Context: an optimization exercise on an open-source flow, tuned for small area, a short achievable clock period and few clock cycles per item. The choices shown serve that exercise and are no tape-out recipe. RTL that was checked went through simulation tests only; none was proved equivalent to the original. The series may have gaps, and a smaller design here may also do less where the tests do not look. Only the layout flow was run in run 2; the RTL was not checked for function there.

==> run_1/layer_met1.png <==
(1 px per micron) Supply wires on this layer in gray.
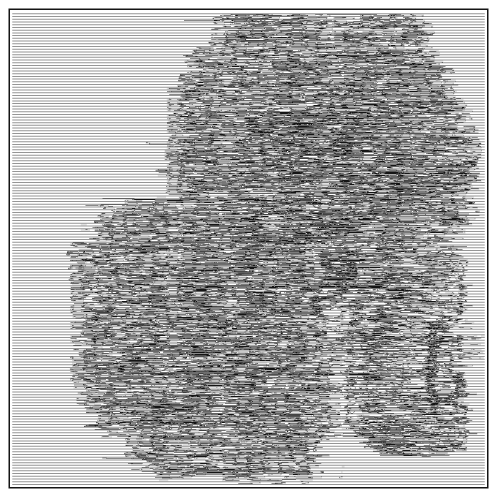
==> run_1/io_placement.png <==
(1 px per micron) Pins as bars across the die edge, other pins in gray.
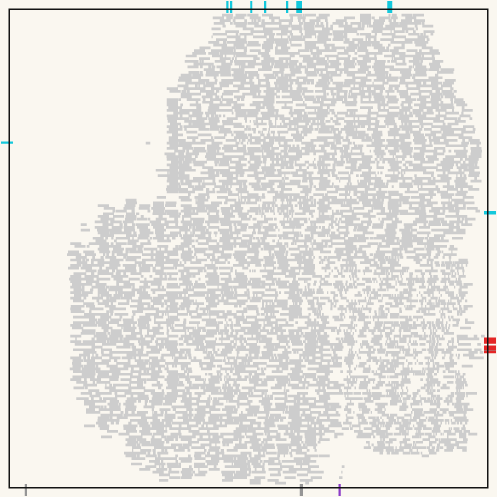
==> run_1/layer_met3.png <==
(1 px per micron)
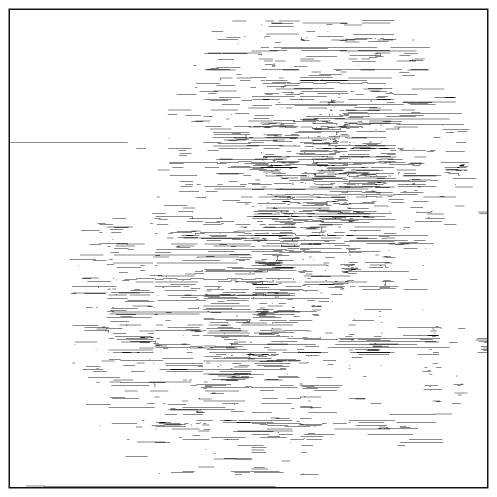
===== run.sh =====
#!/bin/bash
# synth_recipe.tcl (not shown) runs the flow's synth.tcl, then flattens the netlist and writes it again
# the make line also repeats each setting of config.mk as NAME=value (left out here)
make -C /OpenROAD-flow-scripts/flow DESIGN_CONFIG=/design/flow/config.mk WORK_HOME=/design/flow/orfs CLKGATE_MAP_FILE= SYNTH_SCRIPT=/design/flow/synth_recipe.tcl finish

===== config.mk =====
export PLATFORM = sky130hd
export DESIGN_NAME = idct_top
export DESIGN_NICKNAME = idct_top
export VERILOG_FILES = /design/flow/design.v
export SDC_FILE = /design/flow/constraint.sdc
export NUM_CORES = 4
export LEC_CHECK = 0
export CAP_MARGIN = 20
export CORE_MARGIN = 2
export CORE_UTILIZATION = 40
export PLACE_DENSITY = 0.6
export SLEW_MARGIN = 20

===== constraint.sdc =====
create_clock -name core_clock -period 12.0 [get_ports {clk}]
set_input_delay 2.4000 -clock core_clock [delete_from_list [all_inputs] [get_ports {clk}]]
set_output_delay 2.4000 -clock core_clock [all_outputs]
set_load 0.01 [all_outputs]

===== design.v =====
`timescale 1ns / 1ps
module weight_matrix (
    input wire [2:0] row,
    input wire [2:0] col,
    output reg signed [15:0] weight
);
    always @(*) begin
        case ({row, col})
            6'd0: weight = 16'sd181;
            6'd1: weight = 16'sd181;
            6'd2: weight = 16'sd181;
            6'd3: weight = 16'sd181;
            6'd4: weight = 16'sd181;
            6'd5: weight = 16'sd181;
            6'd6: weight = 16'sd181;
            6'd7: weight = 16'sd181;
            6'd8: weight = 16'sd251;
            6'd9: weight = 16'sd213;
            6'd10: weight = 16'sd142;
            6'd11: weight = 16'sd50;
            6'd12: weight = -16'sd50;
            6'd13: weight = -16'sd142;
            6'd14: weight = -16'sd213;
            6'd15: weight = -16'sd251;
            6'd16: weight = 16'sd236;
            6'd17: weight = 16'sd98;
            6'd18: weight = -16'sd98;
            6'd19: weight = -16'sd236;
            6'd20: weight = -16'sd236;
            6'd21: weight = -16'sd98;
            6'd22: weight = 16'sd98;
            6'd23: weight = 16'sd236;
            6'd24: weight = 16'sd213;
            6'd25: weight = -16'sd50;
            6'd26: weight = -16'sd251;
            6'd27: weight = -16'sd142;
            6'd28: weight = 16'sd142;
            6'd29: weight = 16'sd251;
            6'd30: weight = 16'sd50;
            6'd31: weight = -16'sd213;
            6'd32: weight = 16'sd181;
            6'd33: weight = -16'sd181;
            6'd34: weight = -16'sd181;
            6'd35: weight = 16'sd181;
            6'd36: weight = 16'sd181;
            6'd37: weight = -16'sd181;
            6'd38: weight = -16'sd181;
            6'd39: weight = 16'sd181;
            6'd40: weight = 16'sd142;
            6'd41: weight = -16'sd251;
            6'd42: weight = 16'sd50;
            6'd43: weight = 16'sd213;
            6'd44: weight = -16'sd213;
            6'd45: weight = -16'sd50;
            6'd46: weight = 16'sd251;
            6'd47: weight = -16'sd142;
            6'd48: weight = 16'sd98;
            6'd49: weight = -16'sd236;
            6'd50: weight = 16'sd236;
            6'd51: weight = -16'sd98;
            6'd52: weight = -16'sd98;
            6'd53: weight = 16'sd236;
            6'd54: weight = -16'sd236;
            6'd55: weight = 16'sd98;
            6'd56: weight = 16'sd50;
            6'd57: weight = -16'sd142;
            6'd58: weight = 16'sd213;
            6'd59: weight = -16'sd251;
            6'd60: weight = 16'sd251;
            6'd61: weight = -16'sd213;
            6'd62: weight = 16'sd142;
            6'd63: weight = -16'sd50;
            default: weight = 16'sd0;
        endcase
    end
endmodule
`timescale 1ns / 1ps
module mac_unit (
    input clk,
    input rst,
    input enable,
    input clear,
    input signed [15:0] data,
    input signed [15:0] weight,
    output signed [31:0] sum,
    output reg signed [31:0] mac_out
);
    wire signed [31:0] product = data * weight;
    assign sum = (clear ? 32'sd0 : mac_out) + product;
    always @(posedge clk or posedge rst) begin
        if (rst)
            mac_out <= 0;
        else if (enable)
            mac_out <= sum;
    end
endmodule
`timescale 1ns / 1ps
module row_buffer (
    input clk,
    input write_enable,
    input [5:0] wr_index,
    input signed [15:0] data_in,
    input [5:0] rd_index,
    output signed [15:0] data_out
);
    reg signed [15:0] buffer [0:63];
    always @(posedge clk) begin
        if (write_enable)
            buffer[wr_index] <= data_in;
    end
    assign data_out = buffer[rd_index];
endmodule
`timescale 1ns / 1ps
module output_scaler (
    input signed [31:0] idct_value,
    output reg [7:0] pixel_out
);
    reg signed [22:0] temp;
    always @(*) begin
        temp = {idct_value[31], idct_value[31:10]} + 23'sd128;
        if (temp < 0)
            pixel_out = 8'd0;
        else if (temp > 23'sd255)
            pixel_out = 8'd255;
        else
            pixel_out = temp[7:0];
    end
endmodule
`timescale 1ns / 1ps
module idct_fsm (
    input wire clk, rst, in_valid,
    output wire in_ready,
    output wire load_we,
    output wire row_phase,
    output wire col_phase,
    output wire [2:0] outer,
    output wire [2:0] inner,
    output wire [2:0] k,
    output wire [5:0] load_idx
);
    localparam LOAD = 2'd0,
               ROW  = 2'd1,
               COL  = 2'd2;
    reg [1:0] state;
    reg [8:0] cnt;
    assign in_ready  = (state == LOAD);
    assign load_we   = in_ready & in_valid;
    assign row_phase = (state == ROW);
    assign col_phase = (state == COL);
    assign outer     = cnt[8:6];
    assign inner     = cnt[5:3];
    assign k         = cnt[2:0];
    assign load_idx  = cnt[5:0];
    always @(posedge clk or posedge rst) begin
        if (rst) begin
            state <= LOAD;
            cnt   <= 9'd0;
        end else begin
            case (state)
                LOAD: if (in_valid) begin
                    if (cnt[5:0] == 6'd63) begin
                        state <= ROW;
                        cnt   <= 9'd0;
                    end else
                        cnt <= cnt + 9'd1;
                end
                ROW: begin
                    if (cnt == 9'd511) state <= COL;
                    cnt <= cnt + 9'd1;
                end
                COL: begin
                    if (cnt == 9'd511) state <= LOAD;
                    cnt <= cnt + 9'd1;
                end
                default: begin
                    state <= LOAD;
                    cnt   <= 9'd0;
                end
            endcase
        end
    end
endmodule
`timescale 1ns / 1ps
module idct_top (
    input clk,
    input rst,
    input in_valid,
    input signed [15:0] F_in,
    output in_ready,
    output reg [7:0] idct_out,
    output reg out_valid
);
    wire load_we, row_phase, col_phase;
    wire [2:0] outer, inner, k;
    wire [5:0] load_idx;
    wire signed [15:0] weight;
    wire signed [15:0] coef_data;
    wire signed [15:0] row_buffer_data;
    wire signed [31:0] mac_sum;
    wire signed [31:0] mac_result;
    wire [7:0] pixel;
    idct_fsm fsm (
        .clk(clk),
        .rst(rst),
        .in_valid(in_valid),
        .in_ready(in_ready),
        .load_we(load_we),
        .row_phase(row_phase),
        .col_phase(col_phase),
        .outer(outer),
        .inner(inner),
        .k(k),
        .load_idx(load_idx)
    );
    row_buffer coef_buf (
        .clk(clk),
        .write_enable(load_we),
        .wr_index(load_idx),
        .data_in(F_in),
        .rd_index({outer, k}),           
        .data_out(coef_data)
    );
    weight_matrix weight_table (
        .row(k),
        .col(row_phase ? inner : outer),
        .weight(weight)
    );
    mac_unit mac (
        .clk(clk),
        .rst(rst),
        .enable(row_phase | col_phase),
        .clear(k == 3'd0),
        .data(col_phase ? row_buffer_data : coef_data),
        .weight(weight),
        .sum(mac_sum),
        .mac_out(mac_result)
    );
    row_buffer row_buf (
        .clk(clk),
        .write_enable(row_phase && k == 3'd7),
        .wr_index({outer, inner}),       
        .data_in(mac_sum[23:8]),
        .rd_index({k, inner}),           
        .data_out(row_buffer_data)
    );
    output_scaler scaler (
        .idct_value(mac_sum),
        .pixel_out(pixel)
    );
    always @(posedge clk or posedge rst) begin
        if (rst)
            out_valid <= 1'b0;
        else
            out_valid <= col_phase && k == 3'd7;
    end
    always @(posedge clk) begin
        if (col_phase && k == 3'd7)
            idct_out <= pixel;
    end
endmodule

==> impl_results.md, run 1 <==
- Final critical-path share of the clock period: a little over nine tenths
- Prevailing post-synth register cell: edfxtp_1
- Multi-input gates: 2,825
- Top layer in use: met5
- Tap cells: between 2,000 and 3,000
- Total Wirelength: between 200,000 and 300,000 microns
- Fin nets: 6,273
- Post-CTS setup buffers: 0
- Total CTS buffers: 203
- Hold/Removal Path Class: flop to flop
- Crit path buf inv count: 4
- Post-synthesis mux area share: 2.17%
- Fin cells: about 9,000
- Final setup fails: 0
- Syn Area/Cell: 15.8 sq um
- Post-CTS sizing: 2
- Hold Violations, Final: 0
- Busiest metal layer after global routing: met2
- Fin. max-slew vios: 0
- Seq area share: between 60% and 70%
- Final worst slack: between 0.3 and 0.4 ns
- Async SR Flop Fraction: around 2.1%
- Die area: 0.228 sq mm
- Drt wl/cell: around 30 microns
- Antenna-violating nets left: 0
- First-pass DRT Iterations: 6
- Data required time of the critical path: 12.56 ns
- Grt ovf: 0
- Inverter count: 407
- Final RePlAce weighted congestion: 0.913
- Clock-cell share of area: about 6.4%
- Post-Syn Area: between 0.08 and 0.09 sq mm
- CLK BUF: 251
- Slew @ Worst Pin: approximately 1.1 ns
- Synth area leader: edfxtp_1
- Fill cell count: between 15,000 and 20,000
- Worst skew pair latency: about 0.9 ns
- Synth top area cells: edfxtp_1 69%, fa_1 6.2%, a22oi_1 5.0%
- Area growth from synthesis to layout: 13.5%
- Setup Crit Path Kind: flop to flop
- RSZ-0062 raised after global routing: no
- I/O pins: 29
- Non-clk bufs: ~320
- H-Tree Depth: 4
- Residual DRC count: 0
- Synth Net Count: 6,078
- CP max-delay cell: nor3_4
- Largest family of logic cells by synthesized area: compound AO/OA/AOI/OAI gates
- Max-slew headroom: around a quarter
- Share of cells above drive strength 1: a little over an eighth
- Cell count after synthesis: roughly 5,700
- Pre-CTS setup slack: -0.271 ns
- Cell type taking the most area: flip-flops and latches
- Met3 Routed Length: approximately 27,000 microns
- CP delay by family, top: compound AO/OA/AOI/OAI gates
- Status: finished clean
- CTS Sinks: between 2,000 and 2,500
- Max Clk Rate: 86.2 MHz
- DRT iter0 DRCs: 7,740
- WL met1: around 110,000 microns
- Non-clock buffer share: under 10%
- DP HPWL: 167,000 microns
- Final TNS setup: 0 ns
- GR Layer Usage met3: about 4.3%
- Dpl cell area: about 0.095 sq mm
- Pin count of the biggest net entering global routing: around 70
- Synth Area in Adders: under 10%
- Startpoint types: flop
- Multi-input logic area: around 0.024 sq mm
- Multi-input gate share of total cell area: between 20% and 30%
- Max-cap violations: 0
- CTS tree: done
- Util after Layout: roughly 46%
- Post-synthesis sequential area ratio: 70.2%
- Hold-fix buffers, CTS: 0
- EDFF count, synth: a little over 2,000
- WP data arrival: ~12 ns
- Die Y: between 400 and 500 microns
- Top-area cell type share of the netlist area: between 60 and 70%
- Min Tclk post-route: 11.60 ns
- Die extent in x: about 480 microns
- Routed vias/inst: about 6
- XOR/XNOR Fraction of Synth Area: less than 1%
- Seq cells: around 2,100
- Met2 GRT Util: a little over a third
- Placed instance count: between 8,000 and 9,000
- Std-Cell Rows: about 170
- Warnings from Yosys: 6
- Cell area after layout: 0.102 sq mm
- N_diodes: 4
- Crit-path most repeated cell: fa_1
- Initial core utilization: 40.3%
- Initial antenna violation count: 16
- Final Hold Slack: about 0.50 ns
- Final clock skew: between 0.07 and 0.08 ns
- Root Buffer: clkbuf_16
Testbench counts for the RTL of run 1, summed over its fixed seeds: cycles 104,456, blocks 96.
-- layer_met1.png (at the start) --
wire length on this layer	110 mm
longest straight run	134 microns

-- io_placement.png (at the start) --
port	color	pins	direction	edge
`idct_out`	red	8	output	right
`rst`	purple	1	input	bottom
`F_in`	cyan	16	input	13 top, 2 right, 1 left
all pins by edge	13 top, 11 right, 4 bottom, 1 left

-- layer_met3.png (at the start) --
nets with wire on the layer	645
wire length on this layer	27.2 mm

-- run 1: synthesized netlist by cell type (all sizes together) (72+ instances only) --
| cell | count |
|---|---|
| fa | 279 |
| a31oi | 92 |
| mux2 | 72 |
| clkbuf | 186 |
| edfxtp | 2056 |
| a22o | 123 |
| a221oi | 168 |
| nand2 | 135 |
| o21ai | 90 |
| a21oi | 140 |
| inv | 406 |
| nand4 | 100 |
| nor2 | 336 |
| ha | 123 |
| a22oi | 591 |
| buf | 140 |
-- run 1: final timing paths --
kind                                                  start  slack [ns]                           to  depth (start not counted)
worst max-delay path                 fsm.cnt[5]$_DFFE_PP0N_        0.40    idct_out[7]$_SDFFCE_PN0P_                         31
min in group asynchronous                               rst        2.12  mac.mac_out[24]$_DFFE_PP0N_                          3
worst min register to register  mac.mac_out[10]$_DFFE_PP0N_        0.50  mac.mac_out[10]$_DFFE_PP0N_                          1
max in group asynchronous                               rst        9.21       fsm.cnt[0]$_DFFE_PP0N_                          3
worst min-delay path            mac.mac_out[10]$_DFFE_PP0N_        0.50  mac.mac_out[10]$_DFFE_PP0N_                          1
worst max register to register       fsm.cnt[5]$_DFFE_PP0N_        0.40    idct_out[7]$_SDFFCE_PN0P_                         31
==> run_1/flops_by_reg.png <==
(1 px per micron)
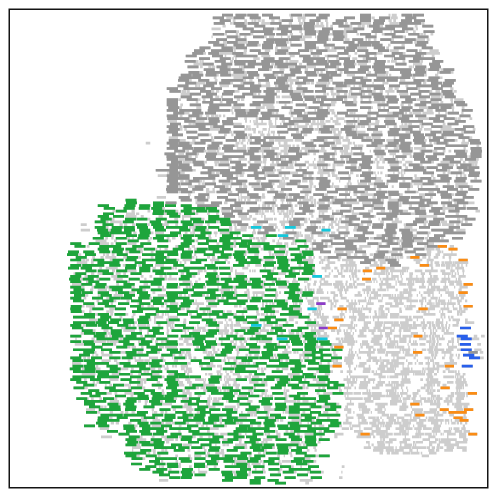

## Run 2: files that changed since run 1, shown whole
==> design.v <==
`timescale 1ns / 1ps
module weight_matrix (
    input  wire [2:0] k,
    output reg  [7:0] neg,       
    output reg  [2:0] sel0, sel1, sel2, sel3
);
    always @(*) begin
        case (k)
            3'd0: begin sel0 = 3'd0; sel1 = 3'd0; sel2 = 3'd0; sel3 = 3'd0; neg = 8'b00000000; end
            3'd1: begin sel0 = 3'd1; sel1 = 3'd2; sel2 = 3'd3; sel3 = 3'd4; neg = 8'b11110000; end
            3'd2: begin sel0 = 3'd5; sel1 = 3'd6; sel2 = 3'd6; sel3 = 3'd5; neg = 8'b00111100; end
            3'd3: begin sel0 = 3'd2; sel1 = 3'd4; sel2 = 3'd1; sel3 = 3'd3; neg = 8'b10001110; end
            3'd4: begin sel0 = 3'd0; sel1 = 3'd0; sel2 = 3'd0; sel3 = 3'd0; neg = 8'b01100110; end
            3'd5: begin sel0 = 3'd3; sel1 = 3'd1; sel2 = 3'd4; sel3 = 3'd2; neg = 8'b10110010; end
            3'd6: begin sel0 = 3'd6; sel1 = 3'd5; sel2 = 3'd5; sel3 = 3'd6; neg = 8'b01011010; end
            default: begin sel0 = 3'd4; sel1 = 3'd3; sel2 = 3'd2; sel3 = 3'd1; neg = 8'b10101010; end
        endcase
    end
endmodule
`timescale 1ns / 1ps
module mac_unit #(
    parameter AW = 24
) (
    input clk,
    input rst,
    input in_v,
    input [2:0] k,
    input signed [15:0] x,
    output reg done,
    output [8*AW-1:0] acc_flat
);
    wire [7:0] neg;
    wire [2:0] sel0, sel1, sel2, sel3;
    weight_matrix wm (.k(k), .neg(neg), .sel0(sel0), .sel1(sel1), .sel2(sel2), .sel3(sel3));
    wire signed [23:0] X   = x;
    wire signed [23:0] x3  = X + (X <<< 1);
    wire signed [23:0] x5  = X + (X <<< 2);
    wire signed [23:0] x9  = X + (X <<< 3);
    wire signed [23:0] x45 = x5 + (x5 <<< 3);
    wire signed [23:0] m50  = (x3 <<< 4) + (X <<< 1);
    wire signed [23:0] m98  = (x3 <<< 5) + (X <<< 1);
    wire signed [23:0] m142 = (x9 <<< 4) - (X <<< 1);
    wire signed [23:0] m181 = (x45 <<< 2) + X;
    wire signed [23:0] m213 = m181 + (X <<< 5);
    wire signed [23:0] m236 = ((X <<< 6) - x5) <<< 2;
    wire signed [23:0] m251 = (X <<< 8) - x5;
    function signed [23:0] pick;
        input [2:0] s;
        begin
            case (s)
                3'd0: pick = m181;
                3'd1: pick = m251;
                3'd2: pick = m213;
                3'd3: pick = m142;
                3'd4: pick = m50;
                3'd5: pick = m236;
                default: pick = m98;
            endcase
        end
    endfunction
    reg signed [23:0] p0, p1, p2, p3;
    reg [7:0] neg1;
    reg clr1, last1, v1;
    always @(posedge clk) begin
        p0 <= pick(sel0);
        p1 <= pick(sel1);
        p2 <= pick(sel2);
        p3 <= pick(sel3);
        neg1  <= neg;
        clr1  <= (k == 3'd0);
        last1 <= (k == 3'd7);
    end
    always @(posedge clk or posedge rst) begin
        if (rst) begin
            v1   <= 1'b0;
            done <= 1'b0;
        end else begin
            v1   <= in_v;
            done <= v1 & last1;
        end
    end
    wire signed [23:0] pl [0:7];
    assign pl[0] = p0; assign pl[1] = p1; assign pl[2] = p2; assign pl[3] = p3;
    assign pl[4] = p3; assign pl[5] = p2; assign pl[6] = p1; assign pl[7] = p0;
    genvar g;
    generate
        for (g = 0; g < 8; g = g + 1) begin : lane
            reg signed [AW-1:0] acc;
            wire signed [AW-1:0] pe = pl[g];
            wire signed [AW-1:0] base = clr1 ? {AW{1'b0}} : acc;
            always @(posedge clk)
                acc <= neg1[g] ? base - pe : base + pe;
            assign acc_flat[AW*g +: AW] = acc;
        end
    endgenerate
endmodule
`timescale 1ns / 1ps
module row_buffer #(
    parameter W = 16
) (
    input clk,
    input write_enable,
    input [5:0] wr_index,
    input [W-1:0] data_in,
    input [5:0] rd_index,
    output [W-1:0] data_out
);
    reg [W-1:0] buffer [0:63];
    always @(posedge clk) begin
        if (write_enable)
            buffer[wr_index] <= data_in;
    end
    assign data_out = buffer[rd_index];
endmodule
`timescale 1ns / 1ps
module output_scaler (
    input signed [26:0] idct_value,
    output [7:0] pixel_out
);
    wire in_range = (idct_value[26:17] == {10{idct_value[17]}});
    assign pixel_out = in_range ? {~idct_value[17], idct_value[16:10]}
                                : {8{~idct_value[26]}};
endmodule
`timescale 1ns / 1ps
module idct_fsm (
    input clk,
    input rst,
    input start,
    output reg busy,
    output reg [5:0] cnt
);
    always @(posedge clk or posedge rst) begin
        if (rst) begin
            busy <= 1'b0;
            cnt  <= 6'd0;
        end else if (start) begin
            busy <= 1'b1;
            cnt  <= 6'd0;
        end else if (busy) begin
            cnt <= cnt + 6'd1;
            if (cnt == 6'd63) busy <= 1'b0;
        end
    end
endmodule
`timescale 1ns / 1ps
module idct_top (
    input clk,
    input rst,
    input in_valid,
    input signed [15:0] F_in,
    output in_ready,
    output reg [7:0] idct_out,
    output reg out_valid
);
    reg rdy, iv;
    reg signed [15:0] fd;
    reg [5:0] idx;                       
    assign in_ready = rdy;
    always @(posedge clk or posedge rst) begin
        if (rst) begin
            rdy <= 1'b0;
            iv  <= 1'b0;
            idx <= 6'd0;
        end else begin
            rdy <= 1'b1;
            iv  <= in_valid & rdy;
            if (iv) idx <= idx + 6'd1;
        end
    end
    always @(posedge clk) fd <= (in_valid & rdy) ? F_in : 16'sd0;
    wire rdone;
    wire [8*24-1:0] racc;
    mac_unit #(.AW(24)) row_mac (
        .clk(clk), .rst(rst), .in_v(iv), .k(idx[2:0]), .x(fd),
        .done(rdone), .acc_flat(racc)
    );
    reg [127:0] gsr;
    reg g_act, gwm;
    reg [2:0] gsc, gsu, rowc;
    integer i;
    always @(posedge clk) begin
        if (rdone) begin
            for (i = 0; i < 8; i = i + 1)
                gsr[16*i +: 16] <= racc[24*i + 8 +: 16];
        end else
            gsr <= gsr >> 16;
    end
    always @(posedge clk or posedge rst) begin
        if (rst) begin
            g_act <= 1'b0;
            gwm   <= 1'b0;
            gsc   <= 3'd0;
            gsu   <= 3'd0;
            rowc  <= 3'd0;
        end else begin
            if (g_act && gsc == 3'd7 && gsu == 3'd7) gwm <= ~gwm;
            if (rdone) begin
                g_act <= 1'b1;
                gsc   <= 3'd0;
                gsu   <= rowc;
                rowc  <= rowc + 3'd1;
            end else if (g_act) begin
                gsc <= gsc + 3'd1;
                if (gsc == 3'd7) g_act <= 1'b0;
            end
        end
    end
    wire r_act;
    wire [5:0] rc;
    reg grm;
    wire [15:0] gdata;
    idct_fsm rseq (.clk(clk), .rst(rst), .start(iv && idx == 6'd63), .busy(r_act), .cnt(rc));
    row_buffer #(.W(16)) gbuf (
        .clk(clk),
        .write_enable(g_act),
        .wr_index(gwm ? {gsc, gsu} : {gsu, gsc}),
        .data_in(gsr[15:0]),
        .rd_index(grm ? {rc[5:3], rc[2:0]} : {rc[2:0], rc[5:3]}),
        .data_out(gdata)
    );
    reg signed [15:0] gr;
    reg [2:0] gk;
    reg gv;
    always @(posedge clk or posedge rst) begin
        if (rst) begin
            grm <= 1'b0;
            gv  <= 1'b0;
        end else begin
            if (iv && idx == 6'd63) grm <= gwm;
            gv <= r_act;
        end
    end
    always @(posedge clk) begin
        gr <= gdata;
        gk <= rc[2:0];
    end
    wire cdone;
    wire [8*27-1:0] cacc;
    mac_unit #(.AW(27)) col_mac (
        .clk(clk), .rst(rst), .in_v(gv), .k(gk), .x(gr),
        .done(cdone), .acc_flat(cacc)
    );
    wire [63:0] pix;
    genvar g;
    generate
        for (g = 0; g < 8; g = g + 1) begin : sc
            output_scaler os (.idct_value(cacc[27*g +: 27]), .pixel_out(pix[8*g +: 8]));
        end
    endgenerate
    reg [63:0] psr;
    reg p_act, pwm;
    reg [2:0] psc, psy, colc;
    always @(posedge clk) begin
        if (cdone) psr <= pix;
        else       psr <= psr >> 8;
    end
    always @(posedge clk or posedge rst) begin
        if (rst) begin
            p_act <= 1'b0;
            pwm   <= 1'b0;
            psc   <= 3'd0;
            psy   <= 3'd0;
            colc  <= 3'd0;
        end else begin
            if (p_act && psc == 3'd7 && psy == 3'd7) pwm <= ~pwm;
            if (cdone) begin
                p_act <= 1'b1;
                psc   <= 3'd0;
                psy   <= colc;
                colc  <= colc + 3'd1;
            end else if (p_act) begin
                psc <= psc + 3'd1;
                if (psc == 3'd7) p_act <= 1'b0;
            end
        end
    end
    wire o_act;
    wire [5:0] oc;
    reg prm;
    wire [7:0] pdata;
    wire ostart = r_act && rc == 6'd60;
    idct_fsm oseq (.clk(clk), .rst(rst), .start(ostart), .busy(o_act), .cnt(oc));
    row_buffer #(.W(8)) pbuf (
        .clk(clk),
        .write_enable(p_act),
        .wr_index(pwm ? {psy, psc} : {psc, psy}),
        .data_in(psr[7:0]),
        .rd_index(prm ? {oc[2:0], oc[5:3]} : oc),
        .data_out(pdata)
    );
    always @(posedge clk or posedge rst) begin
        if (rst) begin
            prm       <= 1'b0;
            out_valid <= 1'b0;
        end else begin
            if (ostart) prm <= pwm;
            out_valid <= o_act;
        end
    end
    always @(posedge clk) idct_out <= pdata;
endmodule
==> run_2/flops_by_reg.png <==
(1 px per micron)
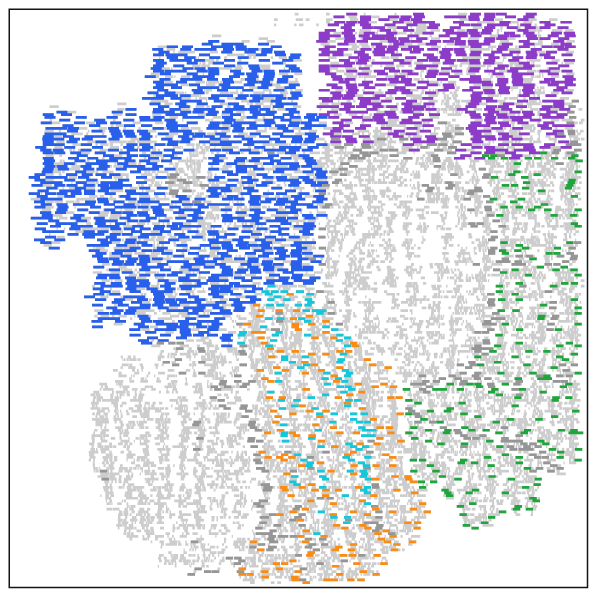
name in the netlist	color	sequential cells
`row_mac.lane.acc`	orange	192
`pbuf.buffer`	purple	512
`gsr`	cyan	128
`col_mac.lane.acc`	green	216
`gbuf.buffer`	blue	1,024
not colored	369

==> impl_results.md, run 2 <==
- Status: finished clean
- Final RePlAce weighted congestion: about 0.95
- Max-slew headroom: about 17%
- Hold/Removal Path Class: flop to flop
- Non-clock buffer share: ~1.3%
- Tap cells: 4,346
- R2r setup slk: between 2 and 3 ns
- Final worst slack: 2.88 ns
- WL met1: between 150,000 and 200,000 microns
- GR Layer Usage met3: 3.81%
- CP delay by family, top: compound AO/OA/AOI/OAI gates
- Synth top area cells: edfxtp_1 35%, dfxtp_1 13%, ha_1 7.1%
- Final critical-path share of the clock period: 76.0%
- Die extent in x: 577 microns
- Cell count after synthesis: roughly 12,000
- Final clock skew: slightly above 0.06 ns
- CTS Sinks: between 2,000 and 2,500
- Data required time of the critical path: ~13 ns
- Met3 Routed Length: around 27,000 microns
- DP HPWL: about 270,000 microns
- Initial antenna violation count: 23
- Crit path buf inv count: 2
- N_diodes: 6
- Top layer in use: met5
- Hold-fix buffers, CTS: 0
- Worst Reg-to-Reg Cells: 31
- Pre-CTS setup slack: around 3 ns
- Post-Syn Area: around 0.13 sq mm
- Multi-input gate share of total cell area: ~44%
- Busiest metal layer after global routing: met2
- Count leader, synth: edfxtp_1
- I/O pins: 29
- Setup Crit Path Kind: flop to flop
- CTS tree: done
- Util after Layout: around 45%
- Post-synthesis sequential area ratio: around half
- Residual DRC count: 0
- Fin. max-slew vios: 0
- Warnings from Yosys: 7
- Start point of the critical path: gr[2]$_DFF_P_
- Multi-input gates: 8,438
- Top-area cell type share of the netlist area: a little over a third
- Multi-input logic area: between 0.06 and 0.07 sq mm
- Worst skew pair latency: 0.92 ns
- DRT iter0 DRCs: 8,130
- Met2 GRT Util: between 30% and 40%
- CP max-delay cell: dfxtp_1
- Drt wl/cell: around 24 microns
- Seq cells: approximately 2,400
- Post-CTS setup buffers: 0
- Reg2reg end: col_mac.p1[22]$_DFF_P_
- Min Tclk post-route: a little over 9 ns
- Seq area share: ~44%
- Inverter count: between 300 and 400
- Worst hold endpoint: col_mac.v1$_DFF_PP0_
- Hold-critical path depth: 0
==> run_2/io_placement.png <==
Pins as bars across the die edge, other pins in gray.
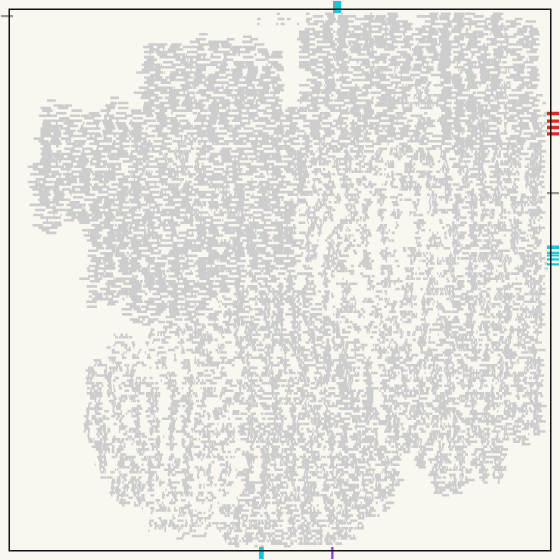
port	color	pins	direction	edge
`F_in`	cyan	16	input	6 right, 6 top, 4 bottom
`rst`	purple	1	input	bottom
`idct_out`	red	8	output	right
all pins by edge	15 right, 8 top, 5 bottom, 1 left

==> run 2: cell types whose count changed after synthesis, sizes merged, moves of 372 or more <==
| cell | delta |
|---|---|
| dfxtp | +853 |
| nor2 | +808 |
| xnor2 | +781 |
| a21oi | +664 |
| ha | +622 |
| nand2 | +586 |
| a22oi | -564 |
| edfxtp | -520 |
| nor2b | +465 |
| mux4 | +372 |
==> run 2: metrics by stage <==
stage / std cells / hold WS (ns)
2_1_floorplan: 11700 / 0.331
3_3_place_gp: 15800 / 0.334
3_5_place_dp: 15800 / 0.336
4_1_cts: 16300 / 0.350
5_1_grt: 16300 / 0.370
6_report: 16300 / 0.348
==> run 2: logic make-up after synthesis <==
group                      synth area share (%)
buffers and inverters                      2.29
adders and majority gates                  7.71
DFF                                        49.2
other                                   0.00286
xor gates and xnor gates                   6.86
muxes                                      8.40
and+or+nand+nor                            12.7
AOI/OAI and AO/OA                          12.9
==> run_2/layer_met3.png <==
(1 px per micron)
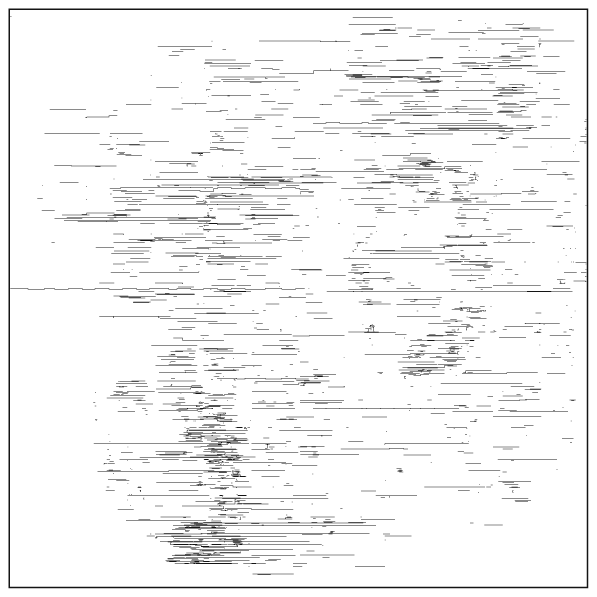

==> run 2 -> run 3 <==
--- a/design.v
+++ b/design.v
@@ -34,7 +34,17 @@
     weight_matrix wm (.k(k), .neg(neg), .sel0(sel0), .sel1(sel1), .sel2(sel2), .sel3(sel3));
-    wire signed [23:0] X   = x;
-    wire signed [23:0] x3  = X + (X <<< 1);
-    wire signed [23:0] x5  = X + (X <<< 2);
-    wire signed [23:0] x9  = X + (X <<< 3);
-    wire signed [23:0] x45 = x5 + (x5 <<< 3);
+    reg signed [23:0] X, x3, x5, x9, x11, x13;
+    reg [2:0] sel0a, sel1a, sel2a, sel3a, ka;
+    reg [7:0] nega;
+    reg va;
+    always @(posedge clk) begin
+        X   <= x;
+        x3  <= x + (x <<< 1);
+        x5  <= x + (x <<< 2);
+        x9  <= x + (x <<< 3);
+        x11 <= x + (x <<< 1) + (x <<< 3);
+        x13 <= x + (x <<< 2) + (x <<< 3);
+        sel0a <= sel0; sel1a <= sel1; sel2a <= sel2; sel3a <= sel3;
+        nega  <= neg;
+        ka    <= k;
+    end
     wire signed [23:0] m50  = (x3 <<< 4) + (X <<< 1);
@@ -42,5 +52,5 @@
     wire signed [23:0] m142 = (x9 <<< 4) - (X <<< 1);
-    wire signed [23:0] m181 = (x45 <<< 2) + X;
-    wire signed [23:0] m213 = m181 + (X <<< 5);
-    wire signed [23:0] m236 = ((X <<< 6) - x5) <<< 2;
+    wire signed [23:0] m181 = (x11 <<< 4) + x5;
+    wire signed [23:0] m213 = (x13 <<< 4) + x5;
+    wire signed [23:0] m236 = (X <<< 8) - (x5 <<< 2);
     wire signed [23:0] m251 = (X <<< 8) - x5;
@@ -64,9 +74,9 @@
     always @(posedge clk) begin
-        p0 <= pick(sel0);
-        p1 <= pick(sel1);
-        p2 <= pick(sel2);
-        p3 <= pick(sel3);
-        neg1  <= neg;
-        clr1  <= (k == 3'd0);
-        last1 <= (k == 3'd7);
+        p0 <= pick(sel0a);
+        p1 <= pick(sel1a);
+        p2 <= pick(sel2a);
+        p3 <= pick(sel3a);
+        neg1  <= nega;
+        clr1  <= (ka == 3'd0);
+        last1 <= (ka == 3'd7);
     end
@@ -74,2 +84,3 @@
         if (rst) begin
+            va   <= 1'b0;
             v1   <= 1'b0;
@@ -77,3 +88,4 @@
         end else begin
-            v1   <= in_v;
+            va   <= in_v;
+            v1   <= va;
             done <= v1 & last1;
@@ -280,3 +292,3 @@
     wire [7:0] pdata;
-    wire ostart = r_act && rc == 6'd60;
+    wire ostart = r_act && rc == 6'd61;
     idct_fsm oseq (.clk(clk), .rst(rst), .start(ostart), .busy(o_act), .cnt(oc));
==> run_3/layer_met3.png <==
(1 px per micron)
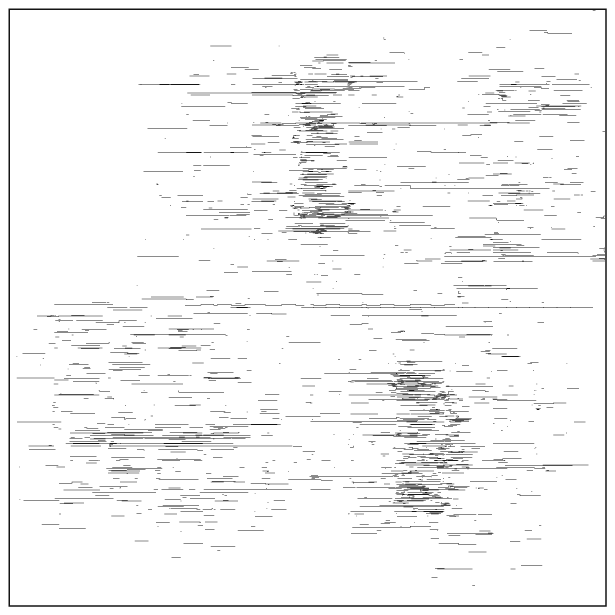
share of all routed wire	6.3%
longest straight run	182 microns
wire length on this layer	24.0 mm
nets with wire on the layer	874

==> impl_results.md, run 3 <==
- Pre-CTS setup slack: about 6.6 ns
- Hold/Removal Path Class: flop to flop
- Prevailing post-synth register cell: edfxtp_1
- Max-slew headroom: 26.7%
- Residual DRC count: 0
- Start point of the critical path: col_mac.p1[0]$_DFF_P_
- Syn Area/Cell: between 10 and 15 sq um
- Die Y: 595 microns
- Synth Net Count: about 13,000
- Pin count of the biggest net entering global routing: 98
- Status: finished clean
- Top layer in use: met5
- CTS Sinks: ~2,700
- Worst hold endpoint: row_mac.neg1[3]$_DFF_P_
- Synth top area cells: edfxtp_1 33%, dfxtp_1 16%, mux4_2 7.1%
- Post-Syn Area: about 0.14 sq mm
- Final critical-path share of the clock period: a little under half
- Worst Reg-to-Reg Cells: 20
- Drt wl/cell: between 20 and 25 microns
- Final Hold Slack: approximately 0.32 ns
- Reg2reg end: col_mac.lane[6].acc[26]$_DFF_P_
- Fin nets: around 13,000
- Area growth from synthesis to layout: 11.1%
- Startpoint types: flop
- R2r startpoint: col_mac.p1[0]$_DFF_P_
- H-Tree Depth: 5
- Multi-input logic area: about 0.068 sq mm
- Cell area after layout: ~0.16 sq mm
- Post-CTS sizing: 0
- Dpl cell area: between 0.1 and 0.15 sq mm
- R2r setup slk: around 6.6 ns
- Met3 Routed Length: 24,000 microns
- Crit path buf inv count: 1
- Warnings from Yosys: 7
- Busiest metal layer after global routing: met2
Testbench counts for the RTL of run 3, summed over its fixed seeds: cycles 7,168, blocks 96.
==> run_3/flops_by_reg.png <==
(1 px per micron)
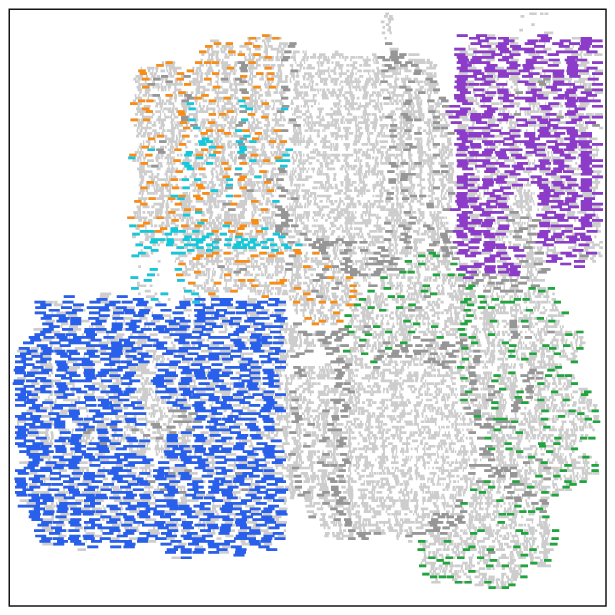
name in the netlist	color	sequential cells
`gbuf.buffer`	blue	1,024
`pbuf.buffer`	purple	512
`col_mac.lane.acc`	green	216
`gsr`	cyan	128
`row_mac.lane.acc`	orange	192

## run 3: cell families (layout without fill, tap and decap cells)
kind of cell | count (synthesis) | after routing | share of synthesized area [%]
other | 1 | 13 | 0.00268
XOR/XNOR | 1057 | 1057 | 6.62
adder cells (fa/ha/maj) | 816 | 816 | 7.48
AND/OR/NAND/NOR | 3470 | 3470 | 12.0
buffers and inverters | 860 | 1095 | 2.36
AO/OA/AOI/OAI | 2811 | 2811 | 12.8
multiplexers | 723 | 723 | 9.27
flip-flops | 2675 | 2675 | 49.5
## run 3: worst register-to-register path: cells and delay by family (launching register included)
kind / cells / cell delay [ns]
buffers and inverters: 1 / 0.08
flip-flops: 1 / 0.36
AND/OR/NAND/NOR: 11 / 2.69
XOR/XNOR: 2 / 0.34
AO/OA/AOI/OAI: 4 / 1.32
adder cells (fa/ha/maj): 2 / 0.55
## run 3: final cells by class
class                           instances  share of cell area, %
Antenna cell                           12                 0.0193
Clock buffer                          385                   5.18
Clock inverter                        155                   1.08
Inverter                              336                  0.812
Multi-Input combinational cell       8878                   43.5
Sequential cell                      2675                   44.6
Tap cell                             4599                   3.70
Timing Repair Buffer                  219                   1.16
==> run_3/io_placement.png <==
Pins as bars across the die edge, other pins in gray.
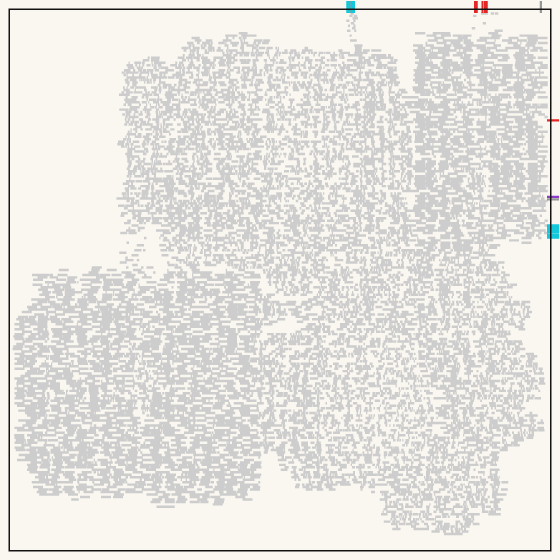

==> run 3 -> run 4 <==
--- a/design.v
+++ b/design.v
@@ -101,5 +101,5 @@
             wire signed [AW-1:0] pe = pl[g];
-            wire signed [AW-1:0] base = clr1 ? {AW{1'b0}} : acc;
+            wire signed [AW-1:0] pn = pe ^ {AW{neg1[g]}};
             always @(posedge clk)
-                acc <= neg1[g] ? base - pe : base + pe;
+                acc <= clr1 ? pe : acc + pn + neg1[g];
             assign acc_flat[AW*g +: AW] = acc;
@@ -135,2 +135,24 @@
 endmodule
+module perm_stage #(
+    parameter W = 8,
+    parameter A = 3,
+    parameter B = 0
+) (
+    input clk,
+    input [5:0] pos,
+    input [W-1:0] din,
+    output [W-1:0] dout
+);
+    localparam L = (1 << A) - (1 << B);
+    reg [W-1:0] dl [0:L-1];
+    wire s = pos[A] & ~pos[B];
+    wire [W-1:0] tail = dl[L-1];
+    integer i;
+    assign dout = s ? din : tail;
+    always @(posedge clk) begin
+        dl[0] <= s ? tail : din;
+        for (i = 1; i < L; i = i + 1)
+            dl[i] <= dl[i-1];
+    end
+endmodule
 `timescale 1ns / 1ps
@@ -166,6 +188,12 @@
 );
-    reg rdy, iv;
+    reg rdy, iv, t63;
     reg signed [15:0] fd;
-    reg [5:0] idx;                       
+    reg [2:0] idx;                       
+    reg [5:0] cnt;
+    reg [6:0] age;
     assign in_ready = rdy;
+    wire take = in_valid & rdy;
+    wire [5:0] cnt_n = take ? cnt + 6'd1 : cnt;
+    wire [6:0] age_n = (take && cnt == 6'd63) ? 7'd1 : (age == 7'd127 ? age : age + 7'd1);
+    wire last_ok = (age_n == 7'd64) || (age_n >= 7'd114);
     always @(posedge clk or posedge rst) begin
@@ -174,10 +202,17 @@
             iv  <= 1'b0;
-            idx <= 6'd0;
+            t63 <= 1'b0;
+            cnt <= 6'd0;
+            age <= 7'd127;
         end else begin
-            rdy <= 1'b1;
-            iv  <= in_valid & rdy;
-            if (iv) idx <= idx + 6'd1;
+            rdy <= ~(cnt_n == 6'd63 && !last_ok);
+            iv  <= take;
+            t63 <= take && cnt == 6'd63;
+            cnt <= cnt_n;
+            age <= age_n;
         end
     end
-    always @(posedge clk) fd <= (in_valid & rdy) ? F_in : 16'sd0;
+    always @(posedge clk) begin
+        fd  <= take ? F_in : 16'sd0;
+        idx <= cnt[2:0];
+    end
     wire rdone;
@@ -185,3 +220,3 @@
     mac_unit #(.AW(24)) row_mac (
-        .clk(clk), .rst(rst), .in_v(iv), .k(idx[2:0]), .x(fd),
+        .clk(clk), .rst(rst), .in_v(iv), .k(idx), .x(fd),
         .done(rdone), .acc_flat(racc)
@@ -223,3 +258,3 @@
     wire [15:0] gdata;
-    idct_fsm rseq (.clk(clk), .rst(rst), .start(iv && idx == 6'd63), .busy(r_act), .cnt(rc));
+    idct_fsm rseq (.clk(clk), .rst(rst), .start(t63), .busy(r_act), .cnt(rc));
     row_buffer #(.W(16)) gbuf (
@@ -240,3 +275,3 @@
         end else begin
-            if (iv && idx == 6'd63) grm <= gwm;
+            if (t63) grm <= gwm;
             gv <= r_act;
@@ -262,4 +297,3 @@
     reg [63:0] psr;
-    reg p_act, pwm;
-    reg [2:0] psc, psy, colc;
+    reg [2:0] colc;
     always @(posedge clk) begin
@@ -268,42 +302,24 @@
     end
+    reg [5:0] pc;
+    reg pend, o_act;
+    wire load0 = cdone && colc == 3'd0;
+    wire [5:0] pc2 = pc - 6'd7;
+    wire [5:0] pc3 = pc - 6'd21;
+    wire [7:0] q1, q2, q3;
+    perm_stage #(.W(8), .A(3), .B(0)) ps1 (.clk(clk), .pos(pc),  .din(psr[7:0]), .dout(q1));
+    perm_stage #(.W(8), .A(4), .B(1)) ps2 (.clk(clk), .pos(pc2), .din(q1),       .dout(q2));
+    perm_stage #(.W(8), .A(5), .B(2)) ps3 (.clk(clk), .pos(pc3), .din(q2),       .dout(q3));
     always @(posedge clk or posedge rst) begin
         if (rst) begin
-            p_act <= 1'b0;
-            pwm   <= 1'b0;
-            psc   <= 3'd0;
-            psy   <= 3'd0;
-            colc  <= 3'd0;
-        end else begin
-            if (p_act && psc == 3'd7 && psy == 3'd7) pwm <= ~pwm;
-            if (cdone) begin
-                p_act <= 1'b1;
-                psc   <= 3'd0;
-                psy   <= colc;
-                colc  <= colc + 3'd1;
-            end else if (p_act) begin
-                psc <= psc + 3'd1;
-                if (psc == 3'd7) p_act <= 1'b0;
-            end
-        end
-    end
-    wire o_act;
-    wire [5:0] oc;
-    reg prm;
-    wire [7:0] pdata;
-    wire ostart = r_act && rc == 6'd61;
-    idct_fsm oseq (.clk(clk), .rst(rst), .start(ostart), .busy(o_act), .cnt(oc));
-    row_buffer #(.W(8)) pbuf (
-        .clk(clk),
-        .write_enable(p_act),
-        .wr_index(pwm ? {psy, psc} : {psc, psy}),
-        .data_in(psr[7:0]),
-        .rd_index(prm ? {oc[2:0], oc[5:3]} : oc),
-        .data_out(pdata)
-    );
-    always @(posedge clk or posedge rst) begin
-        if (rst) begin
-            prm       <= 1'b0;
+            colc      <= 3'd0;
+            pc        <= 6'd0;
+            pend      <= 1'b0;
+            o_act     <= 1'b0;
             out_valid <= 1'b0;
         end else begin
-            if (ostart) prm <= pwm;
+            if (cdone) colc <= colc + 3'd1;
+            pc <= load0 ? 6'd0 : pc + 6'd1;
+            if (pc == 6'd48) o_act <= pend;
+            if (load0) pend <= 1'b1;
+            else if (pc == 6'd48) pend <= 1'b0;
             out_valid <= o_act;
@@ -311,3 +327,3 @@
     end
-    always @(posedge clk) idct_out <= pdata;
+    always @(posedge clk) idct_out <= q3;
 endmodule
==> run_4/io_placement.png <==
Pins as bars across the die edge, other pins in gray.
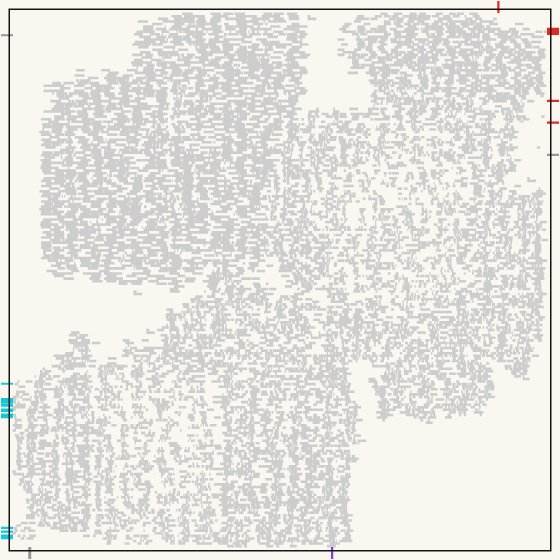
port	color	pins	direction	edge
`rst`	purple	1	input	bottom
`idct_out`	red	8	output	7 right, 1 top
`F_in`	cyan	16	input	left

==> impl_results.md, run 4 <==
- Post-Syn Area: about 0.13 sq mm
- Start point of the critical path: gr[1]$_DFF_P_
- Hold Violations, Final: 0
- Fin. max-slew vios: 0
- Synth top cells by count: 1,480 x dfxtp_1, 1,024 x edfxtp_1, 904 x nand2_1, 852 x o21ai_0, 814 x a21oi_1
- I/O pins: 29
- Die extent in x: ~570 microns
- Die area: 0.326 sq mm
- Final TNS setup: 0 ns
- Grt ovf: 0
- WP data arrival: 5.73 ns
- Reg2reg end: col_mac.x11[17]$_DFF_P_
- Synth Area in Adders: under 10%
- Top-area cell type share of the netlist area: 23.9%
- Post-synthesis mux area share: under 10%
- Final setup fails: 0
- Residual DRC count: 0
- CTS tree: done
- Clock-cell share of area: under 10%
- Non-clk bufs: about 200
- N_diodes: 6
- Seq area share: around 43%
- Antenna-violating nets left: 0
- Prevailing post-synth register cell: dfxtp_1
- CTS Sinks: about 2,600
- CP max-delay cell: dfxtp_1
- Multi-input gates: 8,502
- Status: finished clean
- Area growth from synthesis to layout: 11.6%
- Drt wl/cell: between 20 and 25 microns
- H-Tree Depth: 5
- Multi-input gate share of total cell area: between 40% and 50%
- WL met1: around 160,000 microns
- Final RePlAce weighted congestion: approximately 0.96
- Hold/Removal Path Class: flop to flop
- Levels on crit path: 18
- CLK BUF: 394
- Async SR Flop Fraction: roughly 2.1%
- Syn Area/Cell: between 10 and 15 sq um
- Inverter count: approximately 340
- Fill cell count: about 30,000
- XOR/XNOR Fraction of Synth Area: 6.56%
- Largest family of logic cells by synthesized area: compound AO/OA/AOI/OAI gates
- Fin nets: ~13,000
- Data required time of the critical path: 12.75 ns
- Crit-path most repeated cell: o21ai_0
- Worst Reg-to-Reg Cells: 18
- Busiest metal layer after global routing: met2
- Synth Net Count: 12,700
- Post-CTS setup buffers: 0
- Final clock skew: ~0.091 ns
- CP delay by family, top: compound AO/OA/AOI/OAI gates
- Hold-fix buffers, CTS: 0
- Worst skew pair latency: about 0.93 ns
- Crit path buf inv count: 2
- Cell area after layout: between 0.1 and 0.15 sq mm
- Min-Delay Startpoint: ps3.dl[19][6]$_DFF_P_
- Warnings from Yosys: 12
- Worst hold endpoint: ps3.dl[20][6]$_DFF_P_
- Simple-Gate Fraction of Synth Area: approximately a tenth
- Synth area leader: edfxtp_1
Testbench counts for the RTL of run 4, summed over its fixed seeds: cycles 7,160, blocks 96.
==> run_4/flops_by_reg.png <==
(1 px per micron)
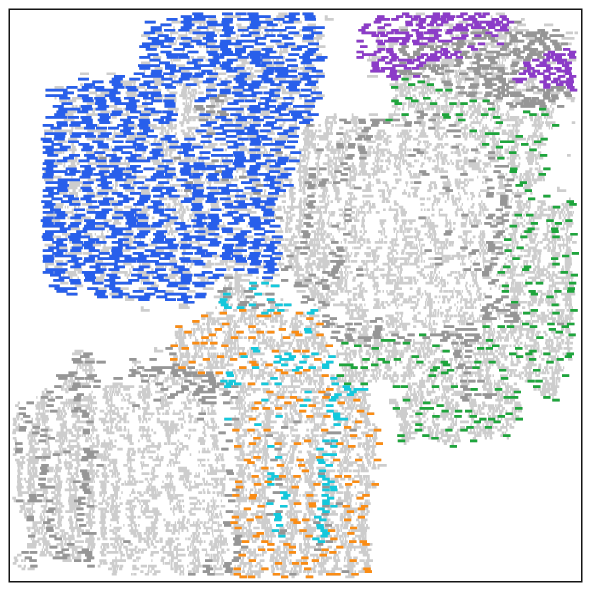
name in the netlist	color	sequential cells
`row_mac.lane.acc`	orange	192
`gsr`	cyan	128
`col_mac.lane.acc`	green	216
`ps3.dl`	purple	224
`gbuf.buffer`	blue	1,024
not colored	774

==> run 4: cell types whose count changed after synthesis, sizes merged, moves of 335 or more <==
cell    delta
xor2     +349
nor2     -360
xnor2    -442
o21ai    +335
nor2b    -423
dfxtp    +395
edfxtp   -512
==> run 4: per-stage QoR <==
| stage | worst slack (ns) | hold WS, ns | cells |
|---|---|---|---|
| floorplan | 8.01 | 0.310 | 11900 |
| global placement | 6.83 | 0.310 | 15900 |
| detailed placement | 6.78 | 0.312 | 15900 |
| CTS | 7.05 | 0.314 | 16400 |
| global route | 6.66 | 0.316 | 16400 |
| finish | 7.02 | 0.317 | 16400 |
==> run_4/layer_met3.png <==
(1 px per micron)
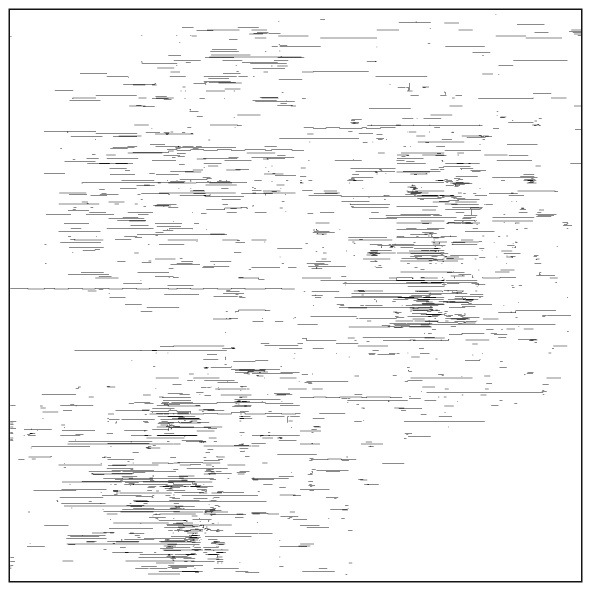

==> run 4 -> run 5 <==
--- a/design.v
+++ b/design.v
@@ -197,3 +197,4 @@
     wire [6:0] age_n = (take && cnt == 6'd63) ? 7'd1 : (age == 7'd127 ? age : age + 7'd1);
-    wire last_ok = (age_n == 7'd64) || (age_n >= 7'd114);
+    wire next_last = take ? (cnt == 6'd62) : (cnt == 6'd63);
+    wire last_ok = (age == 7'd63) || (age >= 7'd113);
     always @(posedge clk or posedge rst) begin
@@ -206,3 +207,3 @@
         end else begin
-            rdy <= ~(cnt_n == 6'd63 && !last_ok);
+            rdy <= ~(next_last && !last_ok);
             iv  <= take;
==> run_5/layer_met3.png <==
(1 px per micron)
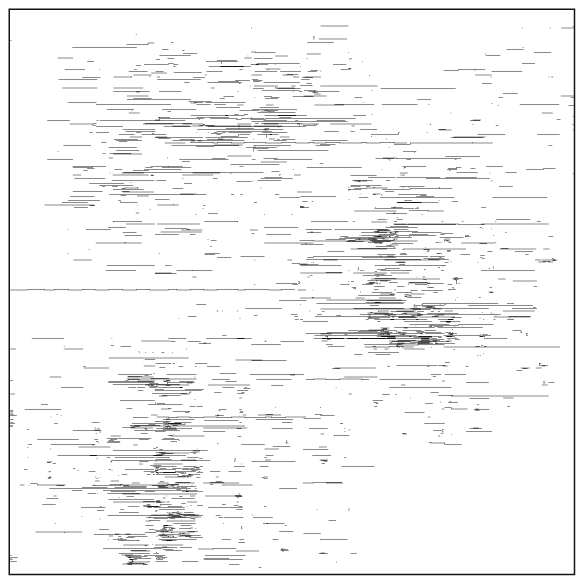
wire length on this layer	24.7 mm
longest straight run	141 microns
share of all routed wire	6.9%
main direction	horizontal
nets with wire on the layer	881

==> run_5/layer_met1.png <==
(1 px per micron) Supply wires on this layer in gray.
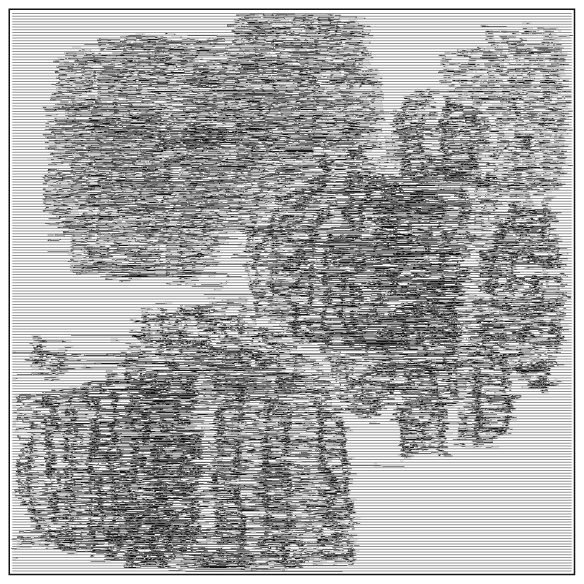
nets with wire on the layer	11,857
longest straight run	157 microns
share of all routed wire	44%

==> impl_results.md, run 5 <==
- Pin count of the biggest net entering global routing: 203
- Hold-critical path depth: 0
- I/O pins: 29
- Std-Cell Rows: between 200 and 250
- Root Buffer: clkbuf_16
- Total Wirelength: 359,000 microns
- Final critical-path share of the clock period: ~43%
- Async SR Flop Fraction: under 10%
- Final RePlAce weighted congestion: just under 1
- Synth top area cells: edfxtp_1 25%, dfxtp_1 24%, ha_1 7.6%
- Prevailing post-synth register cell: dfxtp_1
- Slew @ Worst Pin: ~1.3 ns
- Max Clk Rate: a little under 200 MHz
- Post-synthesis sequential area ratio: between 40% and 50%
- Post-CTS sizing: 0
- Initial core utilization: about two fifths
- Share of cells above drive strength 1: 10.9%
- Count leader, synth: dfxtp_1
- Synth top cells by count: 1,480 x dfxtp_1, 1,024 x edfxtp_1, 867 x o21ai_0, 861 x nand2_1, 838 x a21oi_1
- Grt ovf: 0
- DRT iter0 DRCs: slightly above 8,000
- Util after Layout: roughly 45%
- Area growth from synthesis to layout: 11.6%
- Setup Crit Path Kind: flop to flop
- Max-cap violations: 0
- Hold Violations, Final: 0
- Startpoint types: flop
- CP max-delay cell: a211oi_1
- Data required time of the critical path: 12.74 ns
- CTS tree: done
- EDFF count, synth: between 1,000 and 1,500
- WP data arrival: roughly 5.9 ns
- Cell count after synthesis: around 11,000
- Final clock skew: 0.0834 ns
- R2r setup slk: between 6 and 7 ns
- CTS Sinks: between 2,000 and 3,000
- Routed vias/inst: between 5 and 6
- Simple-Gate Fraction of Synth Area: 9.06%
- Min Tclk post-route: roughly 5 ns
- Setup crit end: gr[8]$_DFF_P_
- XOR/XNOR Fraction of Synth Area: 7.43%
- Post-synthesis mux area share: between 7 and 8%
- Complex-gate fraction of the synthesized area: between 15 and 20%
- Status: finished clean
- Synth Net Count: between 10,000 and 15,000
- Largest family of logic cells by synthesized area: compound AO/OA/AOI/OAI gates
- Worst Reg-to-Reg Cells: 9
- R2r startpoint: grm$_DFFE_PP0P_
- Synth area leader: edfxtp_1
- Hold/Removal Path Class: flop to flop
- DP HPWL: between 200,000 and 250,000 microns
- Post-Syn Area: between 0.1 and 0.15 sq mm
- Post-CTS setup buffers: 0
Testbench counts for the RTL of run 5, summed over its fixed seeds: cycles 7,160, blocks 96.
==> run 5: worst max-delay path, delay by kind of cell, from the launching register on <==
family          cells  cell delay [ns]
simple gates        1             0.16
flops               1             0.80
mux                 2             0.95
buf+inv             2             1.39
compound gates      4             1.51
==> run 5: area by class of cell <==
type,count,area [sq um]
Inverter,312,1170
Fill cell,28700,172000
Clock inverter,146,1640
Tap cell,4140,5180
Sequential cell,2558,61800
Multi-Input combinational cell,8073,60600
Clock buffer,367,7830
Timing Repair Buffer,204,1650
Antenna cell,8,20.0
==> run 5: metal layers <==
metal	wire length, microns	GRT usage [%]
met4	15100	8.69
met2	161000	34.8
met1	158000	29.9
met3	24700	3.78
met5	89	0
==> run 5: metrics by stage <==
step                      hold slack, ns  setup slack [ns]  cells  area (sq um)
final                              0.302              6.87  15800        140000
after global routing               0.302              6.59  15800        140000
after CTS                          0.299              6.83  15800        140000
after detailed placement           0.312              6.89  15300        130000
after global placement             0.310              6.93  15300        130000
after floorplan                    0.310              7.97  11400        125000
==> run_5/io_placement.png <==
Pins as bars across the die edge, other pins in gray.
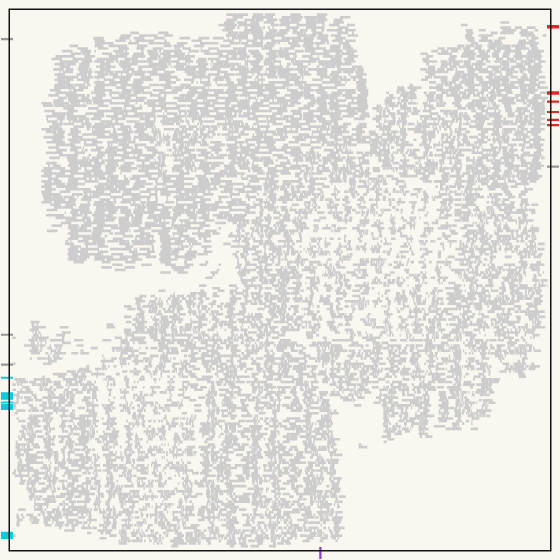

==> run 5 -> run 6 <==
--- a/config.mk
+++ b/config.mk
@@ -9,4 +9,6 @@
 export CORE_MARGIN = 2
-export CORE_UTILIZATION = 40
-export PLACE_DENSITY = 0.6
+export CORE_UTILIZATION = 55
+export CTS_CLUSTER_DIAMETER = 60
+export CTS_CLUSTER_SIZE = 24
+export PLACE_DENSITY = 0.75
 export SLEW_MARGIN = 20
==> run_6/io_placement.png <==
(1 px per micron) Pins as bars across the die edge, other pins in gray.
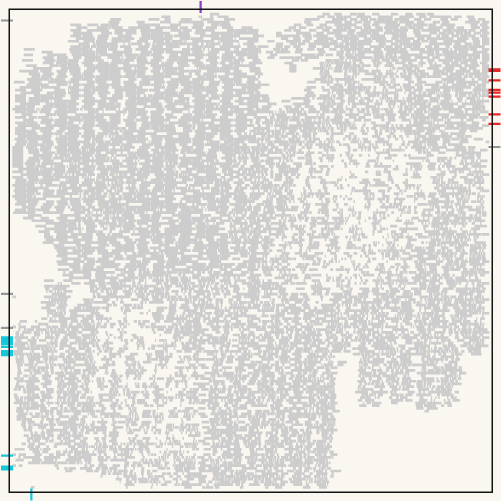
port	color	pins	direction	edge
`rst`	purple	1	input	top
`F_in`	cyan	16	input	15 left, 1 bottom
`idct_out`	red	8	output	right
all pins by edge	18 left, 9 right, 1 bottom, 1 top

==> run_6/layer_met1.png <==
(1 px per micron) Supply wires on this layer in gray.
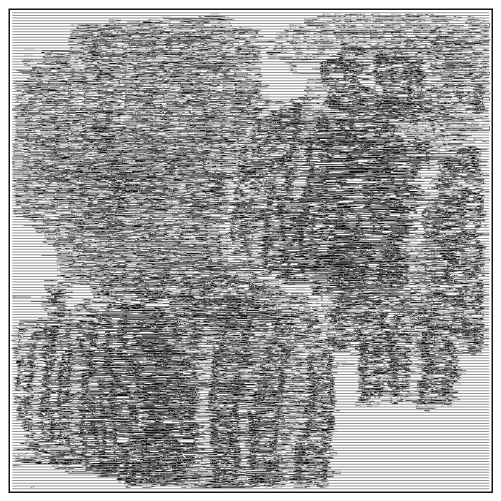
nets with wire on the layer	11,749
share of all routed wire	42%
longest straight run	155 microns
wire length on this layer	144 mm
main direction	horizontal

==> impl_results.md, run 6 <==
- Placed instance count: between 10,000 and 15,000
- Hold-fix buffers, CTS: 0
- Reg area: between 0.06 and 0.07 sq mm
- Prevailing post-synth register cell: dfxtp_1
- Count leader, synth: dfxtp_1
- Multi-input gates: about 8,100
- CTS Sinks: between 2,000 and 3,000
- Start point of the critical path: grm$_DFFE_PP0P_
- Reg2reg end: gr[12]$_DFF_P_
- Final Hold Slack: 0.306 ns
- Post-Syn Area: between 0.1 and 0.15 sq mm
- CTS tree: done
- Final setup fails: 0
- DP HPWL: roughly 240,000 microns
- CLK BUF: 190
- Util after Layout: ~60%
- Final clock skew: approximately 0.07 ns
- Slew @ Worst Pin: 1.22 ns
- Area growth from synthesis to layout: 7.84%
- Status: finished clean
- RSZ-0062 raised after global routing: no
- Final RePlAce weighted congestion: around 1.0
- Die Y: slightly below 500 microns
- Dpl cell area: around 0.13 sq mm
- Pin count of the biggest net entering global routing: 245
- First-pass DRT Iterations: 7
- Hold-critical path depth: 0
- R2r setup slk: between 7 and 8 ns
- Inverter count: 312
- Final TNS setup: 0 ns
- Min Tclk post-route: just under 5 ns
- Drt wl/cell: between 20 and 25 microns
- Pre-CTS setup slack: roughly 7.2 ns
- WL met1: around 140,000 microns
- CP max-delay cell: a311oi_1
- Fin cells: around 14,000
- Max-cap violations: 0
- Synth area leader: edfxtp_1
- Crit-path most repeated cell: a21oi_1
- Top layer in use: met5
- Cell count after synthesis: about 11,000
- Max-slew headroom: ~18%
- Startpoint types: flop
- Met3 Routed Length: roughly 29,000 microns
- Std-Cell Rows: 175
- Die area: 0.232 sq mm
- Data required time of the critical path: ~13 ns
- Multi-input gate share of total cell area: approximately 45%
- Post-CTS setup buffers: 0
- Non-clock buffer share: about 1.1%
- Cell area after layout: 0.135 sq mm
- Root Buffer: clkbuf_16
- Hold Violations, Final: 0
- R2r startpoint: grm$_DFFE_PP0P_
- Synth top area cells: edfxtp_1 25%, dfxtp_1 24%, ha_1 7.6%
- Share of cells above drive strength 1: 9.62%
- Fin nets: 12,100
- Worst hold endpoint: ps3.dl[18][3]$_DFF_P_
- Seq cells: between 2,000 and 3,000
- Total CTS buffers: ~170
- Initial antenna violation count: 13
- Routed vias/inst: 6.26
- Synth Net Count: approximately 12,000
- H-Tree Depth: 4
- Final worst slack: between 7 and 8 ns
- Post-synthesis sequential area ratio: between 40 and 50%
==> run 6: logic make-up (layout without fill, tap and decap cells) <==
logic type	Yosys count	after routing	share of synthesized area [%]
compound gates	3165	3165	15.9
flops	2558	2558	49.3
simple gates	2475	2475	9.06
xor+xnor	1061	1061	7.43
buf+inv	803	798	2.50
fa+ha+maj	793	793	8.12
mux	579	579	7.73
other cells	0	5	0
==> run 6: per-layer routing <==
layer	global-route usage, %	vias to the layer above
met5	0	-
met4	12.4	8
met3	4.49	695
met2	46.1	3983
met1	40.2	43900
li1	-	41800
==> run 6: critical path: cells and delay by family (launching register included) <==
family	cells	cell delay [ns]
multiplexers	2	0.68
flip-flops	1	0.84
buffers and inverters	2	1.30
AO/OA/AOI/OAI	4	1.61
AND/OR/NAND/NOR	1	0.14
==> run_6/layer_met3.png <==
(1 px per micron)
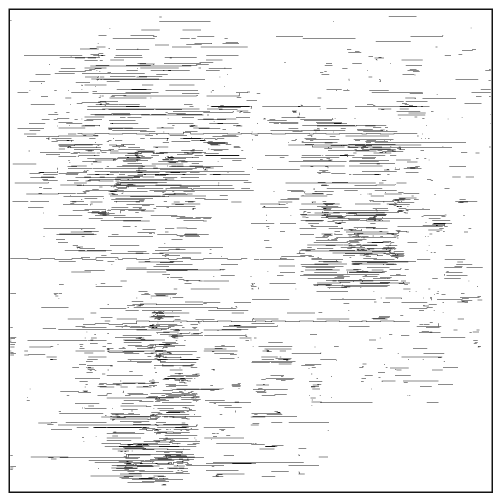

==> run 6 -> run 7 <==
--- a/config.mk
+++ b/config.mk
@@ -9,6 +9,6 @@
 export CORE_MARGIN = 2
-export CORE_UTILIZATION = 55
+export CORE_UTILIZATION = 65
 export CTS_CLUSTER_DIAMETER = 60
-export CTS_CLUSTER_SIZE = 24
-export PLACE_DENSITY = 0.75
+export CTS_CLUSTER_SIZE = 30
+export PLACE_DENSITY = 0.85
 export SLEW_MARGIN = 20
==> run_7/layer_met3.png <==
(1 px per micron)
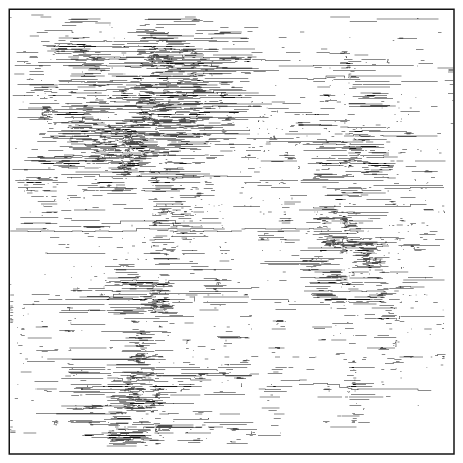
share of all routed wire	9.7%
wire length on this layer	35.4 mm
nets with wire on the layer	1,411
main direction	horizontal

==> impl_results.md, run 7 <==
- Status: finished clean
- WP data arrival: 5.99 ns
- Synth top area cells: edfxtp_1 25%, dfxtp_1 24%, ha_1 7.6%
- Grt ovf: 0
- Root Buffer: clkbuf_16
- I/O pins: 29
- Final clock skew: around 0.065 ns
- Max Clk Rate: 191 MHz
- Multi-input logic area: between 0.06 and 0.07 sq mm
- Clock-cell share of area: under 10%
- Worst skew pair latency: about 0.89 ns
- Top-area cell type share of the netlist area: between 20% and 30%
- Synth Area in Adders: under 10%
- Synth Net Count: roughly 12,000
- CLK BUF: ~170
- Pin count of the biggest net entering global routing: ~200
- First-pass DRT Iterations: 11
- XOR/XNOR Fraction of Synth Area: ~7.4%
- Final TNS setup: 0 ns
- Routed vias/inst: around 6.7
- Count leader, synth: dfxtp_1
- Synth top cells by count: 1,480 x dfxtp_1, 1,024 x edfxtp_1, 867 x o21ai_0, 861 x nand2_1, 838 x a21oi_1
- EDFF count, synth: approximately 1,000
- Total Wirelength: 363,000 microns
- Initial antenna violation count: 24
- Antenna-violating nets left: 0
- Area growth from synthesis to layout: 6.85%
- DRT iter0 DRCs: about 11,000
- Tap cells: ~2,500
- Fill cell count: 13,100
- Post-CTS sizing: 0
- Reg area: about 0.06 sq mm
- Warnings from Yosys: 12
- Prevailing post-synth register cell: dfxtp_1
- Fin nets: between 10,000 and 15,000
- Max-cap violations: 0
- Cell count after synthesis: around 11,000
- Setup Crit Path Kind: flop to flop
- Util after Layout: 69.7%
- Non-clk bufs: about 180
- Multi-input gates: slightly above 8,000
- Data required time of the critical path: between 10 and 15 ns
- Cell type taking the most area: flip-flops and latches
- Largest family of logic cells by synthesized area: compound AO/OA/AOI/OAI gates
- Post-Syn Area: 0.125 sq mm
- Final worst slack: slightly below 7 ns
- Residual DRC count: 0
- Hold/Removal Path Class: flop to flop
- H-Tree Depth: 4
- Post-synthesis mux area share: 7.73%
- Fin cells: about 14,000
- Seq cells: 2,558
- DP HPWL: around 250,000 microns
- Complex-gate fraction of the synthesized area: between 15 and 20%
- Die Y: approximately 440 microns
- Die area: 0.196 sq mm
- Die extent in x: about 440 microns
- Min Tclk post-route: roughly 5.2 ns
- Initial core utilization: between 60% and 70%
==> run_7/flops_by_reg.png <==
(1 px per micron)
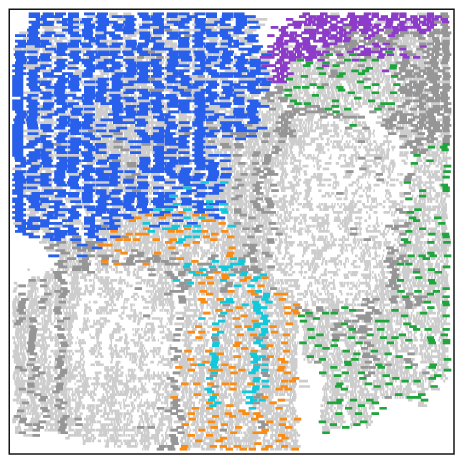
name in the netlist	color	sequential cells
`gbuf.buffer`	blue	1,024
`gsr`	cyan	128
`row_mac.lane.acc`	orange	192
`col_mac.lane.acc`	green	216
`ps3.dl`	purple	224
not colored	774

## run 7: worst paths after layout
kind | slack (ns) | from | cells after the start | endpoint
max | 6.76 | grm$_DFFE_PP0P_ | 8 | gr[3]$_DFF_P_
min | 0.31 | ps3.dl[12][2]$_DFF_P_ | 0 | ps3.dl[13][2]$_DFF_P_
max reg2reg | 6.76 | grm$_DFFE_PP0P_ | 8 | gr[3]$_DFF_P_
min reg2reg | 0.31 | ps3.dl[12][2]$_DFF_P_ | 0 | ps3.dl[13][2]$_DFF_P_
max in group asynchronous | 9.03 | rst | 3 | row_mac.done$_DFF_PP0_
min in group asynchronous | 2.17 | rst | 3 | pc[0]$_DFF_PP0_
## run 7: per-layer routing
layer	global-route usage [%]	share of wire (%)	wire [microns]
met1	45.8	37	136000
met2	58.1	46	166000
met3	6.79	9.7	35400
met4	21.8	7.0	25600
met5	0	0.0074	27
==> run_7/layer_met1.png <==
(1 px per micron) Supply wires on this layer in gray.
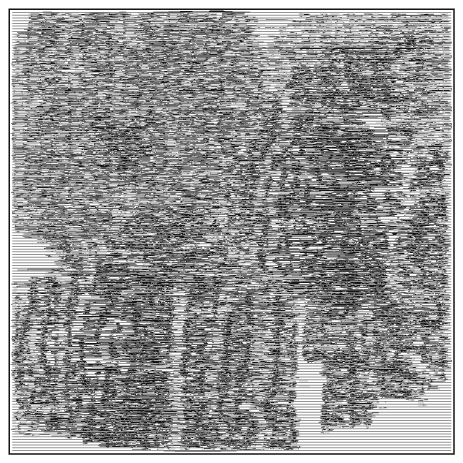

==> run 7 -> run 8 <==
==> flow/run.sh (new file) <==
#!/bin/bash
# The standard layout (standard.sh: standard synthesis, floorplan, place, CTS, route),
# with ORFS's timing repair asked for setup slack of at least SETUP_MARGIN ns against the
# 12 ns clock, so that it sizes and buffers the design for a shorter achieved period.
# The clock, the I/O delays and every other constraint are the standard flow's own.
set -euo pipefail
SETUP_MARGIN=7.5
bash standard.sh SETUP_SLACK_MARGIN=$SETUP_MARGIN finish > standard.log 2>&1
==> standard.sh (new file) <==
#!/bin/bash
# synth_recipe.tcl (not shown) runs the flow's synth.tcl, then flattens the netlist and writes it again
# the make line also repeats each setting of config.mk as NAME=value (left out here)
make -C /OpenROAD-flow-scripts/flow DESIGN_CONFIG=/design/flow/config.mk WORK_HOME=/design/flow/orfs CLKGATE_MAP_FILE= SYNTH_SCRIPT=/design/flow/synth_recipe.tcl "${@:-finish}"
--- a/config.mk
+++ b/config.mk
@@ -9,6 +9,4 @@
 export CORE_MARGIN = 2
-export CORE_UTILIZATION = 65
-export CTS_CLUSTER_DIAMETER = 60
-export CTS_CLUSTER_SIZE = 30
-export PLACE_DENSITY = 0.85
+export CORE_UTILIZATION = 40
+export PLACE_DENSITY = 0.6
 export SLEW_MARGIN = 20
removed: run.sh
==> run_8/layer_met1.png <==
(1 px per micron) Supply wires on this layer in gray.
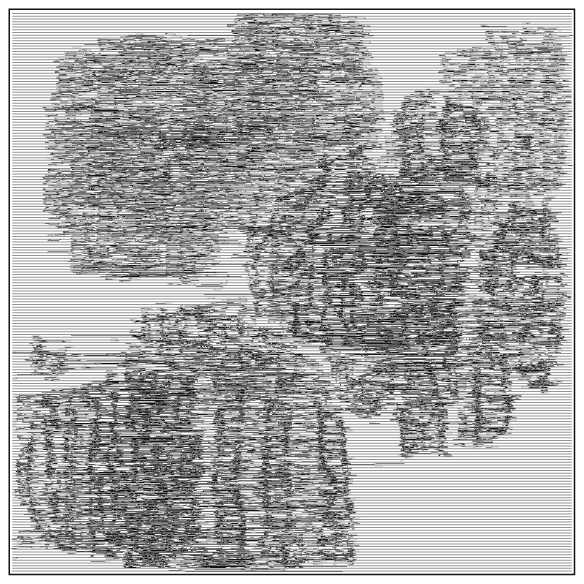
longest straight run	157 microns
share of all routed wire	44%
wire length on this layer	157 mm
main direction	horizontal

==> run_8/layer_met3.png <==
(1 px per micron)
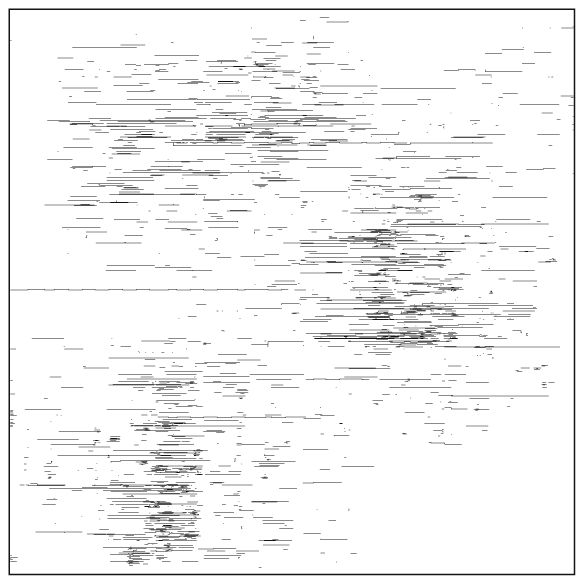
main direction	horizontal
nets with wire on the layer	913
share of all routed wire	7.2%

==> impl_results.md, run 8 <==
- Status: finished clean
- Share of cells above drive strength 1: a little under an eighth
- EDFF count, synth: 1,024
- Synth Net Count: roughly 12,000
- Multi-input gates: 8,073
- Worst hold endpoint: ps1.dl[3][7]$_DFF_P_
- CP max-delay cell: o211ai_1
- Met2 Wirelength: between 150,000 and 200,000 microns
- Final clock skew: about 0.082 ns
- Reg2reg end: col_mac.p1[22]$_DFF_P_
- Met1 usage: 30.0%
- Tap cells: between 4,000 and 5,000
- Setup Crit Path Kind: flop to flop
- Multi-input gate share of total cell area: 43.3%
- Top-area cell type share of the netlist area: between 20 and 25%
- CTS Sinks: about 2,600
- Final critical-path share of the clock period: 36.5%
- Hold-critical path depth: 0
- Synth Area in Adders: just over 8%
- Warnings from Yosys: 12
- H-Tree Depth: 5
- Data required time of the critical path: ~13 ns
- Synth top area cells: edfxtp_1 25%, dfxtp_1 24%, ha_1 7.6%
- XOR/XNOR Fraction of Synth Area: 7.43%
- Routed vias/inst: 5.69
- Final RePlAce weighted congestion: 0.975
- Cell count after synthesis: between 10,000 and 15,000
- Final worst slack: between 7 and 8 ns
- Area growth from synthesis to layout: 11.8%
- Die Y: 564 microns
- Antenna-violating nets left: 0
- Pre-CTS setup slack: 6.89 ns
- Reg area: between 0.06 and 0.07 sq mm
- Largest family of logic cells by synthesized area: compound AO/OA/AOI/OAI gates
- Post-synthesis sequential area ratio: roughly half
- RSZ-0062 raised after global routing: no
- Max Clk Rate: about 230 MHz
- Fill cell count: between 20,000 and 30,000
- Syn Area/Cell: 11.0 sq um
- Synth top cells by count: 1,480 x dfxtp_1, 1,024 x edfxtp_1, 867 x o21ai_0, 861 x nand2_1, 838 x a21oi_1
- Min-Delay Startpoint: ps1.dl[2][7]$_DFF_P_
- Max-cap violations: 0
- Min Tclk post-route: ~4.4 ns
- Busiest metal layer after global routing: met2
- I/O pins: 29
- Simple-Gate Fraction of Synth Area: a little under a tenth
- GR Layer Usage met3: under 10%
- Fin. max-slew vios: 0
- Worst Reg-to-Reg Cells: 13
- Placed instance count: 15,300
- DP HPWL: ~250,000 microns
- Initial antenna violation count: 15
- Final setup fails: 0
- WL met1: 157,000 microns
- Non-clk bufs: 209
- Hold Violations, Final: 0
- Total Wirelength: approximately 360,000 microns
- Worst skew pair latency: ~0.9 ns
- Fin nets: between 10,000 and 15,000
- Clock-cell share of area: slightly below 7%
- Met2 GRT Util: 34.9%
- R2r setup slk: roughly 7.6 ns
- Post-Syn Area: about 0.13 sq mm
- Max-slew headroom: between 10% and 20%
==> run 8: cell counts after synthesis <==
Identical to the previous run, type by type.
==> run 8: how the worst max path moves through the flow <==
stage,from,to,cells after the start
after global placement,grm$_DFFE_PP0P_,gr[5]$_DFF_P_,9
after floorplan,gr[1]$_DFF_P_,col_mac.x11[17]$_DFF_P_,17
final,col_mac.X[3]$_DFF_P_,col_mac.p1[22]$_DFF_P_,13
after detailed placement,grm$_DFFE_PP0P_,gr[5]$_DFF_P_,9
after global routing,fd[1]$_SDFF_PN0_,row_mac.x11[18]$_DFF_P_,17
after CTS,grm$_DFFE_PP0P_,gr[5]$_DFF_P_,9
==> run 8: repair_timing <==
item	in CTS	in global routing
hold buffers	0	0
setup endpoints to repair	25	39
buffers inserted	0	5
endpoints found under the hold margin	0	0
gates resized for setup	21	39
pin swaps	0	1
==> run 8: logic make-up (layout without fill, tap and decap cells) <==
| logic type | Yosys count | after routing |
|---|---|---|
| compound gates | 3165 | 3165 |
| flops | 2558 | 2558 |
| simple gates | 2475 | 2475 |
| xor+xnor | 1061 | 1061 |
| buf+inv | 803 | 1034 |
| fa+ha+maj | 793 | 793 |
| mux | 579 | 579 |
| other cells | 0 | 6 |
==> run_8/io_placement.png <==
Pins as bars across the die edge, other pins in gray.
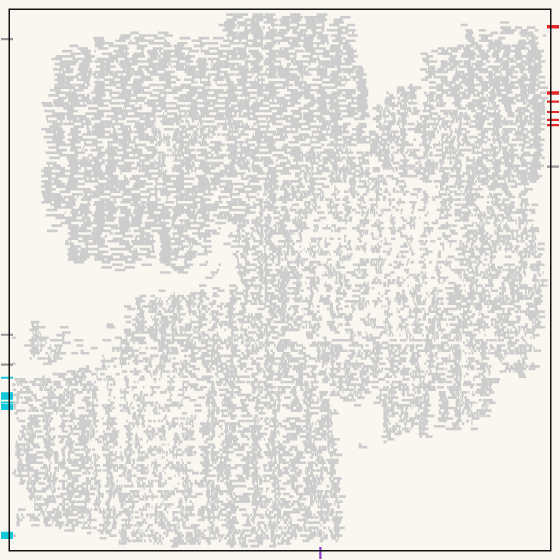

==> run 8 -> run 9 <==
--- a/design.v
+++ b/design.v
@@ -265,5 +265,8 @@
         .data_in(gsr[15:0]),
-        .rd_index(grm ? {rc[5:3], rc[2:0]} : {rc[2:0], rc[5:3]}),
+        .rd_index(ra),
         .data_out(gdata)
     );
+    reg [5:0] ra;
+    reg [2:0] rak;
+    reg rav;
     reg signed [15:0] gr;
@@ -274,2 +277,3 @@
             grm <= 1'b0;
+            rav <= 1'b0;
             gv  <= 1'b0;
@@ -277,3 +281,4 @@
             if (t63) grm <= gwm;
-            gv <= r_act;
+            rav <= r_act;
+            gv  <= rav;
         end
@@ -281,4 +286,6 @@
     always @(posedge clk) begin
-        gr <= gdata;
-        gk <= rc[2:0];
+        ra  <= grm ? {rc[5:3], rc[2:0]} : {rc[2:0], rc[5:3]};
+        rak <= rc[2:0];
+        gr  <= gdata;
+        gk  <= rak;
     end
--- a/flow/run.sh
+++ b/flow/run.sh
@@ -6,3 +6,3 @@
 set -euo pipefail
-SETUP_MARGIN=7.5
+SETUP_MARGIN=8.0
 bash standard.sh SETUP_SLACK_MARGIN=$SETUP_MARGIN finish > standard.log 2>&1
--- a/config.mk
+++ b/config.mk
@@ -9,4 +9,6 @@
 export CORE_MARGIN = 2
-export CORE_UTILIZATION = 40
-export PLACE_DENSITY = 0.6
+export CORE_UTILIZATION = 55
+export CTS_CLUSTER_DIAMETER = 60
+export CTS_CLUSTER_SIZE = 24
+export PLACE_DENSITY = 0.75
 export SLEW_MARGIN = 20
==> run_9/io_placement.png <==
(1 px per micron) Pins as bars across the die edge, other pins in gray.
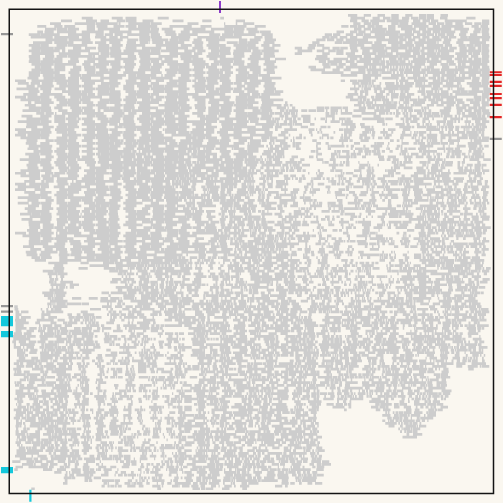
port	color	pins	direction	edge
`rst`	purple	1	input	top
`idct_out`	red	8	output	right
`F_in`	cyan	16	input	15 left, 1 bottom
all pins by edge	18 left, 9 right, 1 bottom, 1 top

==> impl_results.md, run 9 <==
- Final RePlAce weighted congestion: roughly 1
- Met1 usage: about 40%
- Final TNS setup: 0 ns
- Complex-gate fraction of the synthesized area: between 10% and 20%
- Post-Syn Area: between 0.1 and 0.15 sq mm
- Met3 Routed Length: roughly 35,000 microns
- Util after Layout: 60.0%
- Final setup fails: 0
- Total Wirelength: about 360,000 microns
- Hold/Removal Path Class: flop to flop
- Worst skew pair latency: ~0.88 ns
- Non-clk bufs: a little over 200
- Area growth from synthesis to layout: 8.26%
- Die Y: ~480 microns
- Reg area: just over 0.06 sq mm
- Die extent in x: ~480 microns
- Data required time of the critical path: around 13 ns
- Synth Net Count: roughly 12,000
- Synth Area in Adders: under 10%
- Seq area share: a little under half
- CTS Sinks: about 2,600
- Antenna-violating nets left: 0
- Post-synthesis sequential area ratio: between 40% and 50%
- CTS tree: done
- Max-cap violations: 0
- Startpoint types: flop
- Inverter count: about 300
- Initial antenna violation count: 17
- Synth area leader: edfxtp_1
- Synth top cells by count: 1,489 x dfxtp_1, 1,024 x edfxtp_1, 846 x o21ai_0, 794 x nand2_1, 791 x a21oi_1
- Multi-input gate share of total cell area: 45.3%
- Status: finished clean
- Root Buffer: clkbuf_16
- RSZ-0062 raised after global routing: yes
- Count leader, synth: dfxtp_1
- Grt ovf: 0
- Clock-cell share of area: ~4.4%
- Met2 GRT Util: roughly 47%
- Seq cells: between 2,000 and 3,000
- XOR/XNOR Fraction of Synth Area: approximately 7.1%
- H-Tree Depth: 4
- Multi-input logic area: roughly 0.06 sq mm
Testbench counts for the RTL of run 9, summed over its fixed seeds: cycles 7,168, blocks 96.
==> run_9/layer_met3.png <==
(1 px per micron)
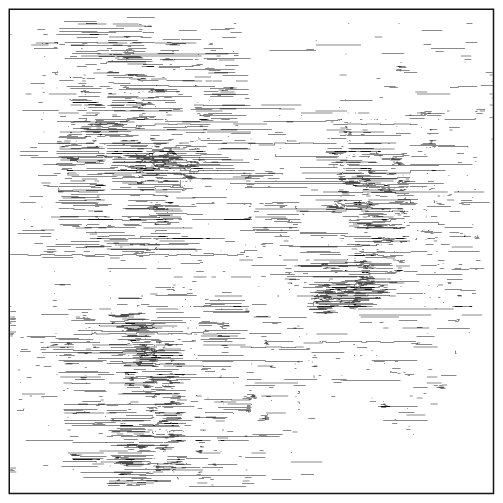
share of all routed wire	9.8%
nets with wire on the layer	1,249
longest straight run	158 microns
main direction	horizontal
wire length on this layer	35.2 mm

run 9: path summary, 6_finish.rpt:
path	from	to	slack (ns)	depth (start not counted)
setup / recovery	gr[0]$_DFF_P_	col_mac.x11[17]$_DFF_P_	8.04	15
hold / removal	ps3.dl[20][4]$_DFF_P_	ps3.dl[21][4]$_DFF_P_	0.30	0
setup reg to reg	gr[0]$_DFF_P_	col_mac.x11[17]$_DFF_P_	8.04	15
hold reg to reg	ps3.dl[20][4]$_DFF_P_	ps3.dl[21][4]$_DFF_P_	0.30	0
max in group asynchronous	rst	row_mac.done$_DFF_PP0_	9.09	3
min in group asynchronous	rst	pc[0]$_DFF_PP0_	2.11	3
==> run_9/layer_met1.png <==
(1 px per micron) Supply wires on this layer in gray.
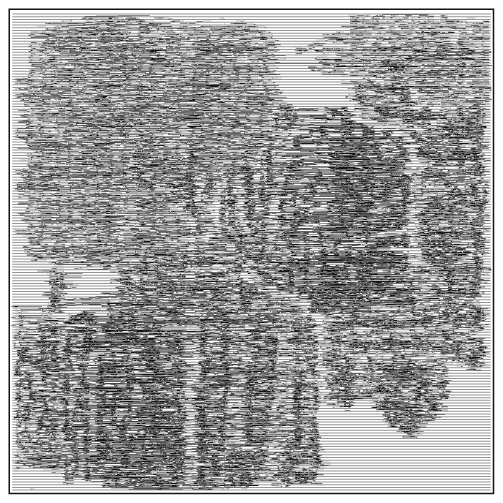

==> run 9 -> run 10 <==
--- a/flow/run.sh
+++ b/flow/run.sh
@@ -6,3 +6,3 @@
 set -euo pipefail
-SETUP_MARGIN=8.0
+SETUP_MARGIN=8.5
 bash standard.sh SETUP_SLACK_MARGIN=$SETUP_MARGIN finish > standard.log 2>&1
==> run_10/layer_met1.png <==
(1 px per micron) Supply wires on this layer in gray.
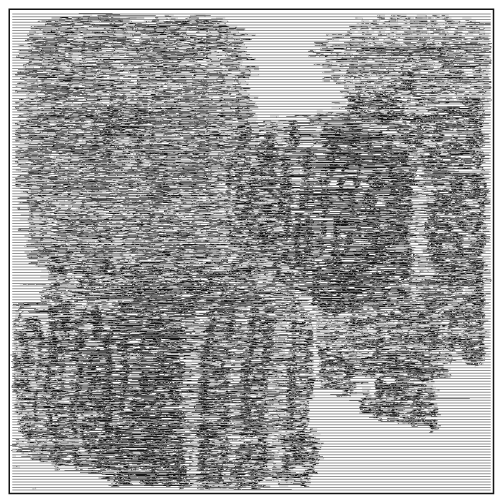
longest straight run	121 microns
share of all routed wire	39%
main direction	horizontal

==> impl_results.md, run 10 <==
- Start point of the critical path: out_valid$_DFF_PP0_
- DRT iter0 DRCs: 10,800
- Min-Delay Startpoint: ps1.dl[4][2]$_DFF_P_
- Cell type taking the most area: multi-input gates
- Final clock skew: around 0.080 ns
- Worst skew pair latency: ~0.90 ns
- Slew @ Worst Pin: roughly 1.2 ns
- Multi-input gate share of total cell area: 45.4%
- R2r setup slk: 8.19 ns
- Synth area leader: edfxtp_1
- Initial core utilization: around 55%
- Complex-gate fraction of the synthesized area: around 15%
- Area growth from synthesis to layout: 12.3%
- Synth top area cells: edfxtp_1 24%, dfxtp_1 24%, ha_1 7.5%
- WP data arrival: between 1 and 1.5 ns
- Synth Net Count: 12,100
- CTS Sinks: about 2,600
- CTS tree: done
- Multi-input gates: roughly 8,000
- Startpoint types: flop
- Min Tclk post-route: 3.82 ns
- Worst hold endpoint: ps1.dl[5][2]$_DFF_P_
- Hold-fix buffers, CTS: 0
- Non-clock buffer share: between 2 and 3%
- Hold/Removal Path Class: flop to flop
- Syn Area/Cell: approximately 11 sq um
- Share of cells above drive strength 1: between 10% and 20%
- Fin nets: 12,300
- Cell area after layout: between 0.1 and 0.15 sq mm
- Setup crit end: out_valid
- Tap cells: around 3,000
- Setup Crit Path Kind: flop to output pin
- Hold Violations, Final: 0
- Initial antenna violation count: 22
- Data required time of the critical path: 9.60 ns
- CP max-delay cell: dfrtp_1
- CP delay by family, top: flip-flops
- Cell count after synthesis: approximately 11,000
- Die area: between 0.2 and 0.25 sq mm
- Max-slew headroom: just under 20%
- Seq cells: approximately 2,600
- I/O pins: 29
- Status: finished clean
- N_diodes: 5
- Post-synthesis sequential area ratio: 49.1%
- Async SR Flop Fraction: ~2.1%
- Fill cell count: 17,100
- Non-clk bufs: 450
- Drt wl/cell: 25.4 microns
==> run_10/io_placement.png <==
(1 px per micron) Pins as bars across the die edge, other pins in gray.
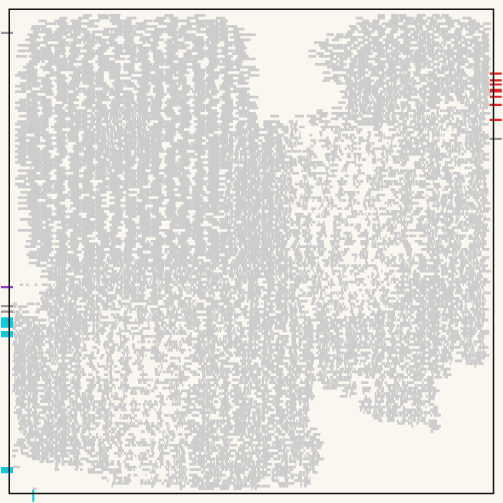
port	color	pins	direction	edge
`F_in`	cyan	16	input	15 left, 1 bottom
`rst`	purple	1	input	left
`idct_out`	red	8	output	right

[run 10: cell counts after synthesis]
Identical to the previous run, type by type.
[run 10: kinds of logic after synthesis]
group	Yosys count
AOI/OAI and AO/OA	3054
xor gates and xnor gates	1018
adders and majority gates	793
buffers and inverters	767
DFF	2568
muxes	663
and+or+nand+nor	2430
[run 10: through the flow]
step | util (%) | hold WS [ns] | cells | setup WS, ns
final | 62.2 | 0.288 | 14600 | 8.18
after floorplan | - | 0.310 | 11300 | 8.42
after CTS | 61.0 | 0.278 | 14500 | 8.13
after detailed placement | 57.0 | 0.312 | 14000 | 7.49
after global placement | 56.9 | 0.310 | 14000 | 7.54
after global routing | 62.2 | 0.279 | 14600 | 8.04
[run 10: per-layer routing]
layer  routed length, microns  track usage (%)  up-vias
li1                         -                -    42300
met1                   146000             40.4    45600
met2                   169000             48.5     4816
met3                    34700             5.59     1040
met4                    20800             14.6       20
met5                      132                0        -
[run 10: what timing repair did]
item	4_1_cts	5_1_grt
setup buffers	143	115
gates cloned	7	7
gates resized for setup	460	343
pin swaps	167	229
setup endpoints to repair	247	235
==> run_10/flops_by_reg.png <==
(1 px per micron)
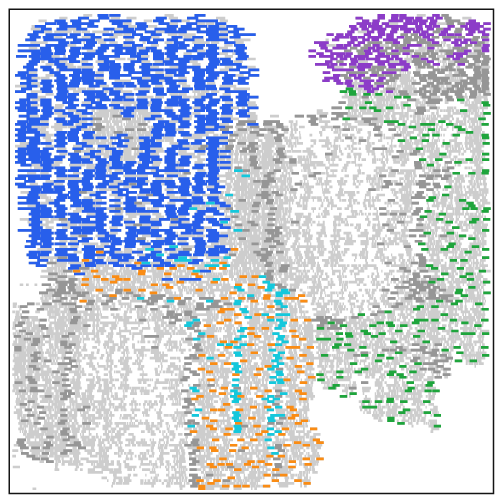

==> run 10 -> run 11 <==
--- a/flow/run.sh
+++ b/flow/run.sh
@@ -6,3 +6,3 @@
 set -euo pipefail
-SETUP_MARGIN=8.5
+SETUP_MARGIN=9.0
 bash standard.sh SETUP_SLACK_MARGIN=$SETUP_MARGIN finish > standard.log 2>&1
==> run_11/flops_by_reg.png <==
(1 px per micron)
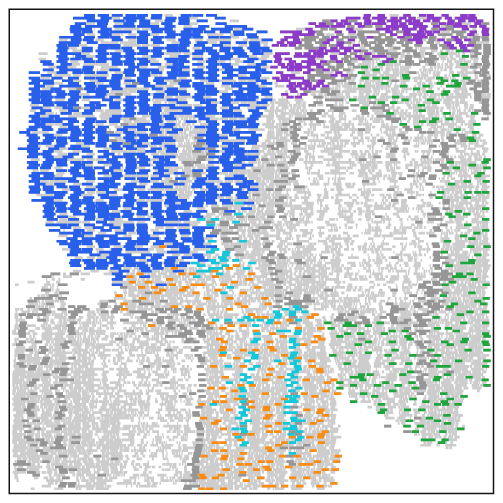
name in the netlist	color	sequential cells
`gsr`	cyan	128
`gbuf.buffer`	blue	1,024
`col_mac.lane.acc`	green	216
`ps3.dl`	purple	224
`row_mac.lane.acc`	orange	192
not colored	784

==> impl_results.md, run 11 <==
- CP max-delay cell: dfrtp_2
- Max-slew headroom: roughly 22%
- Die area: about 0.23 sq mm
- Busiest metal layer after global routing: met2
- Initial antenna violation count: 20
- Startpoint types: flop
- Fin nets: ~13,000
- Hold-fix buffers, CTS: 0
- Final critical-path share of the clock period: between 30% and 40%
- Hold Violations, Final: 0
- Setup Crit Path Kind: flop to output pin
- Total CTS buffers: approximately 180
- Area growth from synthesis to layout: 20.1%
- Crit path buf inv count: 1
- Max Clk Rate: between 200 and 300 MHz
- I/O pins: 29
- Nature of the critical path endpoint: output pin
- Met1 usage: a little over two fifths
- Cell chain of the critical path: buf_6
- Die extent in x: 483 microns
- Synth top area cells: edfxtp_1 24%, dfxtp_1 24%, ha_1 7.5%
- Slew @ Worst Pin: roughly 1.2 ns
- Post-CTS setup buffers: between 400 and 500
- Worst hold endpoint: col_mac.neg1[7]$_DFF_P_
- First-pass DRT Iterations: 9
- Cell count after synthesis: 11,300
- Util after Layout: roughly 67%
- Final RePlAce weighted congestion: 1.04
- Syn Area/Cell: about 11 sq um
- Synth area leader: edfxtp_1
- Reg2reg end: col_mac.x13[16]$_DFF_P_
- WP data arrival: about 1.5 ns
- Share of cells above drive strength 1: between 20% and 30%
- Post-synthesis mux area share: 9.17%
- Top-area cell type share of the netlist area: 24.4%
- Worst Reg-to-Reg Cells: 17
- Met2 GRT Util: around 53%
- Final worst slack: between 8 and 9 ns
- Warnings from Yosys: 12
- Placed instance count: around 14,000
- Final clock skew: between 0.06 and 0.07 ns
- Post-synthesis sequential area ratio: 49.1%
- CP delay by family, top: flip-flops
- R2r setup slk: 8.22 ns
- Hold-critical path depth: 0
- Complex-gate fraction of the synthesized area: 15.4%
- Synth Area in Adders: between 8 and 9%
- Post-Syn Area: about 0.13 sq mm
- Prevailing post-synth register cell: dfxtp_1
- Seq cells post-synth: 2,568
- Final Hold Slack: between 0.3 and 0.4 ns
- Routed vias/inst: approximately 6.4
- Dpl cell area: between 0.1 and 0.15 sq mm
- Fin. max-slew vios: 0
- Reg with most FFs: gbuf.buffer
- Post-CTS sizing: ~1,100
- Post-synth cell types: 98
- Clock transition at the registers of the reported paths: about 0.08 ns
- Cell area after layout: 0.151 sq mm
- DRT iter0 DRCs: 10,800
- CTS tree: done
- Hold/Removal Path Class: flop to flop
- Synth Net Count: 12,100
- H-Tree Depth: 4
- Grt ovf: 0
- Status: finished clean
- Min-Delay Startpoint: col_mac.nega[7]$_DFF_P_
- Async SR Flop Fraction: under 10%
- Total Wirelength: about 400,000 microns
- RSZ-0062 raised after global routing: yes
- Top layer in use: met5
- Initial core utilization: between 50 and 60%
- DP HPWL: between 200,000 and 300,000 microns
- Root Buffer: clkbuf_16
- WL met1: ~150,000 microns
- Drt wl/cell: approximately 26 microns
- Largest family of logic cells by synthesized area: compound AO/OA/AOI/OAI gates
- Pre-CTS setup slack: 7.35 ns
- Std-Cell Rows: 175
- Met3 Routed Length: between 30,000 and 40,000 microns
- Fin cells: ~15,000
- Residual DRC count: 0
- GR Layer Usage met3: under 10%
- XOR/XNOR Fraction of Synth Area: under 10%
- CTS Sinks: around 2,600
- Simple-Gate Fraction of Synth Area: 8.91%
- Pin count of the biggest net entering global routing: 88
- Data required time of the critical path: roughly 9.6 ns
- Final setup fails: 0
- R2r startpoint: gr[2]$_DFF_P_
- EDFF count, synth: approximately 1,000
- Die Y: 483 microns
- Final TNS setup: 0 ns
- Min Tclk post-route: just under 4 ns
- Synth top cells by count: 1,489 x dfxtp_1, 1,024 x edfxtp_1, 846 x o21ai_0, 794 x nand2_1, 791 x a21oi_1
- Count leader, synth: dfxtp_1
- Max-cap violations: 0
- Met2 Wirelength: about 180,000 microns
- Antenna-violating nets left: 0
- Worst skew pair latency: between 0.9 and 1 ns
==> run_11/layer_met1.png <==
(1 px per micron) Supply wires on this layer in gray.
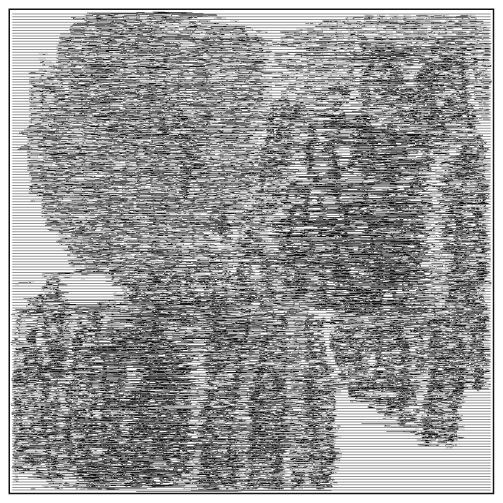
wire length on this layer	153 mm
longest straight run	140 microns
nets with wire on the layer	12,367
share of all routed wire	39%

## run 11: cell counts after synthesis
No cell type changed its count.
## run 11: worst max-delay path by stage
stage | from | cells after the start | endpoint
6_report | out_valid$_DFF_PP0_ | 1 | out_valid
5_1_grt | out_valid$_DFF_PP0_ | 1 | out_valid
4_1_cts | out_valid$_DFF_PP0_ | 1 | out_valid
3_5_place_dp | ra[0]$_DFF_P_ | 5 | gr[15]$_DFF_P_
3_3_place_gp | ra[0]$_DFF_P_ | 5 | gr[15]$_DFF_P_
2_1_floorplan | gr[1]$_DFF_P_ | 17 | col_mac.x11[17]$_DFF_P_
## run 11: cell families after synthesis
family | Yosys count
compound gates | 3054
flops | 2568
simple gates | 2430
xor+xnor | 1018
fa+ha+maj | 793
buf+inv | 767
mux | 663
## run 11: final cells by class
type / instances / area [sq um]
fill: 16000 / 76200
multi-input combinational: 7958 / 69500
sequential: 2568 / 62300
timing repair buffer: 923 / 8620
clock buffer: 207 / 4680
tap: 3009 / 3760
clock inverter: 109 / 1500
inverter: 301 / 1150
antenna: 8 / 20.0
==> run_11/io_placement.png <==
(1 px per micron) Pins as bars across the die edge, other pins in gray.
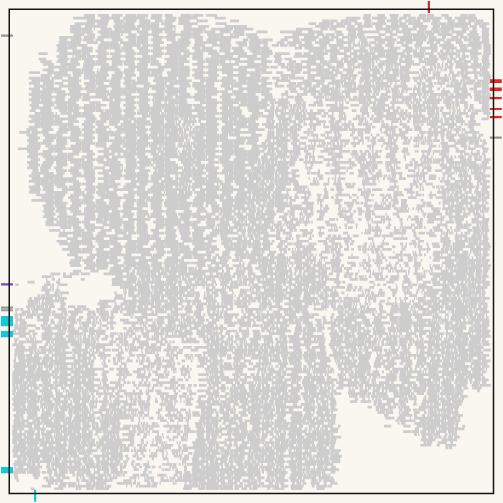

==> run 11 -> run 12 <==
--- a/flow/run.sh
+++ b/flow/run.sh
@@ -6,3 +6,3 @@
 set -euo pipefail
-SETUP_MARGIN=9.0
+SETUP_MARGIN=8.5
 bash standard.sh SETUP_SLACK_MARGIN=$SETUP_MARGIN finish > standard.log 2>&1
--- a/config.mk
+++ b/config.mk
@@ -14 +14,2 @@
 export SLEW_MARGIN = 20
+export TNS_END_PERCENT = 20
==> run_12/io_placement.png <==
(1 px per micron) Pins as bars across the die edge, other pins in gray.
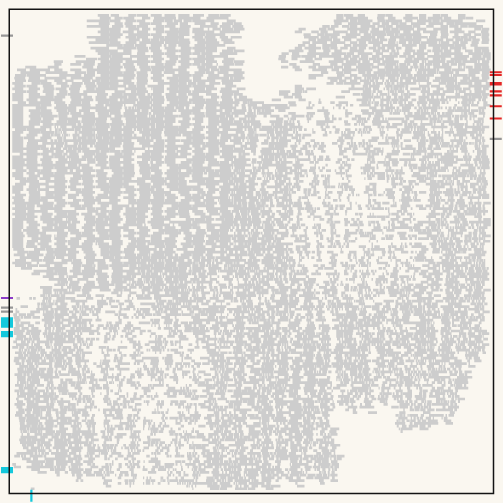
port	color	pins	direction	edge
`F_in`	cyan	16	input	15 left, 1 bottom
`idct_out`	red	8	output	right
`rst`	purple	1	input	left
all pins by edge	19 left, 9 right, 1 bottom

==> impl_results.md, run 12 <==
- Share of cells above drive strength 1: between 10% and 20%
- Final setup fails: 0
- Status: finished clean
- Routed vias/inst: between 6 and 7
- Cell chain of the critical path: buf_6
- Fin cells: 14,500
- Residual DRC count: 0
- Max-slew headroom: between 10% and 20%
- Fin. max-slew vios: 0
- Synth area leader: edfxtp_1
- Startpoint types: flop
- Antenna-violating nets left: 0
- CTS Sinks: approximately 2,600
- Synth top cells by count: 1,489 x dfxtp_1, 1,024 x edfxtp_1, 846 x o21ai_0, 794 x nand2_1, 791 x a21oi_1
- Worst hold endpoint: ps3.dl[24][3]$_DFF_P_
- Final clock skew: roughly 0.065 ns
- Synth Area in Adders: between 8 and 9%
- Warnings from Yosys: 12
- First-pass DRT Iterations: 9
- Post-synthesis mux area share: about 9.2%
- Std-Cell Rows: around 180
- Hold-fix buffers, CTS: 0
- Prevailing post-synth register cell: dfxtp_1
- Max-cap violations: 0
- Reg2reg end: col_mac.x13[17]$_DFF_P_
- Min-Delay Startpoint: ps3.dl[23][3]$_DFF_P_
- Final critical-path share of the clock period: 31.9%
- Initial core utilization: 55.4%
- RSZ-0062 raised after global routing: yes
- EDFF count, synth: just over 1,000
- Area growth from synthesis to layout: 11.0%
- Die area: 0.233 sq mm
- Syn Area/Cell: roughly 11 sq um
- Final TNS setup: 0 ns
- R2r setup slk: 8.24 ns
- R2r startpoint: gr[0]$_DFF_P_
- Setup crit end: out_valid
- Cell area after layout: about 0.14 sq mm
- Setup Crit Path Kind: flop to output pin
- DP HPWL: about 250,000 microns
- Post-CTS setup buffers: 94
- Grt ovf: 0
- H-Tree Depth: 4
- Die Y: a little under 500 microns
- Fin nets: between 10,000 and 15,000
- Dpl cell area: approximately 0.13 sq mm
- Simple-Gate Fraction of Synth Area: 8.91%
- Post-CTS sizing: 322
- Synth Net Count: 12,100
- Levels on crit path: 1
- Min Tclk post-route: 3.82 ns
- CP delay by family, top: flip-flops
- Post-Syn Area: ~0.13 sq mm
- Reg area: around 0.062 sq mm
- Root Buffer: clkbuf_16
- Worst skew pair latency: between 0.8 and 0.9 ns
- I/O pins: 29
- Slew @ Worst Pin: about 1.3 ns
- Count leader, synth: dfxtp_1
- Complex-gate fraction of the synthesized area: between 10% and 20%
- Fill cell count: about 17,000
- Total CTS buffers: between 150 and 200
- Placed instance count: approximately 14,000
- Worst Reg-to-Reg Cells: 18
==> run_12/flops_by_reg.png <==
(1 px per micron)
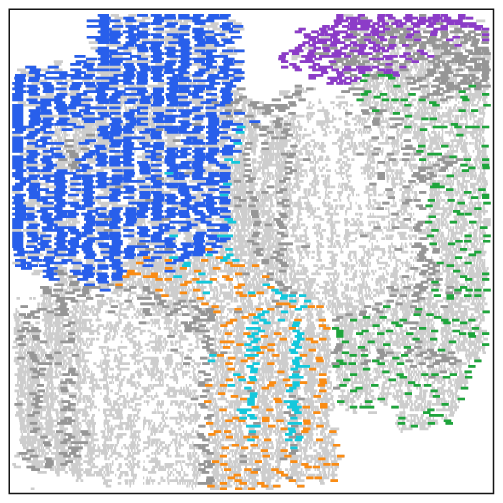
name in the netlist	color	sequential cells
`gsr`	cyan	128
`row_mac.lane.acc`	orange	192
`col_mac.lane.acc`	green	216
`ps3.dl`	purple	224
`gbuf.buffer`	blue	1,024

==> run 12: cell type report <==
type	instances	area share (%)
Clock buffer	199	3.15
Sequential cell	2568	44.4
Antenna cell	6	0.0107
Tap cell	3009	2.69
Timing Repair Buffer	356	2.30
Clock inverter	106	1.11
Multi-Input combinational cell	7958	45.5
Inverter	301	0.815
==> run 12: per-stage QoR <==
step	hold slack [ns]	util [%]	setup slack [ns]
2_1_floorplan	0.310	-	8.29
3_3_place_gp	0.310	56.9	7.40
3_5_place_dp	0.312	56.9	7.40
4_1_cts	0.320	60.4	8.12
5_1_grt	0.322	61.5	8.09
6_report	0.315	61.5	8.18
==> run 12: per-layer routing <==
layer	vias up	share of wire [%]	global-route usage (%)
met5	-	0.0087	0
met4	6	5.2	14.1
met3	897	8.7	5.12
met2	4463	46	48.7
met1	45300	40	40.6
li1	42100	-	-
==> run 12: logic make-up (layout without fill, tap and decap cells) <==
logic type,after synthesis,after routing
fa+ha+maj,793,793
compound gates,3054,3054
xor+xnor,1018,1018
simple gates,2430,2430
buf+inv,767,962
mux,663,663
flops,2568,2568
other cells,0,6
==> run_12/layer_met1.png <==
(1 px per micron) Supply wires on this layer in gray.
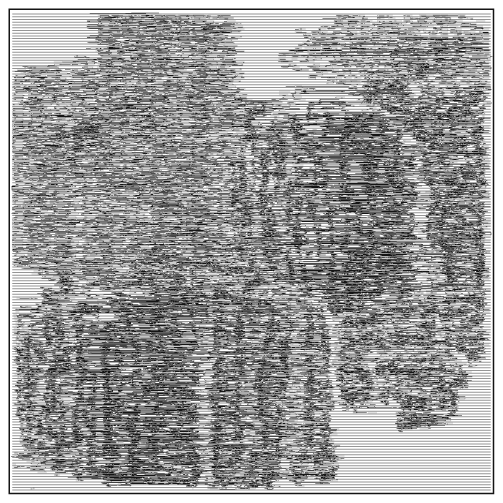

==> run 12 -> run 13 <==
--- a/config.mk
+++ b/config.mk
@@ -14,2 +14,2 @@
 export SLEW_MARGIN = 20
-export TNS_END_PERCENT = 20
+export TNS_END_PERCENT = 5
==> run_13/layer_met1.png <==
(1 px per micron) Supply wires on this layer in gray.
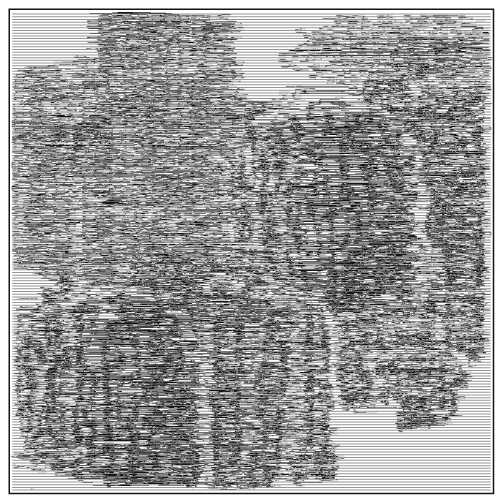
share of all routed wire	40%
nets with wire on the layer	11,696
longest straight run	109 microns

==> run_13/io_placement.png <==
(1 px per micron) Pins as bars across the die edge, other pins in gray.
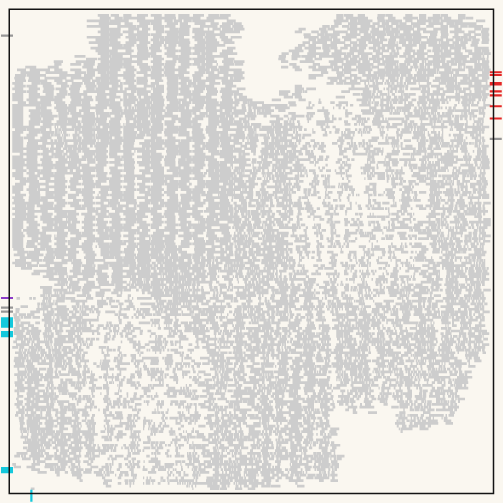
port	color	pins	direction	edge
`idct_out`	red	8	output	right
`rst`	purple	1	input	left
`F_in`	cyan	16	input	15 left, 1 bottom

==> impl_results.md, run 13 <==
- Synth Net Count: about 12,000
- Async SR Flop Fraction: under 10%
- Cell chain of the critical path: buf_6
- Largest family of logic cells by synthesized area: compound AO/OA/AOI/OAI gates
- Antenna-violating nets left: 0
- Post-CTS sizing: between 100 and 150
- Post-Syn Area: 0.126 sq mm
- Die area: about 0.23 sq mm
- First-pass DRT Iterations: 7
- Post-synthesis mux area share: a little under a tenth
- Fin nets: between 10,000 and 15,000
- Post-synthesis sequential area ratio: between 40% and 50%
- Data required time of the critical path: approximately 9.6 ns
- Util after Layout: about three fifths
- Initial core utilization: approximately 55%
- Top-area cell type share of the netlist area: between 20% and 30%
- Max Clk Rate: 262 MHz
- Slew @ Worst Pin: 1.37 ns
- WP data arrival: ~1.4 ns
- GR Layer Usage met3: 4.86%
- Reg2reg end: gbuf.buffer[49][1]$_DFFE_PP_
- CP delay by family, top: flip-flops
- Root Buffer: clkbuf_16
- Total Wirelength: 366,000 microns
- Syn Area/Cell: about 11 sq um
- Dpl cell area: between 0.1 and 0.15 sq mm
- Std-Cell Rows: approximately 180
- Met1 usage: approximately two fifths
- Synth top area cells: edfxtp_1 24%, dfxtp_1 24%, ha_1 7.5%
- Final TNS setup: 0 ns
- Count leader, synth: dfxtp_1
- Min Tclk post-route: roughly 3.8 ns
- Die Y: a little under 500 microns
- Fin cells: 14,400
- Routed vias/inst: 6.41
- Final setup fails: 0
- RSZ-0062 raised after global routing: yes
- Post-synth cell types: slightly below 100
- Warnings from Yosys: 12
- Final clock skew: roughly 0.06 ns
- Max-cap violations: 0
- Final RePlAce weighted congestion: roughly 1
- Residual DRC count: 0
- Crit path buf inv count: 1
- Worst hold endpoint: ps3.dl[24][3]$_DFF_P_
- Simple-Gate Fraction of Synth Area: under 10%
- Worst skew pair latency: between 0.8 and 0.9 ns
- Status: finished clean
- Hold/Removal Path Class: flop to flop
- WL met1: roughly 150,000 microns
- Met2 GRT Util: around 48%
- DRT iter0 DRCs: between 10,000 and 15,000
- Cell area after layout: between 0.1 and 0.15 sq mm
- Initial antenna violation count: 18
- Fin. max-slew vios: 0
- Complex-gate fraction of the synthesized area: roughly 15%
[run 13: worst max-delay path by stage]
stage | to
finish | out_valid
global route | col_mac.x13[17]$_DFF_P_
CTS | out_valid
detailed placement | col_mac.p0[21]$_DFF_P_
global placement | col_mac.p0[21]$_DFF_P_
floorplan | col_mac.lane[5].acc[26]$_DFF_P_
[run 13: logic make-up (layout without fill, tap and decap cells)]
family	count (synthesis)	in the layout
other	0	6
muxes	663	663
buffers and inverters	767	869
adders and majority gates	793	793
xor gates and xnor gates	1018	1018
AOI/OAI and AO/OA	3054	3054
and+or+nand+nor	2430	2430
DFF	2568	2568
[run 13: stage by stage]
stage | hold slack (ns)
after global routing | 0.322
after floorplan | 0.310
final | 0.313
after detailed placement | 0.312
after global placement | 0.310
after CTS | 0.320
[run 13: final cells by class]
cell class / instances / area share, %
multi-input cells: 7958 / 45.5
inverters: 301 / 0.828
clock inverters: 106 / 1.12
flip-flops and latches: 2568 / 45.0
repair buffers: 263 / 1.64
diodes: 6 / 0.0109
clock buffers: 199 / 3.19
well taps: 3009 / 2.72
==> run_13/layer_met3.png <==
(1 px per micron)
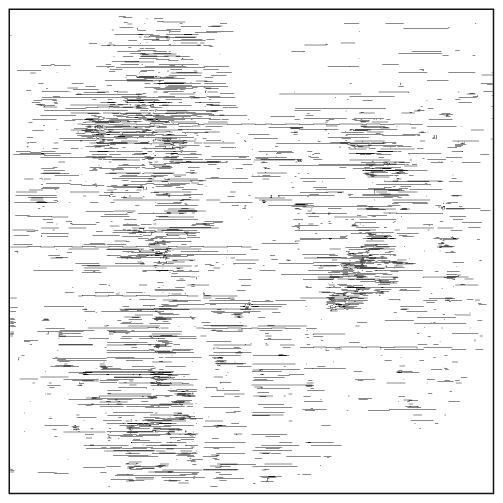

==> run 13 -> run 14 <==
--- a/flow/run.sh
+++ b/flow/run.sh
@@ -6,3 +6,3 @@
 set -euo pipefail
-SETUP_MARGIN=8.5
+SETUP_MARGIN=8.3
 bash standard.sh SETUP_SLACK_MARGIN=$SETUP_MARGIN finish > standard.log 2>&1
==> run_14/layer_met3.png <==
(1 px per micron)
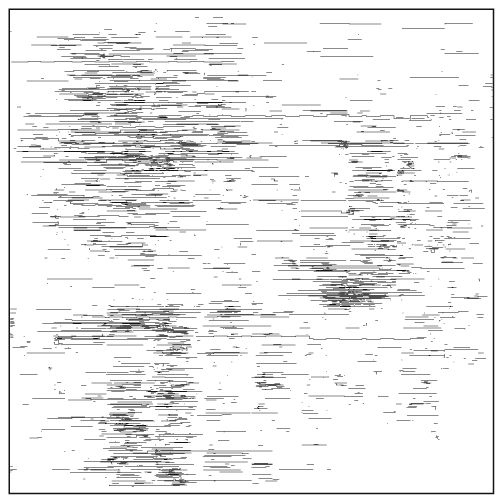
share of all routed wire	9.1%
nets with wire on the layer	1,168

==> run_14/io_placement.png <==
(1 px per micron) Pins as bars across the die edge, other pins in gray.
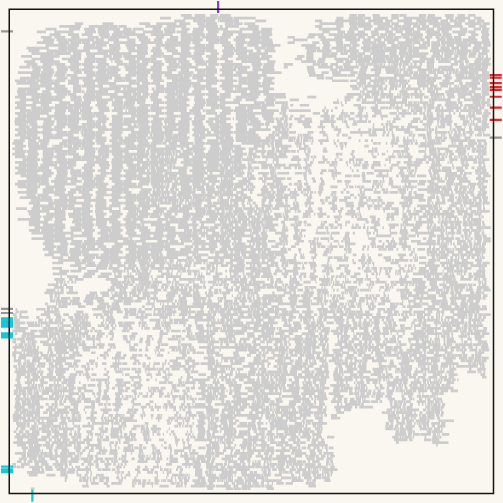
port	color	pins	direction	edge
`idct_out`	red	8	output	right
`F_in`	cyan	16	input	15 left, 1 bottom
`rst`	purple	1	input	top
all pins by edge	18 left, 9 right, 1 bottom, 1 top

==> impl_results.md, run 14 <==
- Status: finished clean
- Worst skew pair latency: ~0.87 ns
- Slew @ Worst Pin: between 1 and 1.5 ns
- Post-synthesis mux area share: a little under a tenth
- Fill cell count: approximately 18,000
- Residual DRC count: 0
- EDFF count, synth: approximately 1,000
- Simple-Gate Fraction of Synth Area: 8.91%
- Fin nets: around 12,000
- I/O pins: 29
- First-pass DRT Iterations: 9
- Antenna-violating nets left: 0
- GR Layer Usage met3: under 10%
- Synth Net Count: around 12,000
- DRT iter0 DRCs: approximately 9,400
- WL met1: roughly 150,000 microns
- CP delay by family, top: compound AO/OA/AOI/OAI gates
- Met1 usage: about 41%
- DP HPWL: roughly 250,000 microns
- Final RePlAce weighted congestion: 1.00
- Initial core utilization: approximately 55%
- Routed vias/inst: approximately 6.4
- Hold-fix buffers, CTS: 0
- WP data arrival: 4.62 ns
- Startpoint types: flop
- Util after Layout: 60.4%
- Hold/Removal Path Class: flop to flop
- Die area: approximately 0.23 sq mm
- Pin count of the biggest net entering global routing: around 220
- Total CTS buffers: 170
- Initial antenna violation count: 18
- Die extent in x: between 400 and 500 microns
- Post-CTS setup buffers: 13
- Top-area cell type share of the netlist area: around 24%
- Async SR Flop Fraction: 2.14%
- Nature of the critical path endpoint: flop
- Final worst slack: approximately 8.1 ns
- Cell chain of the critical path: ha_1 > a21oi_1 > nor2_1 > o311a_1 > o2111ai_1 > a21oi_1 > a21boi_0 > o22ai_1 > a311oi_1 > a32oi_1
- Synth top area cells: edfxtp_1 24%, dfxtp_1 24%, ha_1 7.5%
- Multi-input logic area: roughly 0.063 sq mm
- Max-slew headroom: 17.9%
- Dpl cell area: 0.130 sq mm
- Cell area after layout: between 0.1 and 0.15 sq mm
- Final critical-path share of the clock period: about a third
- Std-Cell Rows: approximately 180
- Clock transition at the registers of the reported paths: ~0.08 ns
- Max-cap violations: 0
- Max Clk Rate: 254 MHz
- Root Buffer: clkbuf_16
- Synth Area in Adders: under 10%
- Grt ovf: 0
- Prevailing post-synth register cell: dfxtp_1
- Seq cells post-synth: ~2,600
- CP max-delay cell: a21boi_0
- Crit-path most repeated cell: a21oi_1
- Synth area leader: edfxtp_1
- Area growth from synthesis to layout: 9.09%
- Final setup fails: 0
- Post-CTS sizing: 101
- Final clock skew: approximately 0.06 ns
- Met2 Wirelength: ~160,000 microns
- Data required time of the critical path: between 10 and 15 ns
- Die Y: a little under 500 microns
- Synth top cells by count: 1,489 x dfxtp_1, 1,024 x edfxtp_1, 846 x o21ai_0, 794 x nand2_1, 791 x a21oi_1
- Total Wirelength: between 300,000 and 400,000 microns
- XOR/XNOR Fraction of Synth Area: between 7 and 8%
- Min Tclk post-route: about 3.9 ns
- Drt wl/cell: roughly 25 microns
- Largest family of logic cells by synthesized area: compound AO/OA/AOI/OAI gates
- Top layer in use: met5
- CTS Sinks: 2,568
- Reg area: 0.0621 sq mm
- Complex-gate fraction of the synthesized area: ~15%
-- run 14: area by class of cell --
class,instances,area share (%)
diodes,7,0.0127
clock buffers,202,3.24
clock inverters,105,1.09
inverters,301,0.821
multi-input cells,7958,45.5
flip-flops and latches,2568,45.1
well taps,3009,2.74
repair buffers,249,1.49
-- run 14: per-stage QoR --
step	std cells	hold slack, ns
floorplan	11300	0.310
finish	14400	0.304
global placement	14000	0.310
global route	14400	0.301
detailed placement	14000	0.312
CTS	14300	0.298
-- run 14: worst paths after layout --
path | startpoint | to | cells past startpoint
worst min-delay path | col_mac.nega[3]$_DFF_P_ | col_mac.neg1[3]$_DFF_P_ | 0
min in group asynchronous | rst | pc[1]$_DFF_PP0_ | 3
worst min register to register | col_mac.nega[3]$_DFF_P_ | col_mac.neg1[3]$_DFF_P_ | 0
worst max-delay path | col_mac.X[4]$_DFF_P_ | col_mac.p2[21]$_DFF_P_ | 10
max in group asynchronous | rst | row_mac.done$_DFF_PP0_ | 3
worst max register to register | col_mac.X[4]$_DFF_P_ | col_mac.p2[21]$_DFF_P_ | 10
==> run_14/flops_by_reg.png <==
(1 px per micron)
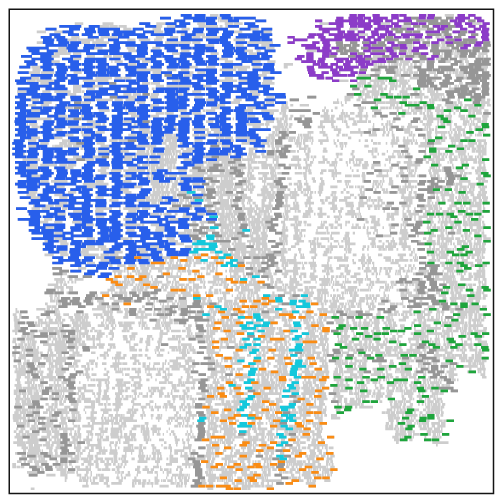

==> run 14 -> run 15 <==
--- a/flow/run.sh
+++ b/flow/run.sh
@@ -6,3 +6,3 @@
 set -euo pipefail
-SETUP_MARGIN=8.3
+SETUP_MARGIN=8.7
 bash standard.sh SETUP_SLACK_MARGIN=$SETUP_MARGIN finish > standard.log 2>&1
--- a/config.mk
+++ b/config.mk
@@ -14,2 +14,2 @@
 export SLEW_MARGIN = 20
-export TNS_END_PERCENT = 5
+export TNS_END_PERCENT = 20
==> run_15/flops_by_reg.png <==
(1 px per micron)
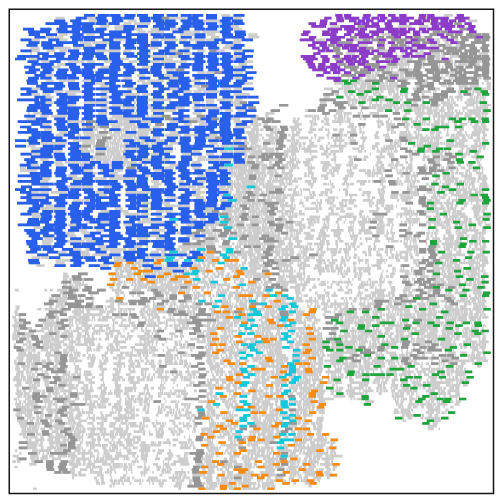
name in the netlist	color	sequential cells
`ps3.dl`	purple	224
`gsr`	cyan	128
`col_mac.lane.acc`	green	216
`gbuf.buffer`	blue	1,024
`row_mac.lane.acc`	orange	192

==> run_15/layer_met3.png <==
(1 px per micron)
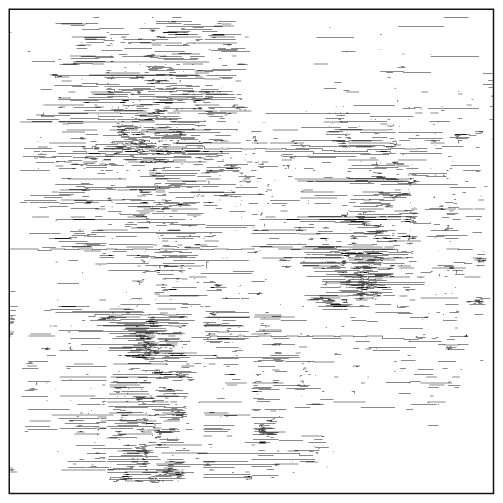
wire length on this layer	34.5 mm
nets with wire on the layer	1,331

==> impl_results.md, run 15 <==
- Crit path buf inv count: 1
- Drt wl/cell: approximately 26 microns
- Clock-cell share of area: between 4 and 5%
- Fin nets: 12,300
- Status: finished clean
- Cell chain of the critical path: buf_6
- Min Tclk post-route: around 3.9 ns
- Busiest metal layer after global routing: met2
- Synth top cells by count: 1,489 x dfxtp_1, 1,024 x edfxtp_1, 846 x o21ai_0, 794 x nand2_1, 791 x a21oi_1
- Non-clock buffer share: 2.88%
- Die extent in x: 483 microns
- Max-slew headroom: between 10% and 20%
- Final TNS setup: 0 ns
- Hold/Removal Path Class: flop to flop
- Pre-CTS setup slack: between 7 and 8 ns
- Worst skew pair latency: 0.90 ns
- Setup Crit Path Kind: flop to output pin
- Area growth from synthesis to layout: 12.2%
- Tap cells: 3,009
- Slew @ Worst Pin: 1.30 ns
- Prevailing post-synth register cell: dfxtp_1
- Synth area leader: edfxtp_1
- Routed vias/inst: 6.42
- WL met1: 148,000 microns
- DRT iter0 DRCs: roughly 10,000
- Post-Syn Area: roughly 0.13 sq mm
- Reg2reg end: col_mac.x11[17]$_DFF_P_
- Data required time of the critical path: about 9.6 ns
- Multi-input gates: a little under 8,000
- R2r setup slk: around 8.2 ns
- Worst Reg-to-Reg Cells: 19
- DP HPWL: around 250,000 microns
- Final critical-path share of the clock period: between 30% and 40%
- WP data arrival: 1.48 ns
- Std-Cell Rows: between 150 and 200
- Root Buffer: clkbuf_16
- Top layer in use: met5
- CP delay by family, top: flip-flops
- Grt ovf: 0
- Post-CTS sizing: about 360
- N_diodes: 9
- Levels on crit path: 1
- Util after Layout: between 60% and 70%
- Top-area cell type share of the netlist area: 24.4%
- Multi-input logic area: about 0.064 sq mm
- Dpl cell area: between 0.1 and 0.15 sq mm
- GR Layer Usage met3: 5.67%
- Cell area after layout: 0.141 sq mm
- Final Hold Slack: slightly above 0.3 ns
- Clock transition at the registers of the reported paths: roughly 0.090 ns
- Hold Violations, Final: 0
- Warnings from Yosys: 12
- Start point of the critical path: out_valid$_DFF_PP0_
- Total Wirelength: approximately 370,000 microns
- Post-synthesis sequential area ratio: between 40% and 50%
- Min-Delay Startpoint: ps2.dl[9][0]$_DFF_P_
## run 15: cell types whose count changed in the layout (fill, tap and decap cells not counted), moves of 14 or more
cell,previous run,this run
xor2_1,576,561
fa_2,6,22
o21ai_1,9,39
buf_4,200,353
a21oi_1,750,719
dfxtp_4,26,52
fa_1,28,12
clkbuf_16,171,185
dfxtp_1,1430,1388
dfxtp_2,33,49
ha_1,738,719
o21ai_0,832,786
a21oi_2,39,65
## run 15: cell families after synthesis
logic type / count (synthesis) / share of synthesized area [%]
AOI/OAI and AO/OA: 3054 / 15.4
xor gates and xnor gates: 1018 / 7.07
adders and majority gates: 793 / 8.07
buffers and inverters: 767 / 2.29
DFF: 2568 / 49.1
muxes: 663 / 9.17
and+or+nand+nor: 2430 / 8.91

-- re-timing with driven ports --
No port has a modelled driver above. Below, the same layouts with a new extraction and two added sets of constraints. Step 1 sets driving cells, clkbuf_16 on the clock port and buf_2 on the other inputs (assumed; they add their load-dependent delay and slew). Step 2, shift: input delay + t, output delay - t, t = (earliest + latest rising clock arrival at the registers) / 2. This alone moves slack from input paths to output paths. a / b / c = ideal ports / drivers / drivers and shift; a / b = the first two.
run	t (ns)	slack for setup (ns)	worst setup path after step 2	cell pins on the clock port's net
run 1	0.941	0.400 / 0.400 / 0.400	register to register	1
run 2	0.985	2.878 / 2.878 / 2.878	register to register	1
run 3	0.987	6.557 / 6.557 / 6.557	register to register	1
run 4	0.982	7.017 / 7.017 / 6.795	input to register	1
run 5	0.965	6.870 / 6.870 / 6.870	register to register	1
run 6	0.933	7.186 / 7.186 / 7.186	register to register	1
run 7	0.962	6.757 / 6.757 / 6.757	register to register	1
run 8	0.961	7.618 / 7.574 / 7.570	input to register	1
run 9	0.926	8.037 / 8.006 / 7.631	input to register	1
run 10	0.952	8.179 / 8.088 / 7.899	input to register	1
run 11	0.953	8.112 / 8.028 / 8.224	register to register	1
run 12	0.946	8.178 / 8.084 / 7.680	input to register	1
run 13	0.941	8.177 / 8.082 / 7.651	input to register	1
run 14	0.943	8.067 / 8.051 / 7.603	input to register	1
run 15	0.953	8.116 / 8.028 / 7.610	input to register	1
After both steps every run listed still meets setup and hold. The setup slack of run 13, which loses most, moves by -0.095 ns with the drivers and by -0.526 ns with both steps.
